What follows belongs to an exercise in optimizing a design on an open flow for small area; a production flow would make more cautious choices.
Where RTL was checked, it was by simulation tests only, not by an equivalence proof against the original.
Not every run is shown, and edits may drop behaviour that the tests do not exercise.
For runs 2 and 3, only the layout was checked, not whether the RTL still works.

$ cat config.mk
export PLATFORM = sky130hd
export DESIGN_NAME = debug_uart
export DESIGN_NICKNAME = debug_uart
export VERILOG_FILES = /design/flow/design.v
export SDC_FILE = /design/flow/constraint.sdc
export NUM_CORES = 4
export LEC_CHECK = 0
export CAP_MARGIN = 20
export CORE_MARGIN = 2
export CORE_UTILIZATION = 40
export SLEW_MARGIN = 20
$ cat constraint.sdc
create_clock -name core_clock -period 10.0 [get_ports {CLK}]
set_input_delay 2.0000 -clock core_clock [delete_from_list [all_inputs] [get_ports {CLK}]]
set_output_delay 2.0000 -clock core_clock [all_outputs]
set_load 0.01 [all_outputs]
$ cat design.v
module debug_uart
  (
   input         RST_N,
   input         CLK,
   output        TXD,
   input         RXD,
   output reg [7:0]  LED,
   output        U_RUN,
   output        U_STOP,
   output        U_WRITE,
   output        U_READ,
   output [31:0] U_ADRS,
   input [31:0]  U_RDATA,
   output [31:0] U_WDATA
   );
   reg [5:0] c6;                        
   wire [4:0] c   = c6[4:0];            
   wire       c0  = (c == 5'd0);
   wire       c31 = (c == 5'd31);
   wire       t64 = c0 & ~c6[5];
   always @(posedge CLK or negedge RST_N)
     if (!RST_N) c6 <= 6'd0;
     else        c6 <= c6 + 6'd1;
   reg       s1, s2;                    
   reg       rx_on;                     
   reg       ph;                        
   reg [8:0] rsr;                       
   reg       ebit;                      
   always @(posedge CLK or negedge RST_N)
     if (!RST_N) begin
        s1 <= 1'b1;
        s2 <= 1'b1;
     end else begin
        s1 <= RXD;
        s2 <= s1;
     end
   wire rx_start  = ~rx_on & c0 & ~s2;
   wire rx_sample = rx_on & c0 & (c6[5] == ph);
   always @(posedge CLK or negedge RST_N)
     if (!RST_N) begin
        rx_on <= 1'b0;
        ebit  <= 1'b1;
     end else if (rx_start) begin
        rx_on <= 1'b1;
        ebit  <= 1'b0;
     end else if (rx_sample) begin
        ebit  <= s2;
        if (rsr[0]) rx_on <= 1'b0;      
     end
   always @(posedge CLK)
     if (rx_start) begin
        ph  <= c6[5];
        rsr <= 9'h100;
     end else if (rx_sample & ~rsr[0]) begin
        rsr <= {s2, rsr[8:1]};
     end
   wire [7:0] ch     = rsr[8:1];
   wire       rx_evt = rx_on & rsr[0] & c31 & (c6[5] == ph);
   localparam F_CMD = 3'd0, F_SP1 = 3'd1, F_ADR = 3'd2, F_SP2 = 3'd3, F_DAT = 3'd4;
   reg       line;                      
   reg [2:0] field;
   reg [3:0] cnt;
   reg [3:0] alive;                     
   reg [4:0] pc;                        
   wire isget = alive[3];
   wire isset = alive[2];
   wire isrun = alive[1];
   wire isstp = alive[0];
   wire iserr = ~|alive;
   wire isCR = (ch == 8'h0D);
   wire isSP = (ch == 8'h20);
   reg [3:0] dig;
   always @(*) begin
      if (ch >= 8'h30 && ch <= 8'h39)      dig = ch[3:0];
      else if (ch >= 8'h41 && ch <= 8'h46) dig = ch[3:0] + 4'd9;
      else if (ch >= 8'h61 && ch <= 8'h66) dig = ch[3:0] + 4'd9;
      else                                 dig = 4'd0;
   end
   reg [3:0] m;
   always @(*) begin
      case (cnt[1:0])
        2'd0:    m = {ch == "g", ch == "s", ch == "r", ch == "s"};
        2'd1:    m = {ch == "e", ch == "e", ch == "u", ch == "t"};
        default: m = {ch == "t", ch == "t", ch == "n", ch == "p"};
      endcase
   end
   wire cnt_lt3 = (cnt < 4'd3);
   wire cnt_lt8 = ~cnt[3];
   wire ins_req = rx_evt & line & ~isCR &
                  (((field == F_SP1 || field == F_SP2) & ~isSP) |
                   ((field == F_ADR) & ~isSP & cnt_lt8) |
                   ((field == F_DAT) & cnt_lt8));
   reg [31:0] A, D;
   reg [3:0]  nib;                      
   reg        act;                      
   reg        cz;                       
   wire pc_d   = (pc >= 5'd13) && (pc <= 5'd20);
   wire dsel   = line ? (field == F_DAT) : pc_d;
   wire op_insA = act &  line & (field == F_ADR);
   wire op_insD = act &  line & (field == F_DAT);
   wire op_inc  = act & ~line & (pc == 5'd22);
   wire op_dec  = act & ~line & (pc == 5'd0);
   wire op_clr  = act & ~line & (pc == 5'd24);
   wire cy      = c0 | cz;
   wire ins_bit = (c < 5'd4) ? dig[c[1:0]] : nib[0];
   wire fA = op_clr ? 1'b0 : op_insA ? ins_bit : (A[0] ^ (op_inc & cy));
   wire fD = op_clr ? 1'b0 : op_insD ? ins_bit : (D[0] ^ (op_dec & cy));
   always @(posedge CLK) begin
      A   <= {fA, A[31:1]};
      D   <= {fD, D[31:1]};
      nib <= {dsel ? D[0] : A[0], nib[3:1]};
      cz  <= cy & (op_inc ? A[0] : op_dec ? ~D[0] : ~A[0]);
   end
   assign U_ADRS  = A;
   assign U_WDATA = D;
   reg [9:0] sr;
   reg       txd_r;
   wire      ready = (sr == 10'd0);
   reg       go;
   reg [7:0] tch;
   always @(posedge CLK or negedge RST_N)
     if (!RST_N) begin
        sr    <= 10'd0;
        txd_r <= 1'b1;
     end else begin
        if (go)       sr <= {1'b1, tch, 1'b0};
        else if (t64) sr <= {1'b0, sr[9:1]};
        if (t64) txd_r <= ebit & (ready | sr[0]);
     end
   assign TXD = txd_r;
   wire [2:0] kA = 3'd3 - pc[2:0];
   wire [2:0] kD = 3'd4 - pc[2:0];
   wire [2:0] k  = pc_d ? kD : kA;
   wire       c_dig = (c[1:0] == 2'd0) && (c[4:2] == k + 3'd1);
   reg [3:0] rnib;
   always @(*) begin
      case (kD)
        3'd0: rnib = U_RDATA[3:0];
        3'd1: rnib = U_RDATA[7:4];
        3'd2: rnib = U_RDATA[11:8];
        3'd3: rnib = U_RDATA[15:12];
        3'd4: rnib = U_RDATA[19:16];
        3'd5: rnib = U_RDATA[23:20];
        3'd6: rnib = U_RDATA[27:24];
        default: rnib = U_RDATA[31:28];
      endcase
   end
   wire [3:0] hn  = (pc_d & isget) ? rnib : nib;
   wire [7:0] hch = (hn < 4'd10) ? {4'h3, hn} : ({4'h0, hn} + 8'h37);
   reg ph_ok;
   always @(*) begin
      tch   = 8'h20;
      ph_ok = c31;
      case (pc)
        5'd0:  begin tch = iserr ? "E" : "A"; ph_ok = c0; end
        5'd1:  tch = iserr ? "R" : "C";
        5'd2:  tch = iserr ? "R" : "K";
        5'd21: tch = 8'h0D;
        5'd22: tch = 8'h0A;
        5'd23: tch = ">";
        5'd25: begin tch = 8'h0A; ph_ok = t64 & ~rx_on; end
        default: begin
           if ((pc >= 5'd4 && pc <= 5'd11) || pc_d) begin
              tch   = hch;
              ph_ok = (pc_d & isget) ? c0 : c_dig;
           end
        end
      endcase
      go = ~line & ready & ph_ok;
   end
   wire more = isget & (D[3] | D[2]);           
   always @(posedge CLK or negedge RST_N)
     if (!RST_N) begin
        line  <= 1'b0;
        pc    <= 5'd23;
        field <= F_CMD;
        cnt   <= 4'd0;
        alive <= 4'd0;
        act   <= 1'b0;
     end else begin
        if (c31)
          act <= ins_req | (go & ((pc == 5'd21) | (pc == 5'd22 & more) | (pc == 5'd23)));
        if (line) begin
           if (rx_evt) begin
              if (isCR) begin
                 line <= 1'b0;
                 pc   <= 5'd25;
                 if (field == F_CMD && cnt_lt3) alive <= 4'd0;
              end else begin
                 case (field)
                   F_CMD: begin
                      if (isSP) begin
                         field <= F_SP1;
                         cnt   <= 4'd0;
                         if (cnt_lt3) alive <= 4'd0;
                      end else if (cnt_lt3) begin
                         alive <= (cnt == 4'd0) ? m : (alive & m);
                         cnt   <= cnt + 4'd1;
                      end
                   end
                   F_SP1: if (!isSP) begin field <= F_ADR; cnt <= 4'd1; end
                   F_ADR: begin
                      if (isSP) begin
                         field <= F_SP2;
                         cnt   <= 4'd0;
                      end else if (cnt_lt8) cnt <= cnt + 4'd1;
                   end
                   F_SP2: if (!isSP) begin field <= F_DAT; cnt <= 4'd1; end
                   default: if (cnt_lt8) cnt <= cnt + 4'd1;
                 endcase
              end
           end
        end else if (go) begin
           case (pc)
             5'd22: pc <= more ? 5'd0 : 5'd23;
             5'd24: begin
                line  <= 1'b1;
                field <= F_CMD;
                cnt   <= 4'd0;
             end
             5'd25: pc <= 5'd0;
             default: pc <= pc + 5'd1;
           endcase
        end
     end
   reg user_run, user_stop;
   wire item = go & (pc == 5'd0);
   assign U_WRITE = item & isset;
   assign U_READ  = item & isget;
   assign U_RUN   = user_run;
   assign U_STOP  = user_stop;
   always @(posedge CLK or negedge RST_N)
     if (!RST_N) begin
        user_run  <= 1'b0;
        user_stop <= 1'b0;
        LED       <= 8'd0;
     end else begin
        if (item & isrun) begin user_run <= 1'b1; user_stop <= 1'b0; end
        if (item & isstp) begin user_run <= 1'b0; user_stop <= 1'b1; end
        if (~line & (pc == 5'd1) & c0 & isset & cz) LED <= D[7:0];
     end
endmodule
$ cat run.sh
#!/bin/bash
# synth_recipe.tcl (not shown) runs the flow's synth.tcl, then flattens the netlist and writes it again
# the make line also repeats each setting of config.mk as NAME=value (left out here)
make -C /OpenROAD-flow-scripts/flow DESIGN_CONFIG=/design/flow/config.mk WORK_HOME=/design/flow/orfs CLKGATE_MAP_FILE= SYNTH_SCRIPT=/design/flow/synth_recipe.tcl finish
==> run summary, run 1 <==
WHS Path Cells 0; First-pass DRT Iterations 8; Syn Inst Count 575; highest metal used met4; CP max stage cell dfstp_2; clk latency of the worst-skew pair slightly above 0.4 ns; boundary pin count 112; CP startpoint pc[1]; Yosys top cell area share 0.269; fraction of layout cells with a size suffix above 1 0.114; final core utilization 0.531; Core Footprint 14400 sq um; Root Buffer clkbuf_16; CTS tree done; Post-DP HPWL 10500 um; met1 usage 0.246; CP Class reg -> out; cell count of the worst reg-to-reg path 16; WP depth 17; largest net degree at the start of global routing 50; residual overflow from global routing 0; grt peak-use layer met2; critical path cell sequence inv_1, ha_1, a22oi_1, nand3b_2, nand2_4, nor2_1, a21oi_1, ha_1, xnor2_1, xnor2_1, nand3b_1, o21ai_0, nor4b_4, o21ai_2, nor2_1, and2_1, clkdlybuf4s50_1; Reg area 2830 sq um; Clock transition at path regs 0.06 ns; most common cell in the netlist dfxtp_1; nets about 740; Setup crit end U_WRITE; unrepaired setup endpoints after global routing false; status timing/DRC/antenna clean; maximum operating frequency 154 MHz; Mapped Nets 633; EDFF count, synth 1; Post-Synth XOR/XNOR Area 0.0316; hold path start D[30]; setup tns final 0 ns; synthesized cell area 5820 sq um; fin. max-slew vios 0; dominant synthesized flop cell dfxtp_1; Worst Clk Skew 0.00886 ns; post-synthesis mux area share 0.0602; drt drc 0; CP Capture Type output port; DIE AREA ~16000 sq um; syn avg cell area just over 10 sq um; vias in the first global route 4734; Syn. warnings 1; Die Y 125 um; Slew @ Worst Pin 0.768 ns; # resized after CTS 0; Slew HR 0.485; mean number of vias per cell between 5 and 6; Sink Count 128; fillers 1288; worst stage delay on the critical path 0.64 ns; Synth area leaders dfxtp_1 (27%), dfrtp_1 (18%), ha_1 (4.9%); starting density of the core 0.405; H-tree levels 4; worst path required time 8.00 ns; Multi-input gate area 2750 sq um; Area Overhead vs Synth 31.2%; Vias 4777; Finished Layout Cells 879; WHS 0.346 ns; Final WS setup 3.49 ns; largest area contributor in the netlist dfxtp_1; I/O Buffers between 100 and 150; critical path peak fanout 14; GRT met2 Usage 0.296; Yosys cell types 81; main combinational cell family by area after synthesis compound AO/OA/AOI/OAI gates; Post-DRT Antenna Nets 0; DR iter-0 viols 313; design area about 7600 sq um; Num CTS Buffers 17; FF-to-FF Start pc[1]; Async S/R FF share, synth 0.383; routability cong. 0.905; Post-CTS Repair Setup Buffers 0; Final Setup Violations 0; worst slack, placed 3.91 ns; met3 Usage GRT 0.0391; flop-to-flop setup slack ~6 ns; Routed WL 14200 um; metal1 wirelength ~6500 um; fin crit share 0.651; sequential share of the synthesized area 0.486; register bit total from synthesis 128; CTS Hold Buffers Added 0; WL/cell approximately 16 um; Inst Count DP ~850; metal3 WL 619 um
[run 1: sequential cells by signal (all words and copies together), names as in the netlist]
| register | flops |
|---|---|
| line | 1 |
| cnt | 4 |
| user_run | 1 |
| field | 3 |
| nib | 4 |
| pc | 5 |
| s2 | 1 |
| user_stop | 1 |
| ebit | 1 |
| rx_on | 1 |
| s1 | 1 |
| LED | 8 |
| rsr | 9 |
| D | 32 |
| c6 | 6 |
| alive | 4 |
| A | 32 |
| sr | 10 |
| act | 1 |
| txd_r | 1 |
| cz | 1 |
| ph | 1 |
[run 1: layout make-up]
cell class / instances / share of cell area
Sequential cell: 128 / 0.371
Multi-Input combinational cell: 397 / 0.361
Timing Repair Buffer: 113 / 0.147
Clock buffer: 21 / 0.0661
Tap cell: 184 / 0.0302
Inverter: 26 / 0.0128
Clock inverter: 10 / 0.0126
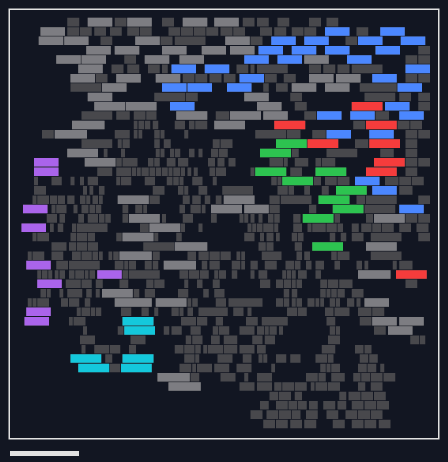
Figure 1: run 1, sequential cells coloured by netlist name.
Scale bar: 20 um. Other sequential cells in the stronger grey, the rest of the logic in the fainter grey.
LED: in red, placed flops 8. rsr: in purple, placed flops 9. D: in blue, placed flops 32. c6: in cyan, placed flops 6. sr: in green, placed flops 10, where middle right.
Another 63 sequential cells are not coloured.

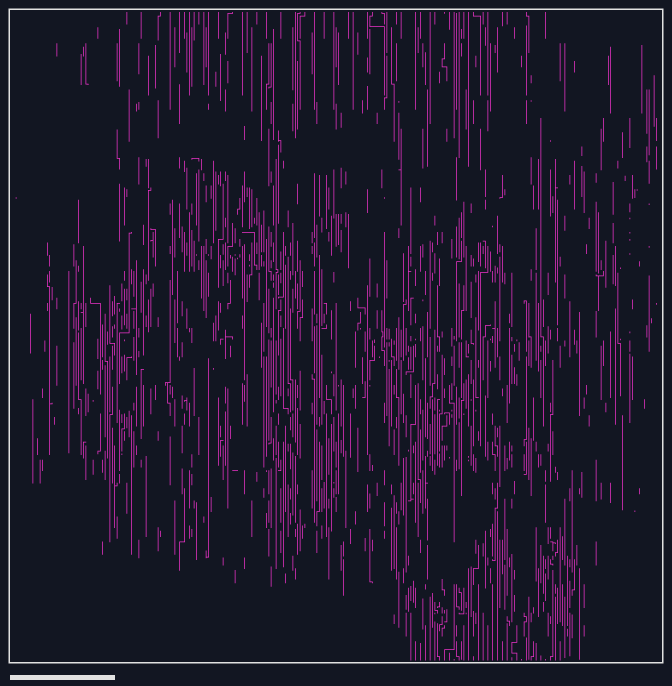
Figure 2: run 1, the metal 2 layer.
Scale bar: 20 um.
The layer carries 6730 um of wire. 635 nets have wire on it. The longest straight run is 41.8 um.

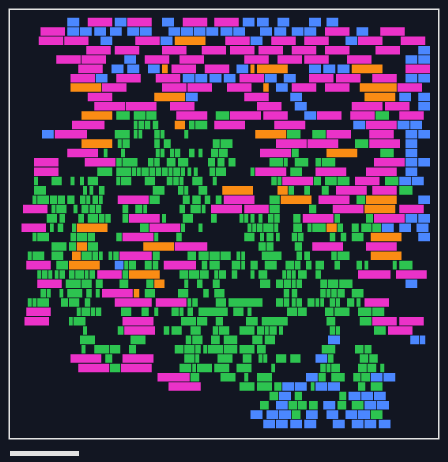
Figure 3: run 1, cell classes on the final placement.
Scale bar: 20 um.
clock drivers and dummy loads: in orange, cells 31, share of their area 8.1%. combinational and other logic: in green, cells 423, share of their area 39%. remaining buffers and delay cells: in blue, cells 113, share of their area 15%. sequential cells: in magenta, cells 128, share of their area 38%.

## Run 2: files that changed since run 1, shown whole
removed: run.sh
==> design.v <==
module debug_uart
  (
   input         RST_N,
   input         CLK,
   output        TXD,
   input         RXD,
   output reg [7:0]  LED,
   output        U_RUN,
   output        U_STOP,
   output        U_WRITE,
   output        U_READ,
   output [31:0] U_ADRS,
   input [31:0]  U_RDATA,
   output [31:0] U_WDATA
   );
   reg [5:0] c6;                        
   wire [4:0] c   = c6[4:0];            
   wire       c0  = (c == 5'd0);
   wire       c31 = (c == 5'd31);
   wire       t64 = c0 & ~c6[5];
   always @(posedge CLK or negedge RST_N)
     if (!RST_N) c6 <= 6'd0;
     else        c6 <= c6 + 6'd1;
   reg       s1, s2;                    
   reg       rx_on;                     
   reg       ph;                        
   reg [8:0] rsr;                       
   always @(posedge CLK or negedge RST_N)
     if (!RST_N) begin
        s1 <= 1'b1;
        s2 <= 1'b1;
     end else begin
        s1 <= RXD;
        s2 <= s1;
     end
   wire rx_start  = ~rx_on & c0 & ~s2;
   wire rx_sample = rx_on & c0 & (c6[5] == ph);
   always @(posedge CLK or negedge RST_N)
     if (!RST_N)                      rx_on <= 1'b0;
     else if (rx_start)               rx_on <= 1'b1;
     else if (rx_sample & ~rsr[0])    rx_on <= 1'b0;    
   always @(posedge CLK)
     if (rx_start) begin
        ph  <= c6[5];
        rsr <= 9'h0FF;
     end else if (rx_sample & rsr[0]) begin
        rsr <= {s2, rsr[8:1]};
     end
   wire [7:0] ch     = rsr[8:1];
   wire       ebit   = ~rx_on | rsr[8];             
   wire       rx_evt = rx_on & ~rsr[0] & c31 & (c6[5] == ph);
   localparam F_CMD = 3'd0, F_SP1 = 3'd1, F_ADR = 3'd2, F_SP2 = 3'd3, F_DAT = 3'd4;
   reg       line;
   reg [4:0] pc;
   reg [3:0] tb;
   reg [3:0] alive;                     
   wire [2:0] field = pc[2:0];
   wire [3:0] cnt   = tb;
   wire isget = alive[3];
   wire isset = alive[2];
   wire isrun = alive[1];
   wire isstp = alive[0];
   wire iserr = ~|alive;
   wire isCR = (ch == 8'h0D);
   wire isSP = (ch == 8'h20);
   wire ch_num = (ch[7:4] == 4'h3) & ~(ch[3] & (ch[2] | ch[1]));
   wire ch_alp = (ch[7:4] == 4'h4 || ch[7:4] == 4'h6) & ~ch[3] &
                 (ch[2:0] != 3'd0) & (ch[2:0] != 3'd7);
   wire [3:0] dig = ch_num ? ch[3:0] :
                    ch_alp ? {1'b1, ch[2] ^ (ch[1] & ch[0]), ch[1] ^ ch[0], ~ch[0]} :
                    4'd0;
   reg [3:0] m;
   always @(*) begin
      case (cnt[1:0])
        2'd0:    m = {ch == "g", ch == "s", ch == "r", ch == "s"};
        2'd1:    m = {ch == "e", ch == "e", ch == "u", ch == "t"};
        default: m = {ch == "t", ch == "t", ch == "n", ch == "p"};
      endcase
   end
   wire [3:0] tb1 = tb + 4'd1;
   wire cnt_lt3 = ~(cnt[1] & cnt[0]);   
   wire cnt_lt8 = ~cnt[3];
   wire ins_req = rx_evt & line & ~isCR &
                  (((field == F_SP1 || field == F_SP2) & ~isSP) |
                   ((field == F_ADR) & ~isSP & cnt_lt8) |
                   ((field == F_DAT) & cnt_lt8));
   reg [31:0] A, D;
   reg [3:0]  nib;                      
   reg        act;                      
   reg        cz;                       
   reg pcA, pcD;                        
   always @(*) begin
      pcA = 1'b0;
      pcD = 1'b0;
      case (pc)
        5'd4, 5'd5, 5'd6, 5'd7, 5'd8, 5'd9, 5'd10, 5'd11:     pcA = 1'b1;
        5'd13, 5'd14, 5'd15, 5'd16, 5'd17, 5'd18, 5'd19, 5'd20: pcD = 1'b1;
        default: ;
      endcase
   end
   wire dsel   = line ? (field == F_DAT) : pcD;
   wire op_insA = act &  line & (field == F_ADR);
   wire op_insD = act &  line & (field == F_DAT);
   wire op_inc  = act & ~line & (pc == 5'd22);
   wire op_dec  = act & ~line & (pc == 5'd0);
   wire op_clr  = act & ~line & (pc == 5'd24);
   wire cy      = c0 | cz;
   wire ins_bit = (c[4:2] == 3'd0) ? dig[c[1:0]] : nib[0];
   wire fA = op_clr ? 1'b0 : op_insA ? ins_bit : (A[0] ^ (op_inc & cy));
   wire fD = op_clr ? 1'b0 : op_insD ? ins_bit : (D[0] ^ (op_dec & cy));
   always @(posedge CLK) begin
      A   <= {fA, A[31:1]};
      D   <= {fD, D[31:1]};
      nib <= {dsel ? D[0] : A[0], nib[3:1]};
      cz  <= cy & (op_inc ? A[0] : op_dec ? ~D[0] : ~A[0]);
   end
   assign U_ADRS  = A;
   assign U_WDATA = D;
   reg [2:0] kp;                        
   always @(*) begin
      case (pc)
        5'd4,  5'd13: kp = 3'd0;        
        5'd5,  5'd14: kp = 3'd7;
        5'd6,  5'd15: kp = 3'd6;
        5'd7,  5'd16: kp = 3'd5;
        5'd8,  5'd17: kp = 3'd4;
        5'd9,  5'd18: kp = 3'd3;
        5'd10, 5'd19: kp = 3'd2;
        default:      kp = 3'd1;        
      endcase
   end
   wire c_dig = (c[1:0] == 2'd0) && (c[4:2] == kp);
   reg [3:0] rnib;                      
   always @(*) begin
      case (pc[2:0])
        3'd5: rnib = U_RDATA[31:28];
        3'd6: rnib = U_RDATA[27:24];
        3'd7: rnib = U_RDATA[23:20];
        3'd0: rnib = U_RDATA[19:16];
        3'd1: rnib = U_RDATA[15:12];
        3'd2: rnib = U_RDATA[11:8];
        3'd3: rnib = U_RDATA[7:4];
        default: rnib = U_RDATA[3:0];
      endcase
   end
   wire       rdig = pcD & isget;       
   wire [3:0] hn   = rdig ? rnib : nib;
   wire       gt9  = hn[3] & (hn[2] | hn[1]);
   wire [7:0] hch  = gt9 ? {5'b01000, hn[2] & (hn[1] | hn[0]), ~(hn[1] ^ hn[0]), ~hn[0]}
                         : {4'h3, hn};
   reg       qe, qtx;                  
   reg [7:0] tch;
   reg       tgt;
   always @(*) begin
      tch = 8'h20;
      tgt = c0;
      case (pc)
        5'd0:  tch = iserr ? "E" : "A";
        5'd1:  tch = iserr ? "R" : "C";
        5'd2:  tch = iserr ? "R" : "K";
        5'd21: begin tch = 8'h0D; tgt = c31; end
        5'd22: begin tch = 8'h0A; tgt = c31; end
        5'd23: begin tch = ">";   tgt = c31; end
        5'd25: begin tch = 8'h0A; tgt = c0 & ~rx_on & qe; end
        default: begin
           if (pcA | pcD) begin
              tch = hch;
              tgt = rdig ? c0 : c_dig;
           end
        end
      endcase
   end
   wire hit = ~line & ~c6[5] & tgt;
   reg bitval;
   always @(*) begin
      case (tb)
        4'd0:    bitval = 1'b0;           
        4'd1:    bitval = tch[0];
        4'd2:    bitval = tch[1];
        4'd3:    bitval = tch[2];
        4'd4:    bitval = tch[3];
        4'd5:    bitval = tch[4];
        4'd6:    bitval = tch[5];
        4'd7:    bitval = tch[6];
        4'd8:    bitval = tch[7];
        default: bitval = 1'b1;           
      endcase
   end
   always @(posedge CLK or negedge RST_N)
     if (!RST_N) begin
        qe  <= 1'b1;
        qtx <= 1'b1;
     end else begin
        if (t64) qe  <= ebit;
        if (hit) qtx <= bitval;
     end
   assign TXD = qe & qtx;
   wire more = isget & (D[3] | D[2]);   
   wire send_end = hit & (tb == 4'd10);
   always @(posedge CLK or negedge RST_N)
     if (!RST_N) begin
        line  <= 1'b0;
        pc    <= 5'd23;
        tb    <= 4'd0;
        alive <= 4'd0;
        act   <= 1'b0;
     end else begin
        if (c31)
          act <= ins_req | (send_end & ((pc == 5'd21) | (pc == 5'd22 & more) | (pc == 5'd23)));
        if (line) begin
           if (rx_evt) begin
              if (isCR) begin
                 line <= 1'b0;
                 pc   <= 5'd25;
                 tb   <= 4'd0;
                 if (field == F_CMD && cnt_lt3) alive <= 4'd0;
              end else begin
                 case (field)
                   F_CMD: begin
                      if (isSP) begin
                         pc <= {2'b00, F_SP1};
                         tb <= 4'd0;
                         if (cnt_lt3) alive <= 4'd0;
                      end else if (cnt_lt3) begin
                         alive <= (cnt == 4'd0) ? m : (alive & m);
                         tb    <= tb1;
                      end
                   end
                   F_SP1: if (!isSP) begin pc <= {2'b00, F_ADR}; tb <= 4'd1; end
                   F_ADR: begin
                      if (isSP) begin
                         pc <= {2'b00, F_SP2};
                         tb <= 4'd0;
                      end else if (cnt_lt8) tb <= tb1;
                   end
                   F_SP2: if (!isSP) begin pc <= {2'b00, F_DAT}; tb <= 4'd1; end
                   default: if (cnt_lt8) tb <= tb1;
                 endcase
              end
           end
        end else if (hit) begin
           if (tb != 4'd10) tb <= tb1;
           else begin
              tb <= 4'd0;
              case (pc)
                5'd22: pc <= more ? 5'd0 : 5'd23;
                5'd24: begin
                   line <= 1'b1;
                   pc   <= {2'b00, F_CMD};
                end
                5'd25: pc <= 5'd0;
                default: pc <= pc + 5'd1;
              endcase
           end
        end
     end
   reg user_run, user_stop;
   wire item = hit & (tb == 4'd0) & (pc == 5'd0);    
   assign U_WRITE = item & isset;
   assign U_READ  = item & isget;
   assign U_RUN   = user_run;
   assign U_STOP  = user_stop;
   always @(posedge CLK or negedge RST_N)
     if (!RST_N) begin
        user_run  <= 1'b0;
        user_stop <= 1'b0;
        LED       <= 8'd0;
     end else begin
        if (item & isrun) begin user_run <= 1'b1; user_stop <= 1'b0; end
        if (item & isstp) begin user_run <= 1'b0; user_stop <= 1'b1; end
        if (hit & (tb == 4'd0) & (pc == 5'd1) & isset & cz) LED <= D[7:0];
     end
endmodule
==> flow/run.sh <==
#!/bin/bash
set -euo pipefail
bash standard.sh "BUFFER_PORTS_ARGS=-buffer_cell sky130_fd_sc_hd__buf_1" \
  "CTS_ARGS=-sink_clustering_enable -repair_clock_nets -buf_list sky130_fd_sc_hd__clkbuf_4 -dont_use_dummy_load" \
  finish > standard_flow.log 2>&1
==> standard.sh <==
#!/bin/bash
# synth_recipe.tcl (not shown) runs the flow's synth.tcl, then flattens the netlist and writes it again
# the make line also repeats each setting of config.mk as NAME=value (left out here)
make -C /OpenROAD-flow-scripts/flow DESIGN_CONFIG=/design/flow/config.mk WORK_HOME=/design/flow/orfs CLKGATE_MAP_FILE= SYNTH_SCRIPT=/design/flow/synth_recipe.tcl "${@:-finish}"
==> config.mk <==
export PLATFORM = sky130hd
export DESIGN_NAME = debug_uart
export DESIGN_NICKNAME = debug_uart
export VERILOG_FILES = /design/flow/design.v
export SDC_FILE = /design/flow/constraint.sdc
export NUM_CORES = 4
export LEC_CHECK = 0
export CAP_MARGIN = 20
export CORE_MARGIN = 2
export CORE_UTILIZATION = 50
export SLEW_MARGIN = 20
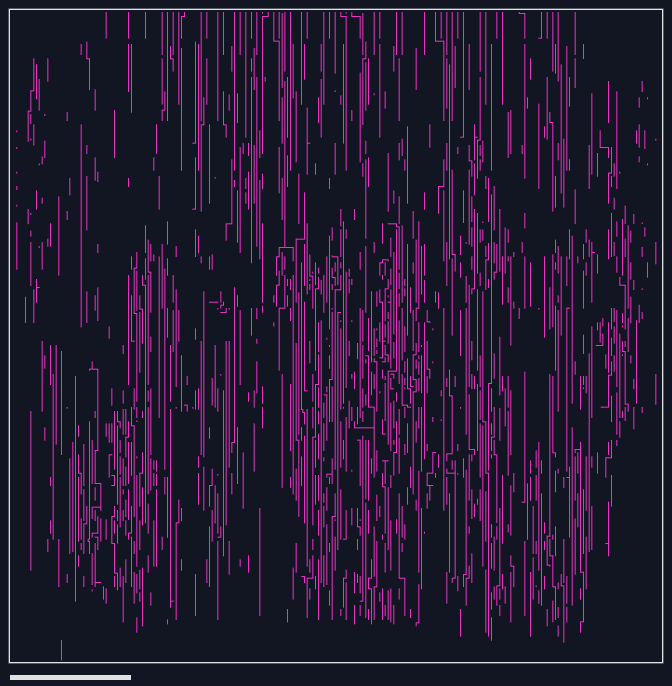
Figure 4: run 2, the metal 2 layer.
Scale bar: 20 um.
The wires run mostly vertical. The longest straight run is 43.2 um.

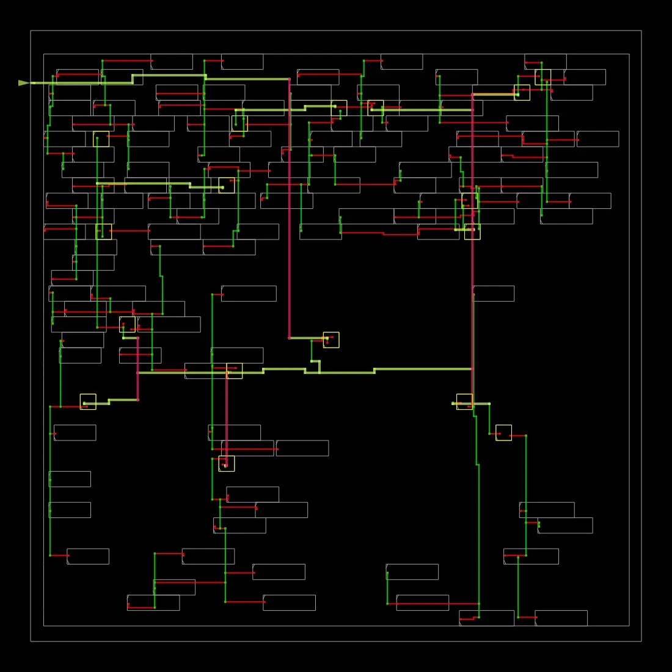
Figure 5: run 2, clock wiring as the flow saved it.
Seq cells: 115

==> run 2 against run 1 <==
Global-route usage grew 6.1 points; worst hold slack lost 0.015 ns; cell count shrank 12%; non-clock buffer count fell by 2; die area decreased by 26%; sequential share of layout area grew 5.2 points; wire length is 4.4% lower; area after synthesis fell by 7.9%; highest routed layer unchanged; setup slack improved by 0.49 ns.
==> run summary, run 2 <==
Slew @ Worst Pin roughly 0.94 ns; hold path start D[23]; CTS tree done; H-tree levels 4; CP startpoint pc[2]; Core Footprint 10400 sq um; commonest non-fill, non-tap cells in the layout buf_1 (110), dfxtp_1 (78), nand2_1 (41); met3 Usage GRT 0.0605; Post-DP HPWL 9930 um; GRT met2 Usage 0.405; fin crit share 0.602; metal1 wirelength a little under 6000 um; metal3 WL 932 um; status timing/DRC/antenna clean; Num CTS Buffers 17; setup tns final 0 ns; starting density of the core 0.516; mean number of vias per cell 5.80; final core utilization 0.572; Vias between 4000 and 5000; Root Buffer clkbuf_4; CTS Hold Buffers Added 0; grt peak-use layer met2; Yosys cell types 76; sequential share of the synthesized area 0.467; Post-DRT Antenna Nets 0; Syn Inst Count 533; most common cell in the netlist dfxtp_1; Final WS setup 3.98 ns; vias in the first global route 4269; Finished Layout Cells a little under 800; Inst Count DP roughly 760; Area Overhead vs Synth 10.7%; Clock transition at path regs 0.11 ns; clk latency of the worst-skew pair 0.51 ns; nets 701; Die Y 107 um; Yosys top cell area share 0.292; CP Class reg -> out; drt drc 0; fraction of layout cells with a size suffix above 1 0.0896; Worst Clk Skew 0.0298 ns; I/O Buffers between 100 and 150; residual overflow from global routing 0; Final Setup Violations 0; worst slack, placed 4.51 ns; Routed WL 13600 um; dominant synthesized flop cell dfxtp_1; Slew HR 0.375; Post-CTS Repair Setup Buffers 0; design area 5930 sq um; Setup crit end U_READ; register bit total from synthesis roughly 120; WL/cell ~18 um; main combinational cell family by area after synthesis compound AO/OA/AOI/OAI gates; Post-Synth XOR/XNOR Area 0.0229; fillers between 900 and 1000; post-synthesis mux area share 0.0533; worst path required time roughly 8 ns; routability cong. 0.914; WHS 0.331 ns; syn avg cell area 10.0 sq um; reg-to-reg critical path endpoint qtx; DR iter-0 viols 325; unrepaired setup endpoints after global routing false; wire length of the first global-routing pass 21900 um; Sink Count 115; highest metal used met4; largest area contributor in the netlist dfxtp_1; cell count of the worst reg-to-reg path 10; flop-to-flop setup slack ~6.3 ns; FF-to-FF Start pc[2]; Async S/R FF share, synth 0.313; synthesized cell area around 5400 sq um; Mapped Nets 596; DIE AREA 11600 sq um; Syn. warnings 1; critical path peak fanout 29; First-pass DRT Iterations 6; fin. max-slew vios 0
run 2: cell count changes after synthesis, moves of 5 or more:
cell and change:
a21oi_1 +5, a22oi_1 -6, dfrtp_1 -13, ha_1 +5, mux2i_1 -8, nand2_1 +5
nor2_1 -20, nor2b_1 +6, o21ai_0 -6, xor2_1 -5
run 2: cell type report:
type                            instances  area (sq um)  share of cell area
Multi-Input combinational cell        369          2620               0.442
Sequential cell                       115          2500               0.422
Timing Repair Buffer                  111           418              0.0705
Tap cell                              136           170              0.0287
Clock buffer                           17           128              0.0215
Inverter                               24          90.1              0.0152
run 2: how the worst min path moves through the flow:
stage / cells after the start / endpoint / slack, ns
6_report: 0 / D[22] / 0.33
5_1_grt: 0 / D[22] / 0.35
4_1_cts: 0 / D[22] / 0.33
3_5_place_dp: 0 / A[15] / 0.34
3_3_place_gp: 0 / A[2] / 0.33
2_1_floorplan: 0 / s2 / 0.35
run 2: worst max-delay path: stages, from the launching register on:
cell     delay (ns)
dfstp_2        0.88
inv_1          0.29
ha_1           0.35
mux2_1         0.31
o21ai_1        0.15
xnor2_1        0.13
and4_1         0.23
o221a_1        0.52
and3_1         0.35
and2_1         0.15
buf_1          0.15
--- run 3 (changed files replaced; the others as in run 2) ---
removed: flow/run.sh
removed: standard.sh
==> design.v <==
module fifo
#(
	parameter FIFO_DEPTH	= 8,
	parameter FIFO_WIDTH	= 32
)
(
	input							RST_N,
	input							FIFO_WR_CLK,
	input							FIFO_WR_CE,
	input							FIFO_WR_ENA,
	input [FIFO_WIDTH -1:0]		FIFO_WR_DATA,
	input							FIFO_WR_LAST,
	output 						FIFO_WR_FULL,
	output 						FIFO_WR_ALM_FULL,
	input [FIFO_DEPTH -1:0]		FIFO_WR_ALM_COUNT,
	input 							FIFO_RD_CLK,
	input 							FIFO_RD_CE,
	input 							FIFO_RD_ENA,
	output [FIFO_WIDTH -1:0]	FIFO_RD_DATA,
	output 						FIFO_RD_EMPTY,
	output 						FIFO_RD_ALM_EMPTY,
	input [FIFO_DEPTH -1:0]		FIFO_RD_ALM_COUNT
);
	reg [FIFO_DEPTH -1:0]	wr_adrs, wr_rd_count_d1r, wr_rd_count;
	reg 						wr_full, wr_alm_full;
	reg [FIFO_DEPTH -1:0]	rd_adrs, rd_wr_count_d1r, rd_wr_count;
	reg 						rd_empty, rd_alm_empty;
	wire 						wr_ena;
	reg 						wr_ena_req;
	reg [FIFO_DEPTH -1:0]	wr_adrs_req;
	wire 						rd_wr_ena, rd_wr_ena_ack;
	reg 						rd_wr_ena_d1r, rd_wr_ena_d2r, rd_wr_ena_d3r;
	reg							rd_wr_full_d1r, rd_wr_full;
	wire						rd_ena;
	reg 						rd_ena_req;
	reg [FIFO_DEPTH -1:0]	rd_adrs_req;
	wire 						wr_rd_ena, wr_rd_ena_ack;
	reg 						wr_rd_ena_d1r, wr_rd_ena_d2r, wr_rd_ena_d3r;
	reg							wr_rd_empty_d1r, wr_rd_empty;
	wire						reserve_ena;
	reg							reserve_empty, reserve_read;
	wire						reserve_alm_empty;
	reg [FIFO_WIDTH -1:0]	reserve_data;
	wire [FIFO_WIDTH -1:0]	rd_fifo;
	assign wr_ena = (!wr_full)?(FIFO_WR_ENA):1'b0;
	always @(posedge FIFO_WR_CLK or negedge RST_N) begin
		if(!RST_N) begin
			wr_adrs				<= 0;
		end else if(FIFO_WR_CE) begin
			if(wr_ena) wr_adrs	<= wr_adrs + 1;
		end
	end
	wire [FIFO_DEPTH -1:0] wr_adrs_s1, wr_adrs_s2;
	assign wr_adrs_s1 = wr_rd_count;
	assign wr_adrs_s2 = wr_rd_count -1;
	always @(posedge FIFO_WR_CLK or negedge RST_N) begin
		if(!RST_N) begin
			wr_full			<= 1'b0;
			wr_alm_full		<= 1'b0;
		end else if(FIFO_WR_CE) begin
			if(wr_ena & (wr_adrs == wr_adrs_s1)) begin
				wr_full		<= 1'b1;
			end else if(wr_rd_ena & !(wr_adrs == wr_adrs_s1)) begin
				wr_full		<= 1'b0;
			end
			if(wr_ena & ((wr_adrs == wr_adrs_s1) | (wr_adrs == wr_adrs_s2))) begin
				wr_alm_full	<= 1'b1;
			end else if(wr_rd_ena & !((wr_adrs == wr_adrs_s1) | (wr_adrs == wr_adrs_s2))) begin
				wr_alm_full	<= 1'b0;
			end
		end
	end
	always @(posedge FIFO_WR_CLK or negedge RST_N) begin
		if(!RST_N) begin
			wr_rd_count_d1r	<= {FIFO_DEPTH{1'b1}};
			wr_rd_count		<= {FIFO_DEPTH{1'b1}};
			wr_rd_ena_d1r		<= 1'b0;
			wr_rd_ena_d2r		<= 1'b0;
			wr_rd_ena_d3r		<= 1'b0;
		end else if(FIFO_WR_CE) begin
			wr_rd_ena_d1r		<= rd_ena_req;
			wr_rd_ena_d2r		<= wr_rd_ena_d1r;
			wr_rd_ena_d3r		<= wr_rd_ena_d2r;
			if(wr_rd_ena) begin
				wr_rd_count	<= rd_adrs_req;
				wr_rd_empty	<= rd_empty;
			end
		end
	end
	assign wr_rd_ena		= wr_rd_ena_d2r & ~wr_rd_ena_d3r;
	assign wr_rd_ena_ack	= wr_rd_ena_d2r & wr_rd_ena_d3r;
	wire [FIFO_DEPTH -1:0] wr_adrs_req_s1;
	assign wr_adrs_req_s1 = wr_adrs -1;
	reg [FIFO_DEPTH -1:0]	wr_last;
	always @(posedge FIFO_WR_CLK or negedge RST_N) begin
		if(!RST_N) begin
			wr_ena_req		<= 1'b0;
			wr_adrs_req		<= {FIFO_DEPTH{1'b1}};
			wr_last			<= {FIFO_DEPTH{1'b1}};
		end else if(FIFO_WR_CE) begin
			if(wr_ena & FIFO_WR_LAST) begin
				wr_last		<= wr_adrs;
			end
			if(~wr_ena_req & ~rd_wr_ena_ack & (wr_adrs_req != wr_last)) begin
				wr_ena_req	<= 1'b1;
				wr_adrs_req	<= wr_last;
			end else if(rd_wr_ena_ack) begin
				wr_ena_req	<= 1'b0;
			end
		end
	end
	always @(posedge FIFO_RD_CLK or negedge RST_N) begin
		if(!RST_N) begin
			rd_adrs		<= 0;
		end else if(FIFO_RD_CE) begin
			if(!rd_empty_d & rd_ena) begin
				rd_adrs	<= rd_adrs + 1;
			end
		end
	end
	wire [FIFO_DEPTH -1:0] rd_adrs_s1, rd_adrs_s2;
	assign rd_adrs_s1 = rd_wr_count;
	assign rd_adrs_s2 = rd_wr_count -1;
	reg rd_empty_d;
	always @(posedge FIFO_RD_CLK or negedge RST_N) begin
		if(!RST_N) begin
			rd_empty		<= 1'b1;
			rd_empty_d	<= 1'b1;
			rd_alm_empty	<= 1'b1;
		end else if(FIFO_RD_CE) begin
			if(rd_wr_ena) begin
				if(rd_ena & !rd_empty_d) begin
					rd_empty_d	<= (rd_adrs == wr_adrs_req);
				end else begin
					rd_empty_d	<= (rd_adrs == wr_adrs_req + 1'b1);
				end
			end else if(rd_ena & (rd_adrs == rd_adrs_s1)) begin
				rd_empty_d	<= 1'b1;
			end
			rd_empty <= rd_empty_d;
			if(rd_ena & ((rd_adrs == rd_adrs_s1) | (rd_adrs == rd_adrs_s2))) begin
				rd_alm_empty	<= 1'b1;
			end else if(rd_wr_ena & !((rd_adrs == rd_adrs_s1) | (rd_adrs == rd_adrs_s2))) begin
				rd_alm_empty	<= 1'b0;
			end
		end
	end
	always @(posedge FIFO_RD_CLK or negedge RST_N) begin
		if(!RST_N) begin
			rd_wr_ena_d1r		<= 1'b0;
			rd_wr_ena_d2r		<= 1'b0;
			rd_wr_ena_d3r		<= 1'b0;
			rd_wr_count_d1r	<= {FIFO_DEPTH{1'b1}};
			rd_wr_count		<= {FIFO_DEPTH{1'b1}};
		end else if(FIFO_RD_CE) begin
			rd_wr_ena_d1r		<= wr_ena_req;
			rd_wr_ena_d2r		<= rd_wr_ena_d1r;
			rd_wr_ena_d3r		<= rd_wr_ena_d2r;
			if(rd_wr_ena) begin
				rd_wr_count	<= wr_adrs_req;
				rd_wr_full	<= wr_full;
			end
		end
	end
	assign rd_wr_ena		= ~rd_wr_ena_d3r & rd_wr_ena_d2r;
	assign rd_wr_ena_ack	= rd_wr_ena_d3r & rd_wr_ena_d2r;
	wire [FIFO_DEPTH -1:0] rd_adrs_req_s1;
	assign rd_adrs_req_s1 = rd_adrs -1;
	always @(posedge FIFO_RD_CLK or negedge RST_N) begin
		if(!RST_N) begin
			rd_ena_req	<= 1'b0;
			rd_adrs_req	<= 0;
		end else if(FIFO_RD_CE) begin
			if(~rd_ena_req & (rd_adrs_req != rd_adrs_req_s1) & ~wr_rd_ena_ack) begin
				rd_ena_req	<= 1'b1;
				rd_adrs_req	<= rd_adrs_req_s1;
			end else if(wr_rd_ena_ack) begin
				rd_ena_req	<= 1'b0;
			end
		end
	end
	assign reserve_ena = reserve_empty_d & ~rd_empty & ~FIFO_RD_ENA;
   assign rd_ena = reserve_ena;
	reg reserve_rdena;
	reg reserve_empty_d;
	always @(posedge FIFO_RD_CLK or negedge RST_N) begin
		if(!RST_N) begin
			reserve_data			<= {FIFO_WIDTH{1'b0}};
			reserve_empty			<= 1'b1;
			reserve_rdena			<= 1'b0;
			reserve_empty_d		<= 1'b1;
		end else if(FIFO_RD_CE) begin
			if(rd_ena) begin
				reserve_data		<= rd_fifo;
			end
			if(reserve_ena) begin
				reserve_empty_d	<= 1'b0;
			end else if(FIFO_RD_ENA) begin
				reserve_empty_d	<= 1'b1;
			end
			if(FIFO_RD_ENA) begin
				reserve_empty		<= 1'b1;
			end else begin
				reserve_empty		<= reserve_empty_d;
			end
			reserve_rdena			<= FIFO_RD_ENA;
		end
	end
	assign reserve_alm_empty = (rd_empty & ~reserve_empty);
	assign FIFO_WR_FULL			= wr_full;
	assign FIFO_WR_ALM_FULL		= wr_alm_full;
	assign FIFO_RD_EMPTY			= (FIFO_RD_ENA)?rd_empty:reserve_empty;
	assign FIFO_RD_ALM_EMPTY	= (FIFO_RD_ENA)?rd_alm_empty:reserve_alm_empty;
	assign FIFO_RD_DATA			= (reserve_empty)?rd_fifo:reserve_data;
	fifo_ram #(FIFO_DEPTH,FIFO_WIDTH) u_fifo_ram(
		.WR_CLK  ( FIFO_WR_CLK  ),
		.WR_CE   ( FIFO_WR_CE   ),
		.WR_ENA  ( wr_ena  ),
		.WR_ADRS ( wr_adrs ),
		.WR_DATA ( FIFO_WR_DATA ),
		.RD_CLK  ( FIFO_RD_CLK  ),
		.RD_CE   ( FIFO_RD_CE   ),
		.RD_ADRS ( rd_adrs ),
		.RD_DATA ( rd_fifo )
		);
endmodule
module fifo_ram
#(
	parameter DEPTH	= 12,
	parameter WIDTH	= 32
)
(
	input					WR_CLK,
	input					WR_CE,
	input					WR_ENA,
	input [DEPTH -1:0] 	WR_ADRS,
	input [WIDTH -1:0]	WR_DATA,
	input 					RD_CLK,
	input 					RD_CE,
	input [DEPTH -1:0] 	RD_ADRS,
	output [WIDTH -1:0]	RD_DATA
);
	reg [WIDTH -1:0]		ram [0:(2**DEPTH) -1];
	reg [WIDTH -1:0]		rd_reg;
	always @(posedge WR_CLK) begin
		if(WR_CE & WR_ENA) ram[WR_ADRS] <= WR_DATA;
	end
	always @(posedge RD_CLK) begin
		if(RD_CE) rd_reg <= ram[RD_ADRS];
	end
	assign RD_DATA = rd_reg;
endmodule
module uartcon_clk
  (
   input  rst_n,
   input  clk,
   output reg out_clk,
   output tick
   );
   reg [7:0] count;
   parameter RESET_COUNT = 8'd7;
   always @(posedge clk or negedge rst_n) begin
      if(!rst_n) begin
         count[7:0]  <= 8'd0;
         out_clk     <= 1'b0;
      end else begin
         if(count[7:0] == RESET_COUNT) begin
            count[7:0]  <= 8'd0;
            out_clk     <= ~out_clk;
         end else begin
            count[7:0]  <= count[7:0] + 8'd1;
         end
      end
   end
   assign tick = (count[7:0] == RESET_COUNT) && (out_clk == 1'b0);
endmodule
module uartcon_rx
  (
   input            rst_n,
   input            clk,
   input            ce,
   input            rxd,
   output           valid,
   output reg [7:0] data
   );
   reg [2:0]    reg_rxd;
   reg [1:0]    sample_count;
   reg [2:0]    bit_count;
   reg [7:0]    rx_data;
   reg [3:0]    state;
   localparam S_IDLE    = 4'd0;
   localparam S_START   = 4'd1;
   localparam S_DATA    = 4'd2;
   localparam S_STOP    = 4'd3;
   localparam S_LAST    = 4'd4;
   wire         detect_startbit, sample_point;
   always @(posedge clk or negedge rst_n) begin
      if(!rst_n) begin
         reg_rxd[2:0] <= 3'd0;
      end else if(ce) begin
         reg_rxd[2:0] <= {reg_rxd[1:0], rxd};
      end
   end
   assign detect_startbit = (state == S_IDLE) && (reg_rxd[2] == 1'b1) && (reg_rxd[1] == 1'b0);
   always @(posedge clk or negedge rst_n) begin
      if(!rst_n) begin
         sample_count[1:0] <= 2'd0;
      end else if(ce) begin
         if(detect_startbit == 1'b1) begin
            sample_count[1:0] <= 2'd0;
         end else begin
            sample_count[1:0] <= sample_count[1:0] + 2'd1;
         end
      end
   end
   assign sample_point = (sample_count[1:0] == 2'd0)?1'b1:1'b0;
   always @(posedge clk or negedge rst_n) begin
      if(!rst_n) begin
         state <= S_IDLE;
         bit_count[2:0] <= 3'd0;
         rx_data[7:0] <= 8'd0;
      end else if(ce) begin
         case(state)
           S_IDLE: begin
              if(detect_startbit == 1'b1) begin
                 state <= S_START;
                 bit_count[2:0] <= 3'd0;
              end
           end
           S_START: begin
              if(sample_point == 1'b1) begin
                 if(reg_rxd[1] == 1'b0) begin
                    state <= S_DATA;
                 end else begin
                    state <= S_IDLE;
                 end
              end
           end
           S_DATA: begin
              if(sample_point == 1'b1) begin
                 data[7:0] <= {reg_rxd[1], data[7:1]};
                 if(bit_count[2:0] == 3'd7) begin
                    state <= S_STOP;
                 end else begin
                    bit_count[2:0] <= bit_count[2:0] + 3'd1;
                 end
              end
           end
           S_STOP: begin
              if(sample_point == 1'b1) begin
                 if(reg_rxd[1] == 1'b1) begin
                    state <= S_LAST;
                 end else begin
                    state <= S_IDLE;
                 end
              end
           end
           S_LAST: begin
              state <= S_IDLE;
           end
         endcase
      end
   end
   assign valid = (state == S_LAST)?1'b1:1'b0;
endmodule
module uartcon_tx
(
   input       rst_n,
   input       clk,
   input       ce,
   output reg  txd,
   input       valid,
   output reg  load,
   input [7:0] data
);
   reg [1:0]   sample_count;
   reg [2:0]   bit_count;
   reg [7:0]   tx_data;
   wire        sample_point;
   reg [3:0]   state;
   localparam S_IDLE    = 4'd0;
   localparam S_START   = 4'd1;
   localparam S_DATA    = 4'd2;
   localparam S_STOP    = 4'd3;
   localparam S_LAST    = 4'd4;
   always @(posedge clk or negedge rst_n) begin
      if(!rst_n) begin
         sample_count[1:0] <= 2'd0;
      end else if(ce) begin
         if(state != S_IDLE) begin
            sample_count[1:0] <= sample_count[1:0] + 2'd1;
         end else begin
            sample_count[1:0] <= 2'd0;
         end
      end
   end
   assign sample_point = (sample_count[1:0] == 2'd3)?1'b1:1'b0;
   always @(posedge clk or negedge rst_n) begin
      if(!rst_n) begin
         state          <= S_IDLE;
         tx_data[7:0]   <= 8'd0;
         load           <= 1'b0;
         txd            <= 1'b1;
         bit_count[2:0] <= 3'd0;
      end else if(ce) begin
         case(state)
           S_IDLE: begin
              if(valid == 1'b1) begin
                 state        <= S_START;
                 tx_data[7:0] <= data[7:0];
                 load         <= 1'b1;
              end
              bit_count[2:0]  <= 3'd0;
           end
           S_START: begin
              load     <= 1'b0;
              txd      <= 1'b0;
              if(sample_point == 1'b1) begin
                 state <= S_DATA;
              end
           end
           S_DATA: begin
              txd <= tx_data[0];
              if(sample_point == 1'b1) begin
                 tx_data[7:0]   <= {1'b0, tx_data[7:1]};
                 bit_count[2:0] <= bit_count[2:0] + 3'd1;
                 if(bit_count[2:0] == 3'd7) begin
                    state <= S_STOP;
                 end
              end
           end
           S_STOP: begin
              txd <= 1'b1;
              if(sample_point == 1'b1) begin
                 state <= S_LAST;
              end
           end
           S_LAST: begin
              txd <= 1'b1;
              if(sample_point == 1'b1) begin
                 state <= S_IDLE;
              end
           end
         endcase
      end
   end
endmodule
module uartcon_top
  (
   input        rst_n,
   input        clk,
   output       txd,
   input        rxd,
   input        write,
   input [7:0]  wdata,
   output       full,
   output       almost_full,
   output       wempty,
   input        read,
   output [7:0] rdata,
   output       empty,
   output       almost_empty
   );
   wire         uart_clk;
   wire         uart_ce;
   wire [7:0]   tx_data;
   wire         tx_empty, tx_almost_empty;
   wire         load;
   wire [7:0]   rx_data;
   wire         rx_full, rx_almost_full;
   wire         save;
   reg			tx_empty_reg;
   reg			tx_empty_d1, tx_empty_d2;
   always @(posedge clk or negedge rst_n) begin
	  if(!rst_n) begin
		 tx_empty_reg <= 1'b1;
		 tx_empty_d1 <= 1'b0;
		 tx_empty_d2 <= 1'b0;
	  end else begin
		 tx_empty_d1 <= tx_empty;
		 tx_empty_d2 <= tx_empty_d1;
		 if((tx_empty_d2 == 1'b0) && (tx_empty_d1 == 1'b1)) begin
			tx_empty_reg <= 1'b1;
		 end else if(write == 1'b1) begin
			tx_empty_reg <= 1'b0;
		 end
	  end
   end
   assign wempty = tx_empty_reg;
   uartcon_clk u_uartcon_clk
     (
      .rst_n      ( rst_n     ),
      .clk        ( clk       ),
      .out_clk    ( uart_clk  ),
      .tick       ( uart_ce   )
      );
   fifo
     #(
       .FIFO_DEPTH(7),  
       .FIFO_WIDTH(8)   
       )
   u_tx_fifo
     (
      .RST_N              ( rst_n             ),
      .FIFO_WR_CLK        ( clk               ),
      .FIFO_WR_CE         ( 1'b1              ),
      .FIFO_WR_ENA        ( write             ),
      .FIFO_WR_LAST       ( 1'b1              ),
      .FIFO_WR_DATA       ( wdata[7:0]        ),
      .FIFO_WR_FULL       ( full              ),
      .FIFO_WR_ALM_FULL   ( almost_full       ),
      .FIFO_WR_ALM_COUNT  ( 7'd1              ),
      .FIFO_RD_CLK        ( clk               ),
      .FIFO_RD_CE         ( uart_ce           ),
      .FIFO_RD_ENA        ( load              ),
      .FIFO_RD_DATA       ( tx_data[7:0]      ),
      .FIFO_RD_EMPTY      ( tx_empty          ),
      .FIFO_RD_ALM_EMPTY  ( tx_almost_empty   ),
      .FIFO_RD_ALM_COUNT  ( 7'd1              )
      );
   fifo
     #(
       .FIFO_DEPTH(7),  
       .FIFO_WIDTH(8)   
       )
   u_rx_fifo
     (
      .RST_N              ( rst_n             ),
      .FIFO_WR_CLK        ( clk               ),
      .FIFO_WR_CE         ( uart_ce           ),
      .FIFO_WR_ENA        ( save              ),
      .FIFO_WR_LAST       ( 1'b1              ),
      .FIFO_WR_DATA       ( rx_data[7:0]      ),
      .FIFO_WR_FULL       ( rx_full           ),
      .FIFO_WR_ALM_FULL   ( rx_almost_full    ),
      .FIFO_WR_ALM_COUNT  ( 7'd1              ),
      .FIFO_RD_CLK        ( clk               ),
      .FIFO_RD_CE         ( 1'b1              ),
      .FIFO_RD_ENA        ( read              ),
      .FIFO_RD_DATA       ( rdata[7:0]        ),
      .FIFO_RD_EMPTY      ( empty             ),
      .FIFO_RD_ALM_EMPTY  ( almost_empty      ),
      .FIFO_RD_ALM_COUNT  ( 7'd1              )
      );
    uartcon_tx u_uartcon_tx
      (
       .rst_n  ( rst_n         ),
       .clk    ( clk           ),
       .ce     ( uart_ce       ),
       .txd    ( txd           ),
       .valid  ( ~tx_empty     ),
       .load   ( load          ),
       .data   ( tx_data[7:0]  )
    );
    uartcon_rx u_uartcon_rx
      (
       .rst_n  ( rst_n         ),
       .clk    ( clk           ),
       .ce     ( uart_ce       ),
       .rxd    ( rxd           ),
       .valid  ( save          ),
       .data   ( rx_data[7:0]  )
       );
endmodule
module uartcon_ctrl
  (
   input         RST_N,
   input         CLK,
   input         EMPTY,
   input         AEMPTY,
   output        READ,
   input [7:0]   RDATA,
   output        WRITE,
   input         FULL,
   input         AFULL,
   input         WEMPTY,
   output [7:0]  WDATA,
   output        U_RUN,
   output        U_STOP,
   output        U_WRITE,
   output        U_READ,
   output [31:0] U_ADRS,
   input [31:0]  U_RDATA,
   output [31:0] U_WDATA
   );
   function [3:0] f_hex2bin;
	  input [7:0] data;
	  begin
		 if((data[7:0] >= 8'h30) && (data[7:0] <= 8'h39)) begin
			f_hex2bin[3:0] = data[7:0] - 8'h30;
		 end else if((data[7:0] >= 8'h41) && (data[7:0] <= 8'h46)) begin
			f_hex2bin[3:0] = data[7:0] - 8'h41 + 8'd10;
		 end else if((data[7:0] >= 8'h61) && (data[7:0] <= 8'h66)) begin
			f_hex2bin[3:0] = data[7:0] - 8'h61 + 8'd10;
		 end else begin
			f_hex2bin[3:0] = 8'd0;
		 end
	  end
   endfunction
   localparam [23:0]	P_CMD_GET	= "get";
   localparam [23:0]	P_CMD_SET	= "set";
   localparam [23:0]	P_CMD_RUN	= "run";
   localparam [23:0]	P_CMD_STP	= "stp";
   localparam S_INIT		= 6'd0;
   localparam S_PROMPT1		= 6'd1;
   localparam S_PROMPT2		= 6'd2;
   localparam S_IDLE		= 6'd3;
   localparam S_GETCHAR		= 6'd4;
   localparam S_GET_CMD		= 6'd5;
   localparam S_GET_SPACE1	= 6'd6;
   localparam S_GET_ADRS	= 6'd7;
   localparam S_GET_SPACE2	= 6'd8;
   localparam S_GET_DATA	= 6'd9;
   localparam S_DECODE1		= 6'd10;
   localparam S_EXECUTE		= 6'd11;
   localparam S_ERROR		= 6'd12;
   localparam S_WRITEBACK1	= 6'd13;
   localparam S_WRITEBACK2	= 6'd14;
   localparam S_WRITEBACK3	= 6'd15;
   localparam S_WRITEBACK4	= 6'd16;
   localparam S_WRITEBACK5	= 6'd17;
   localparam S_WRITEBACK6	= 6'd18;
   localparam S_FINISH		= 6'd19;
   localparam S_NEWLINE1	= 6'd20;
   localparam S_NEWLINE2	= 6'd21;
   localparam S_DECODE0		= 6'd22;
   reg [5:0]	ctrl_state;
   reg			uart_write;
   reg [7:0]    uart_wdata;
   reg [4:0]    buff_wp;
   reg [4:0]    buff_rp;
   reg [4:0]    buff_ct;
   reg [23:0]   buff_cmd;
   reg [23:0]   buff_rtn;
   reg [31:0]   buff_adrs;
   reg [31:0]   buff_rad;
   reg [31:0]   buff_data;
   reg [31:0]   buff_cnt;
   reg			user_write;
   reg			user_read;
   reg			user_run;
   reg			user_stop;
   reg [7:0]    uart_buff[0:31];
   always @(posedge CLK or negedge RST_N) begin
	  if(!RST_N) begin
		 ctrl_state		<= S_INIT;
		 uart_write		<= 1'b0;
		 uart_wdata[7:0]	<= 8'd0;
		 buff_wp[4:0]	<= 5'd0;
		 buff_rp[4:0]	<= 5'd0;
		 buff_ct[4:0]	<= 5'd0;
		 buff_cmd[23:0]	<= 24'd0;
		 buff_rtn[23:0]	<= 24'd0;
		 buff_adrs[31:0]	<= 32'd0;
		 buff_data[31:0]	<= 32'd0;
		 buff_cnt[31:0]	<= 32'd0;
		 buff_rad[31:0]	<= 32'd0;
		 user_write		<= 1'b0;
		 user_read		<= 1'b0;
		 user_run		<= 1'b0;
		 user_stop		<= 1'b0;
	  end else begin
		 case(ctrl_state)
		   S_INIT: begin
		     ctrl_state		<= S_PROMPT1;
			  uart_write		<= 1'b0;
			  uart_wdata[7:0]	<= 8'd0;
			  buff_wp[4:0]	<= 5'd0;
			  buff_rp[4:0]	<= 5'd0;
			  buff_ct[4:0]	<= 5'd0;
			  buff_cmd[23:0]	<= 24'd0;
			  buff_adrs[31:0]	<= 32'd0;
			  buff_data[31:0]	<= 32'd0;
			  buff_cnt[31:0]	<= 32'd0;
			  buff_rad[31:0]	<= 32'd0;
			  user_write		<= 1'b0;
			  user_read		<= 1'b0;
	       end
		   S_PROMPT1: begin
			  ctrl_state		<= S_PROMPT2;
			  uart_write		<= 1'b1;
			  uart_wdata[7:0]	<= 8'h3E;	 
		   end
		   S_PROMPT2: begin
			  ctrl_state <= S_IDLE;
			  uart_write		<= 1'b1;
			  uart_wdata[7:0]	<= 8'h20;	 
		   end
		   S_IDLE: begin
			  uart_write		<= 1'b0;
			  if(!EMPTY) begin
				 ctrl_state	<= S_GETCHAR;
			  end
		   end
		   S_GETCHAR: begin
			  uart_write		<= 1'b1;
			  uart_wdata[7:0]	<= RDATA[7:0];	 
			  buff_wp[4:0]	<= buff_wp[4:0] + 5'd1;
			  uart_buff[buff_wp[4:0]]	<= RDATA[7:0];
			  if(RDATA[7:0] == 8'h0D) begin
				 ctrl_state	<= S_NEWLINE1;
			  end else begin
				 ctrl_state	<= S_IDLE;
			  end
			  buff_rp[4:0]	<= 5'd0;
			  buff_ct[4:0]	<= 5'd0;
		   end
		   S_NEWLINE1: begin
			  ctrl_state	<= S_GET_CMD;
			  uart_wdata[7:0]	<= 8'h0A;	 
		   end
		   S_GET_CMD: begin
			  if(buff_rp[4:0] == buff_wp[4:0]) begin
				 ctrl_state	<= S_DECODE0;
			  end else if(uart_buff[buff_rp[4:0]] == 8'h0D) begin
				 ctrl_state	<= S_DECODE0;
			  end else if(uart_buff[buff_rp[4:0]] == 8'h20) begin
				 ctrl_state	<= S_GET_SPACE1;
			  end else begin
				 if(buff_ct[4:0] < 5'd3) begin
					buff_cmd[23:0] <= {buff_cmd[15:0], uart_buff[buff_rp[4:0]]};
					buff_ct[4:0] <= buff_ct[4:0] + 8'd1;
				 end
			  end
			  buff_rp[4:0] <= buff_rp[4:0] + 5'd1;
			  uart_write		<= 1'b0;
		   end
		   S_GET_SPACE1: begin
			  if(buff_rp[4:0] == buff_wp[4:0]) begin
				 ctrl_state	<= S_DECODE0;
			  end else if(uart_buff[buff_rp[4:0]] == 8'h0D) begin
				 ctrl_state	<= S_DECODE0;
			  end else if(uart_buff[buff_rp[4:0]] == 8'h20) begin
				 buff_rp[4:0] <= buff_rp[4:0] + 5'd1;
			  end else begin
				 ctrl_state	<= S_GET_ADRS;
			  end
			  buff_ct[4:0]	<= 5'd0;
		   end
		   S_GET_ADRS: begin
			  if(buff_rp[4:0] == buff_wp[4:0]) begin
				 ctrl_state	<= S_DECODE0;
			  end else if(uart_buff[buff_rp[4:0]] == 8'h0D) begin
				 ctrl_state	<= S_DECODE0;
			  end else if(uart_buff[buff_rp[4:0]] == 8'h20) begin
				 ctrl_state	<= S_GET_SPACE2;
			  end else begin
				 if(buff_ct[4:0] < 5'd8) begin
					buff_adrs[31:0] <= {buff_adrs[27:0], f_hex2bin(uart_buff[buff_rp[4:0]])};
					buff_ct[4:0] <= buff_ct[4:0] + 5'd1;
				 end
			  end
			  buff_rp[4:0] <= buff_rp[4:0] + 5'd1;
		   end
		   S_GET_SPACE2: begin
			  if(buff_rp[4:0] == buff_wp[4:0]) begin
				 ctrl_state	<= S_DECODE0;
			  end else if(uart_buff[buff_rp[4:0]] == 8'h0D) begin
				 ctrl_state	<= S_DECODE0;
			  end else if(uart_buff[buff_rp[4:0]] == 8'h20) begin
				 buff_rp[4:0] <= buff_rp[4:0] + 5'd1;
			  end else begin
				 ctrl_state	<= S_GET_DATA;
			  end
			  buff_ct[4:0]	<= 5'd0;
		   end
		   S_GET_DATA: begin
			  if(buff_rp[4:0] == buff_wp[4:0]) begin
				 ctrl_state	<= S_DECODE0;
			  end else if(uart_buff[buff_rp[4:0]] == 8'h0D) begin
				 ctrl_state	<= S_DECODE0;
			  end else begin
				 if(buff_ct[4:0] < 5'd8) begin
					buff_data[31:0] <= {buff_data[27:0], f_hex2bin(uart_buff[buff_rp[4:0]])};
					buff_ct[4:0] <= buff_ct[4:0] + 5'd1;
				 end
			  end
			  buff_rp[4:0] <= buff_rp[4:0] + 5'd1;
		   end
		   S_DECODE0: begin
			  ctrl_state	<= S_DECODE1;
			  case(buff_cmd[23:0])
				P_CMD_GET: begin
				   if(buff_data[31:0] == 32'd0) begin
					  buff_cnt[31:0]	<= 32'd1;
				   end else begin
					  buff_cnt[31:0]	<= buff_data[31:0];
				   end
				end
				default: begin
				   buff_cnt[31:0]	<= 32'd1;
				end
			  endcase
		   end
		   S_DECODE1: begin
			  case(buff_cmd[23:0])
				P_CMD_GET: begin
				   buff_data[31:0] <= U_RDATA[31:0];
				   user_read <= 1'b1;
				   ctrl_state	<= S_EXECUTE;
				end
				P_CMD_SET: begin
				   user_write <= 1'b1;
				   ctrl_state	<= S_EXECUTE;
				end
				P_CMD_RUN: begin
				   user_run <= 1'b1;
				   user_stop <= 1'b0;
				   ctrl_state	<= S_EXECUTE;
				end
				P_CMD_STP: begin
				   user_run <= 1'b0;
				   user_stop <= 1'b1;
				   ctrl_state	<= S_EXECUTE;
				end
				default: begin
				   ctrl_state	<= S_ERROR;
				end
			  endcase
			  uart_write	<= 1'b0;
			  buff_rad[31:0]	<= buff_adrs[31:0];
		   end
		   S_EXECUTE: begin
			  if(WEMPTY == 1'b1) begin
				 ctrl_state	<= S_WRITEBACK1;
			  end
			  user_read	<= 1'b0;
			  user_write	<= 1'b0;
			  buff_rtn[23:0]	<= "ACK";
			  buff_ct[4:0]	<= 5'd0;
		   end
		   S_ERROR: begin
			  ctrl_state	<= S_WRITEBACK1;
			  buff_rtn[23:0]	<= "ERR";
			  buff_ct[4:0]	<= 5'd0;
		   end
		   S_WRITEBACK1: begin
			  if(buff_ct[4:0] == 5'd2) begin
				 ctrl_state	<= S_WRITEBACK2;
			  end else begin
				 buff_ct[4:0]	<= buff_ct[4:0] + 5'd1;
			  end
			  uart_write		<= 1'b1;
			  uart_wdata[7:0]	<= buff_rtn[23:16];
			  buff_rtn[23:8]	<= buff_rtn[15:0];
		   end
		   S_WRITEBACK2: begin
			  ctrl_state	<= S_WRITEBACK3;
			  uart_wdata[7:0]	<= 8'h20;	 
			  buff_ct[4:0]	<= 5'd0;
			  uart_write		<= 1'b1;
		   end
		   S_WRITEBACK3: begin
			  if(buff_ct[4:0] == 5'd7) begin
				 ctrl_state	<= S_WRITEBACK4;
			  end else begin
				 buff_ct[4:0]	<= buff_ct[4:0] + 5'd1;
			  end
			  uart_write		<= 1'b1;
			  if(buff_rad[31:28] >= 4'd10) begin
				 uart_wdata[7:0]	<= {4'd0, buff_rad[31:28]} + 8'h41 - 8'd10;
			  end else begin
				 uart_wdata[7:0]	<= {4'd0, buff_rad[31:28]} + 8'h30;
			  end
			  buff_rad[31:4]	<= buff_rad[27:0];
		   end
		   S_WRITEBACK4: begin
			  ctrl_state	<= S_WRITEBACK5;
			  uart_wdata[7:0]	<= 8'h20;	 
			  buff_ct[4:0]	<= 5'd0;
			  uart_write		<= 1'b1;
		   end
		   S_WRITEBACK5: begin
			  if(buff_ct[4:0] == 5'd7) begin
				 ctrl_state	<= S_WRITEBACK6;
			  end else begin
				 buff_ct[4:0]	<= buff_ct[4:0] + 5'd1;
			  end
			  uart_write		<= 1'b1;
			  if(buff_data[31:28] >= 4'd10) begin
				 uart_wdata[7:0]	<= {4'd0, buff_data[31:28]} + 8'h41 - 8'd10;
			  end else begin
				 uart_wdata[7:0]	<= {4'd0, buff_data[31:28]} + 8'h30;
			  end
			  buff_data[31:4]	<= buff_data[27:0];
		   end
		   S_WRITEBACK6: begin
			  ctrl_state	<= S_NEWLINE2;
			  uart_wdata[7:0]	<= 8'h0D;	 
			  buff_ct[4:0]	<= 5'd0;
			  buff_adrs[31:0] <= buff_adrs[31:0] + 32'd1;
			  uart_write		<= 1'b1;
		   end
		   S_NEWLINE2: begin
			  if(buff_cnt[31:0] == 32'd1) begin
				 ctrl_state	<= S_FINISH;
			  end else begin
				 buff_cnt[31:0] <= buff_cnt[31:0] - 32'd1;
				 ctrl_state	<= S_DECODE1;
			  end
			  uart_wdata[7:0]	<= 8'h0A;	 
			  uart_write		<= 1'b1;
		   end
		   S_FINISH: begin
			  uart_write	<= 1'b0;
			  ctrl_state	<= S_INIT;
		   end
		 endcase
	  end
   end
   assign READ			= (ctrl_state == S_GETCHAR)?1'b1:1'b0;
   assign WRITE			= uart_write;
   assign WDATA[7:0]		= uart_wdata[7:0];
   assign U_RUN			= user_run;
   assign U_STOP			= user_stop;
   assign U_WRITE			= user_write;
   assign U_READ			= user_read;
   assign U_ADRS[31:0]	= buff_adrs[31:0];
   assign U_WDATA[31:0]	= buff_data[31:0];
endmodule
module debug_uart
  (
   input         RST_N,
   input         CLK,
   output        TXD,
   input         RXD,
   output reg [7:0]  LED,
   output        U_RUN,
   output        U_STOP,
   output        U_WRITE,
   output        U_READ,
   output [31:0] U_ADRS,
   input [31:0]  U_RDATA,
   output [31:0] U_WDATA
   );
   wire write;
   wire [7:0] wdata;
   wire       full, afull;
   wire       read;
   wire [7:0] rdata;
   wire       empty, aempty;
   wire       w_write;
   wire       w_read;
   wire [31:0] w_adrs;
   wire [31:0] w_rdata;
   wire [31:0] w_wdata;
   assign w_rdata = U_RDATA;
   assign U_WRITE = w_write;
   assign U_READ  = w_read;
   assign U_ADRS  = w_adrs;
   assign U_WDATA = w_wdata;
   uartcon_top u_uartcon_top
     (
	  .rst_n		( RST_N			),
	  .clk			( CLK    		),
	  .txd			( TXD			),
	  .rxd			( RXD			),
	  .write		( write			),
	  .wdata		( wdata[7:0]	),
	  .full			( full			),
	  .almost_full	( afull			),
	  .read			( read			),
	  .rdata		( rdata[7:0]	),
	  .empty		( empty			),
	  .almost_empty	( aempty		)
	  );
   uartcon_ctrl u_uartcon_ctrl
     (
	  .RST_N	( RST_N			),
	  .CLK		( CLK    		),
	  .EMPTY	( empty			),
	  .AEMPTY	( aempty		),
	  .READ		( read			),
	  .RDATA	( rdata[7:0]	),
	  .WRITE	( write			),
	  .FULL		( full			),
	  .AFULL	( afull			),
	  .WEMPTY	( 1'b1			),
	  .WDATA	( wdata[7:0]	),
	  .U_RUN	( U_RUN			),
	  .U_STOP	( U_STOP		),
	  .U_WRITE	( w_write		),
	  .U_READ	( w_read		),
	  .U_ADRS	( w_adrs[31:0]	),
	  .U_RDATA	( w_rdata[31:0]	),
	  .U_WDATA	( w_wdata[31:0]	)
      );
always @(posedge CLK or negedge RST_N) begin
  if(!RST_N) begin
    LED <= 0;
  end else begin
    if(w_write) begin
      case(w_adrs)
        32'h0000_0000: LED <= w_wdata[7:0];
      endcase
    end
  end
end
endmodule
==> run.sh <==
#!/bin/bash
# synth_recipe.tcl (not shown) runs the flow's synth.tcl, then flattens the netlist and writes it again
# the make line also repeats each setting of config.mk as NAME=value (left out here)
make -C /OpenROAD-flow-scripts/flow DESIGN_CONFIG=/design/flow/config.mk WORK_HOME=/design/flow/orfs CLKGATE_MAP_FILE= SYNTH_SCRIPT=/design/flow/synth_recipe.tcl finish
==> config.mk <==
export PLATFORM = sky130hd
export DESIGN_NAME = debug_uart
export DESIGN_NICKNAME = debug_uart
export VERILOG_FILES = /design/flow/design.v
export SDC_FILE = /design/flow/constraint.sdc
export NUM_CORES = 4
export LEC_CHECK = 0
export CAP_MARGIN = 20
export CORE_MARGIN = 2
export CORE_UTILIZATION = 40
export SLEW_MARGIN = 20
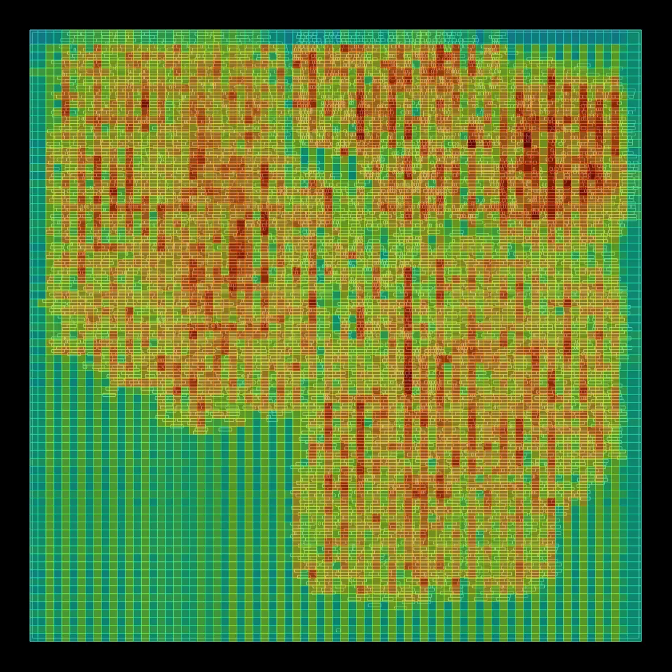
Figure 6: run 3, track usage over the die.
GRT met2 Usage: 0.308
met3 Usage GRT: 0.0247
WL/cell: 26.1 um
met1 usage: 0.267

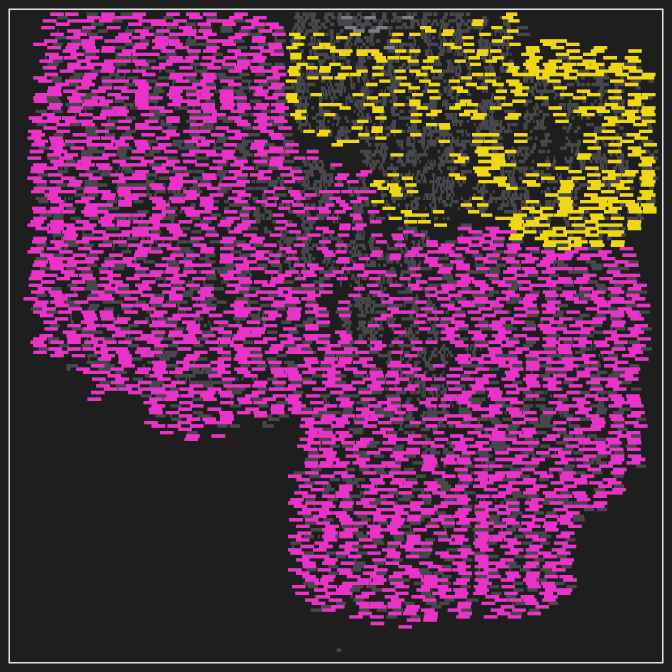
Figure 7: run 3, sequential cells coloured by instance or generate block.
Other sequential cells in the stronger grey, the rest of the logic in the fainter grey.
u_uartcon_top: in magenta, placed flops 2250, where widely spread. u_uartcon_ctrl: in yellow, placed flops 454.
Another 8 sequential cells are not coloured.

==> run 3 against run 2 <==
Critical path type is now reg -> reg; still clean on timing, DRC and antenna; maximum frequency is 7.5% higher; sequential share of layout area is 21 points higher; design area grew to 21 times the previous value; first-iteration DRC count grew to 19 times the previous value; utilization is 12 points lower; critical path depth is 6 higher.
==> run summary, run 3 <==
Routed WL 266000 um; CP Class reg -> reg; boundary pin count 112; sequential share of the synthesized area 0.719; endpoints failing hold 0; nets 6342; commonest non-fill, non-tap cells in the layout edfxtp_1 (2320), mux4_2 (673), nor2_1 (475); CTS Hold Buffers Added 0; DIE AREA 281000 sq um; Inst Count DP between 9000 and 10000; status timing/DRC/antenna clean; Syn Inst Count 6101; Core Footprint 276000 sq um; metal3 WL approximately 15000 um; CP startpoint u_uartcon_ctrl.buff_rp[4]; # resized after CTS 0; WHS approximately 0.35 ns; H-tree levels 5; largest area contributor in the netlist edfxtp_1; Mapped Nets 6177; Slew HR 0.258; Sink Count 2712; CTS tree done; Multi-input gate area 29200 sq um; Final Setup Violations 0; largest net degree at the start of global routing approximately 140; family with the most delay on the worst path compound AO/OA/AOI/OAI gates; dominant synthesized flop cell edfxtp_1; EDFF count, synth 2320; unrepaired setup endpoints after global routing false; Die Y roughly 530 um; Vias 57800; CP Capture Type flop; Root Buffer clkbuf_16; Worst Clk Skew ~0.066 ns; Num CTS Buffers approximately 300; Finished Layout Cells 10200; vias in the first global route 58200; synthesized cell area 111000 sq um; Area Overhead vs Synth 13.3%; fin. max-slew vios 0; Yosys cell types 101; FF-to-FF Start u_uartcon_ctrl.buff_rp[4]; Async S/R FF share, synth 0.142; drt drc 0; mean number of vias per cell 5.67; Final WS setup between 4 and 5 ns; worst stage delay on the critical path 0.72 ns; starting density of the core 0.401; worst path required time 10.70 ns; Setup crit end u_uartcon_ctrl.ctrl_state[0]; Syn. warnings 9; Post-DP HPWL 161000 um; CP max stage cell buf_4; Reg area 79600 sq um; metal1 wirelength between 100000 and 150000 um; routability cong. 0.893; critical path peak fanout 64; worst slack, placed 4.39 ns; maximum operating frequency 179 MHz; Cell Area, Placed roughly 120000 sq um; WHS Path Cells 0; design area 125000 sq um; DR iter-0 viols 6160; syn avg cell area 18.1 sq um; Post-DRT Antenna Nets 0; First-pass DRT Iterations 7; clk latency of the worst-skew pair between 0.8 and 0.9 ns; Post-CTS Repair Setup Buffers 0; critical path cell sequence buf_4, inv_1, ha_1, a22o_1, a31oi_1, a21boi_0, nand4_1, o31ai_2, ha_1, nand2b_1, nor4b_2, a31oi_1, nand2b_2, a2111oi_2, or2_1, mux2_4; Synth area leaders edfxtp_1 (63%), mux4_2 (14%), dfrtp_1 (7.2%); I/O Buffers 111; Clock transition at path regs 0.06 ns; highest metal used met4; hold path start u_uartcon_top.u_tx_fifo.wr_rd_ena_d1r; Max Cap Viol 0; final core utilization 0.454; fin crit share 0.560; CP Buf/Inv Count 2; reg-to-reg critical path endpoint u_uartcon_ctrl.ctrl_state[0]; fraction of layout cells with a size suffix above 1 0.225; wire length of the first global-routing pass 396000 um; WP depth 16; flop-to-flop setup slack 4.40 ns; Slew @ Worst Pin 1.10 ns; cell count of the worst reg-to-reg path 16; register bit total from synthesis between 2000 and 3000; grt peak-use layer met2; Min-Delay Endpoint u_uartcon_top.u_tx_fifo.wr_rd_ena_d2r; setup tns final 0 ns; fillers 23500; Max Buffers Root-to-Sink 4; residual overflow from global routing 0; Yosys top cell area share 0.630; # rows ~190; most common cell in the netlist edfxtp_1
==> run 3: cell count changes after synthesis, moves of 96 or more <==
| cell | previous run | this run |
|---|---|---|
| mux2_2 | 13 | 118 |
| nand3_1 | 17 | 113 |
| nand2_1 | 41 | 212 |
| dfrtp_1 | 28 | 319 |
| nor2_1 | 26 | 478 |
| a21oi_1 | 36 | 152 |
| clkbuf_1 | 14 | 235 |
| mux4_2 | 0 | 673 |
| edfxtp_1 | 1 | 2320 |
| inv_1 | 24 | 121 |
| o21ai_0 | 30 | 192 |
==> run 3: layout make-up <==
class                   instances  share of cell area
flip-flops and latches       2712               0.635
multi-input cells            2913               0.233
clock buffers                 367              0.0628
well taps                    3705              0.0370
repair buffers                220              0.0163
clock inverters               153              0.0117
inverters                     122             0.00366
diodes                          4           0.0000799
==> run 3: kinds of logic (layout without fill, tap and decap cells) <==
logic type | Yosys count | after routing | synth area share
compound gates | 697 | 697 | 0.0423
xor+xnor | 126 | 126 | 0.00998
fa+ha+maj | 41 | 41 | 0.00464
buf+inv | 476 | 862 | 0.0176
flops | 2712 | 2712 | 0.719
mux | 858 | 858 | 0.155
other cells | 0 | 4 | 0
simple gates | 1191 | 1191 | 0.0510

==> afterwards: timing with drivers on the ports <==
Ports are ideal in the flow. The routed layouts listed here were re-timed in OpenROAD. Step 1 sets driving cells, clkbuf_16 on the clock port and buf_2 on the other inputs (assumed; they add their load-dependent delay and slew). Step 2 moves the port delays by t, midway between the first and last clock arrival at a register: inputs arrive t later, outputs are due t later. That takes back most of the time a late clock gives input paths. Three values: ideal ports, drivers, drivers and shift; two values: the first two.
| run | t (ns) | slack for setup (ns) | worst setup path after step 2 | worst slew at a driven data input, ns |
|---|---|---|---|---|
| run 1 | 0.449 | 3.487 / 3.447 / 3.895 | register to output | 0.04 |
| run 2 | 0.541 | 3.982 / 3.948 / 4.489 | register to output | 0.04 |
| run 3 | 0.921 | 4.404 / 4.404 / 4.404 | register to register | 0.10 |
After both steps setup and hold are still met in every run listed.
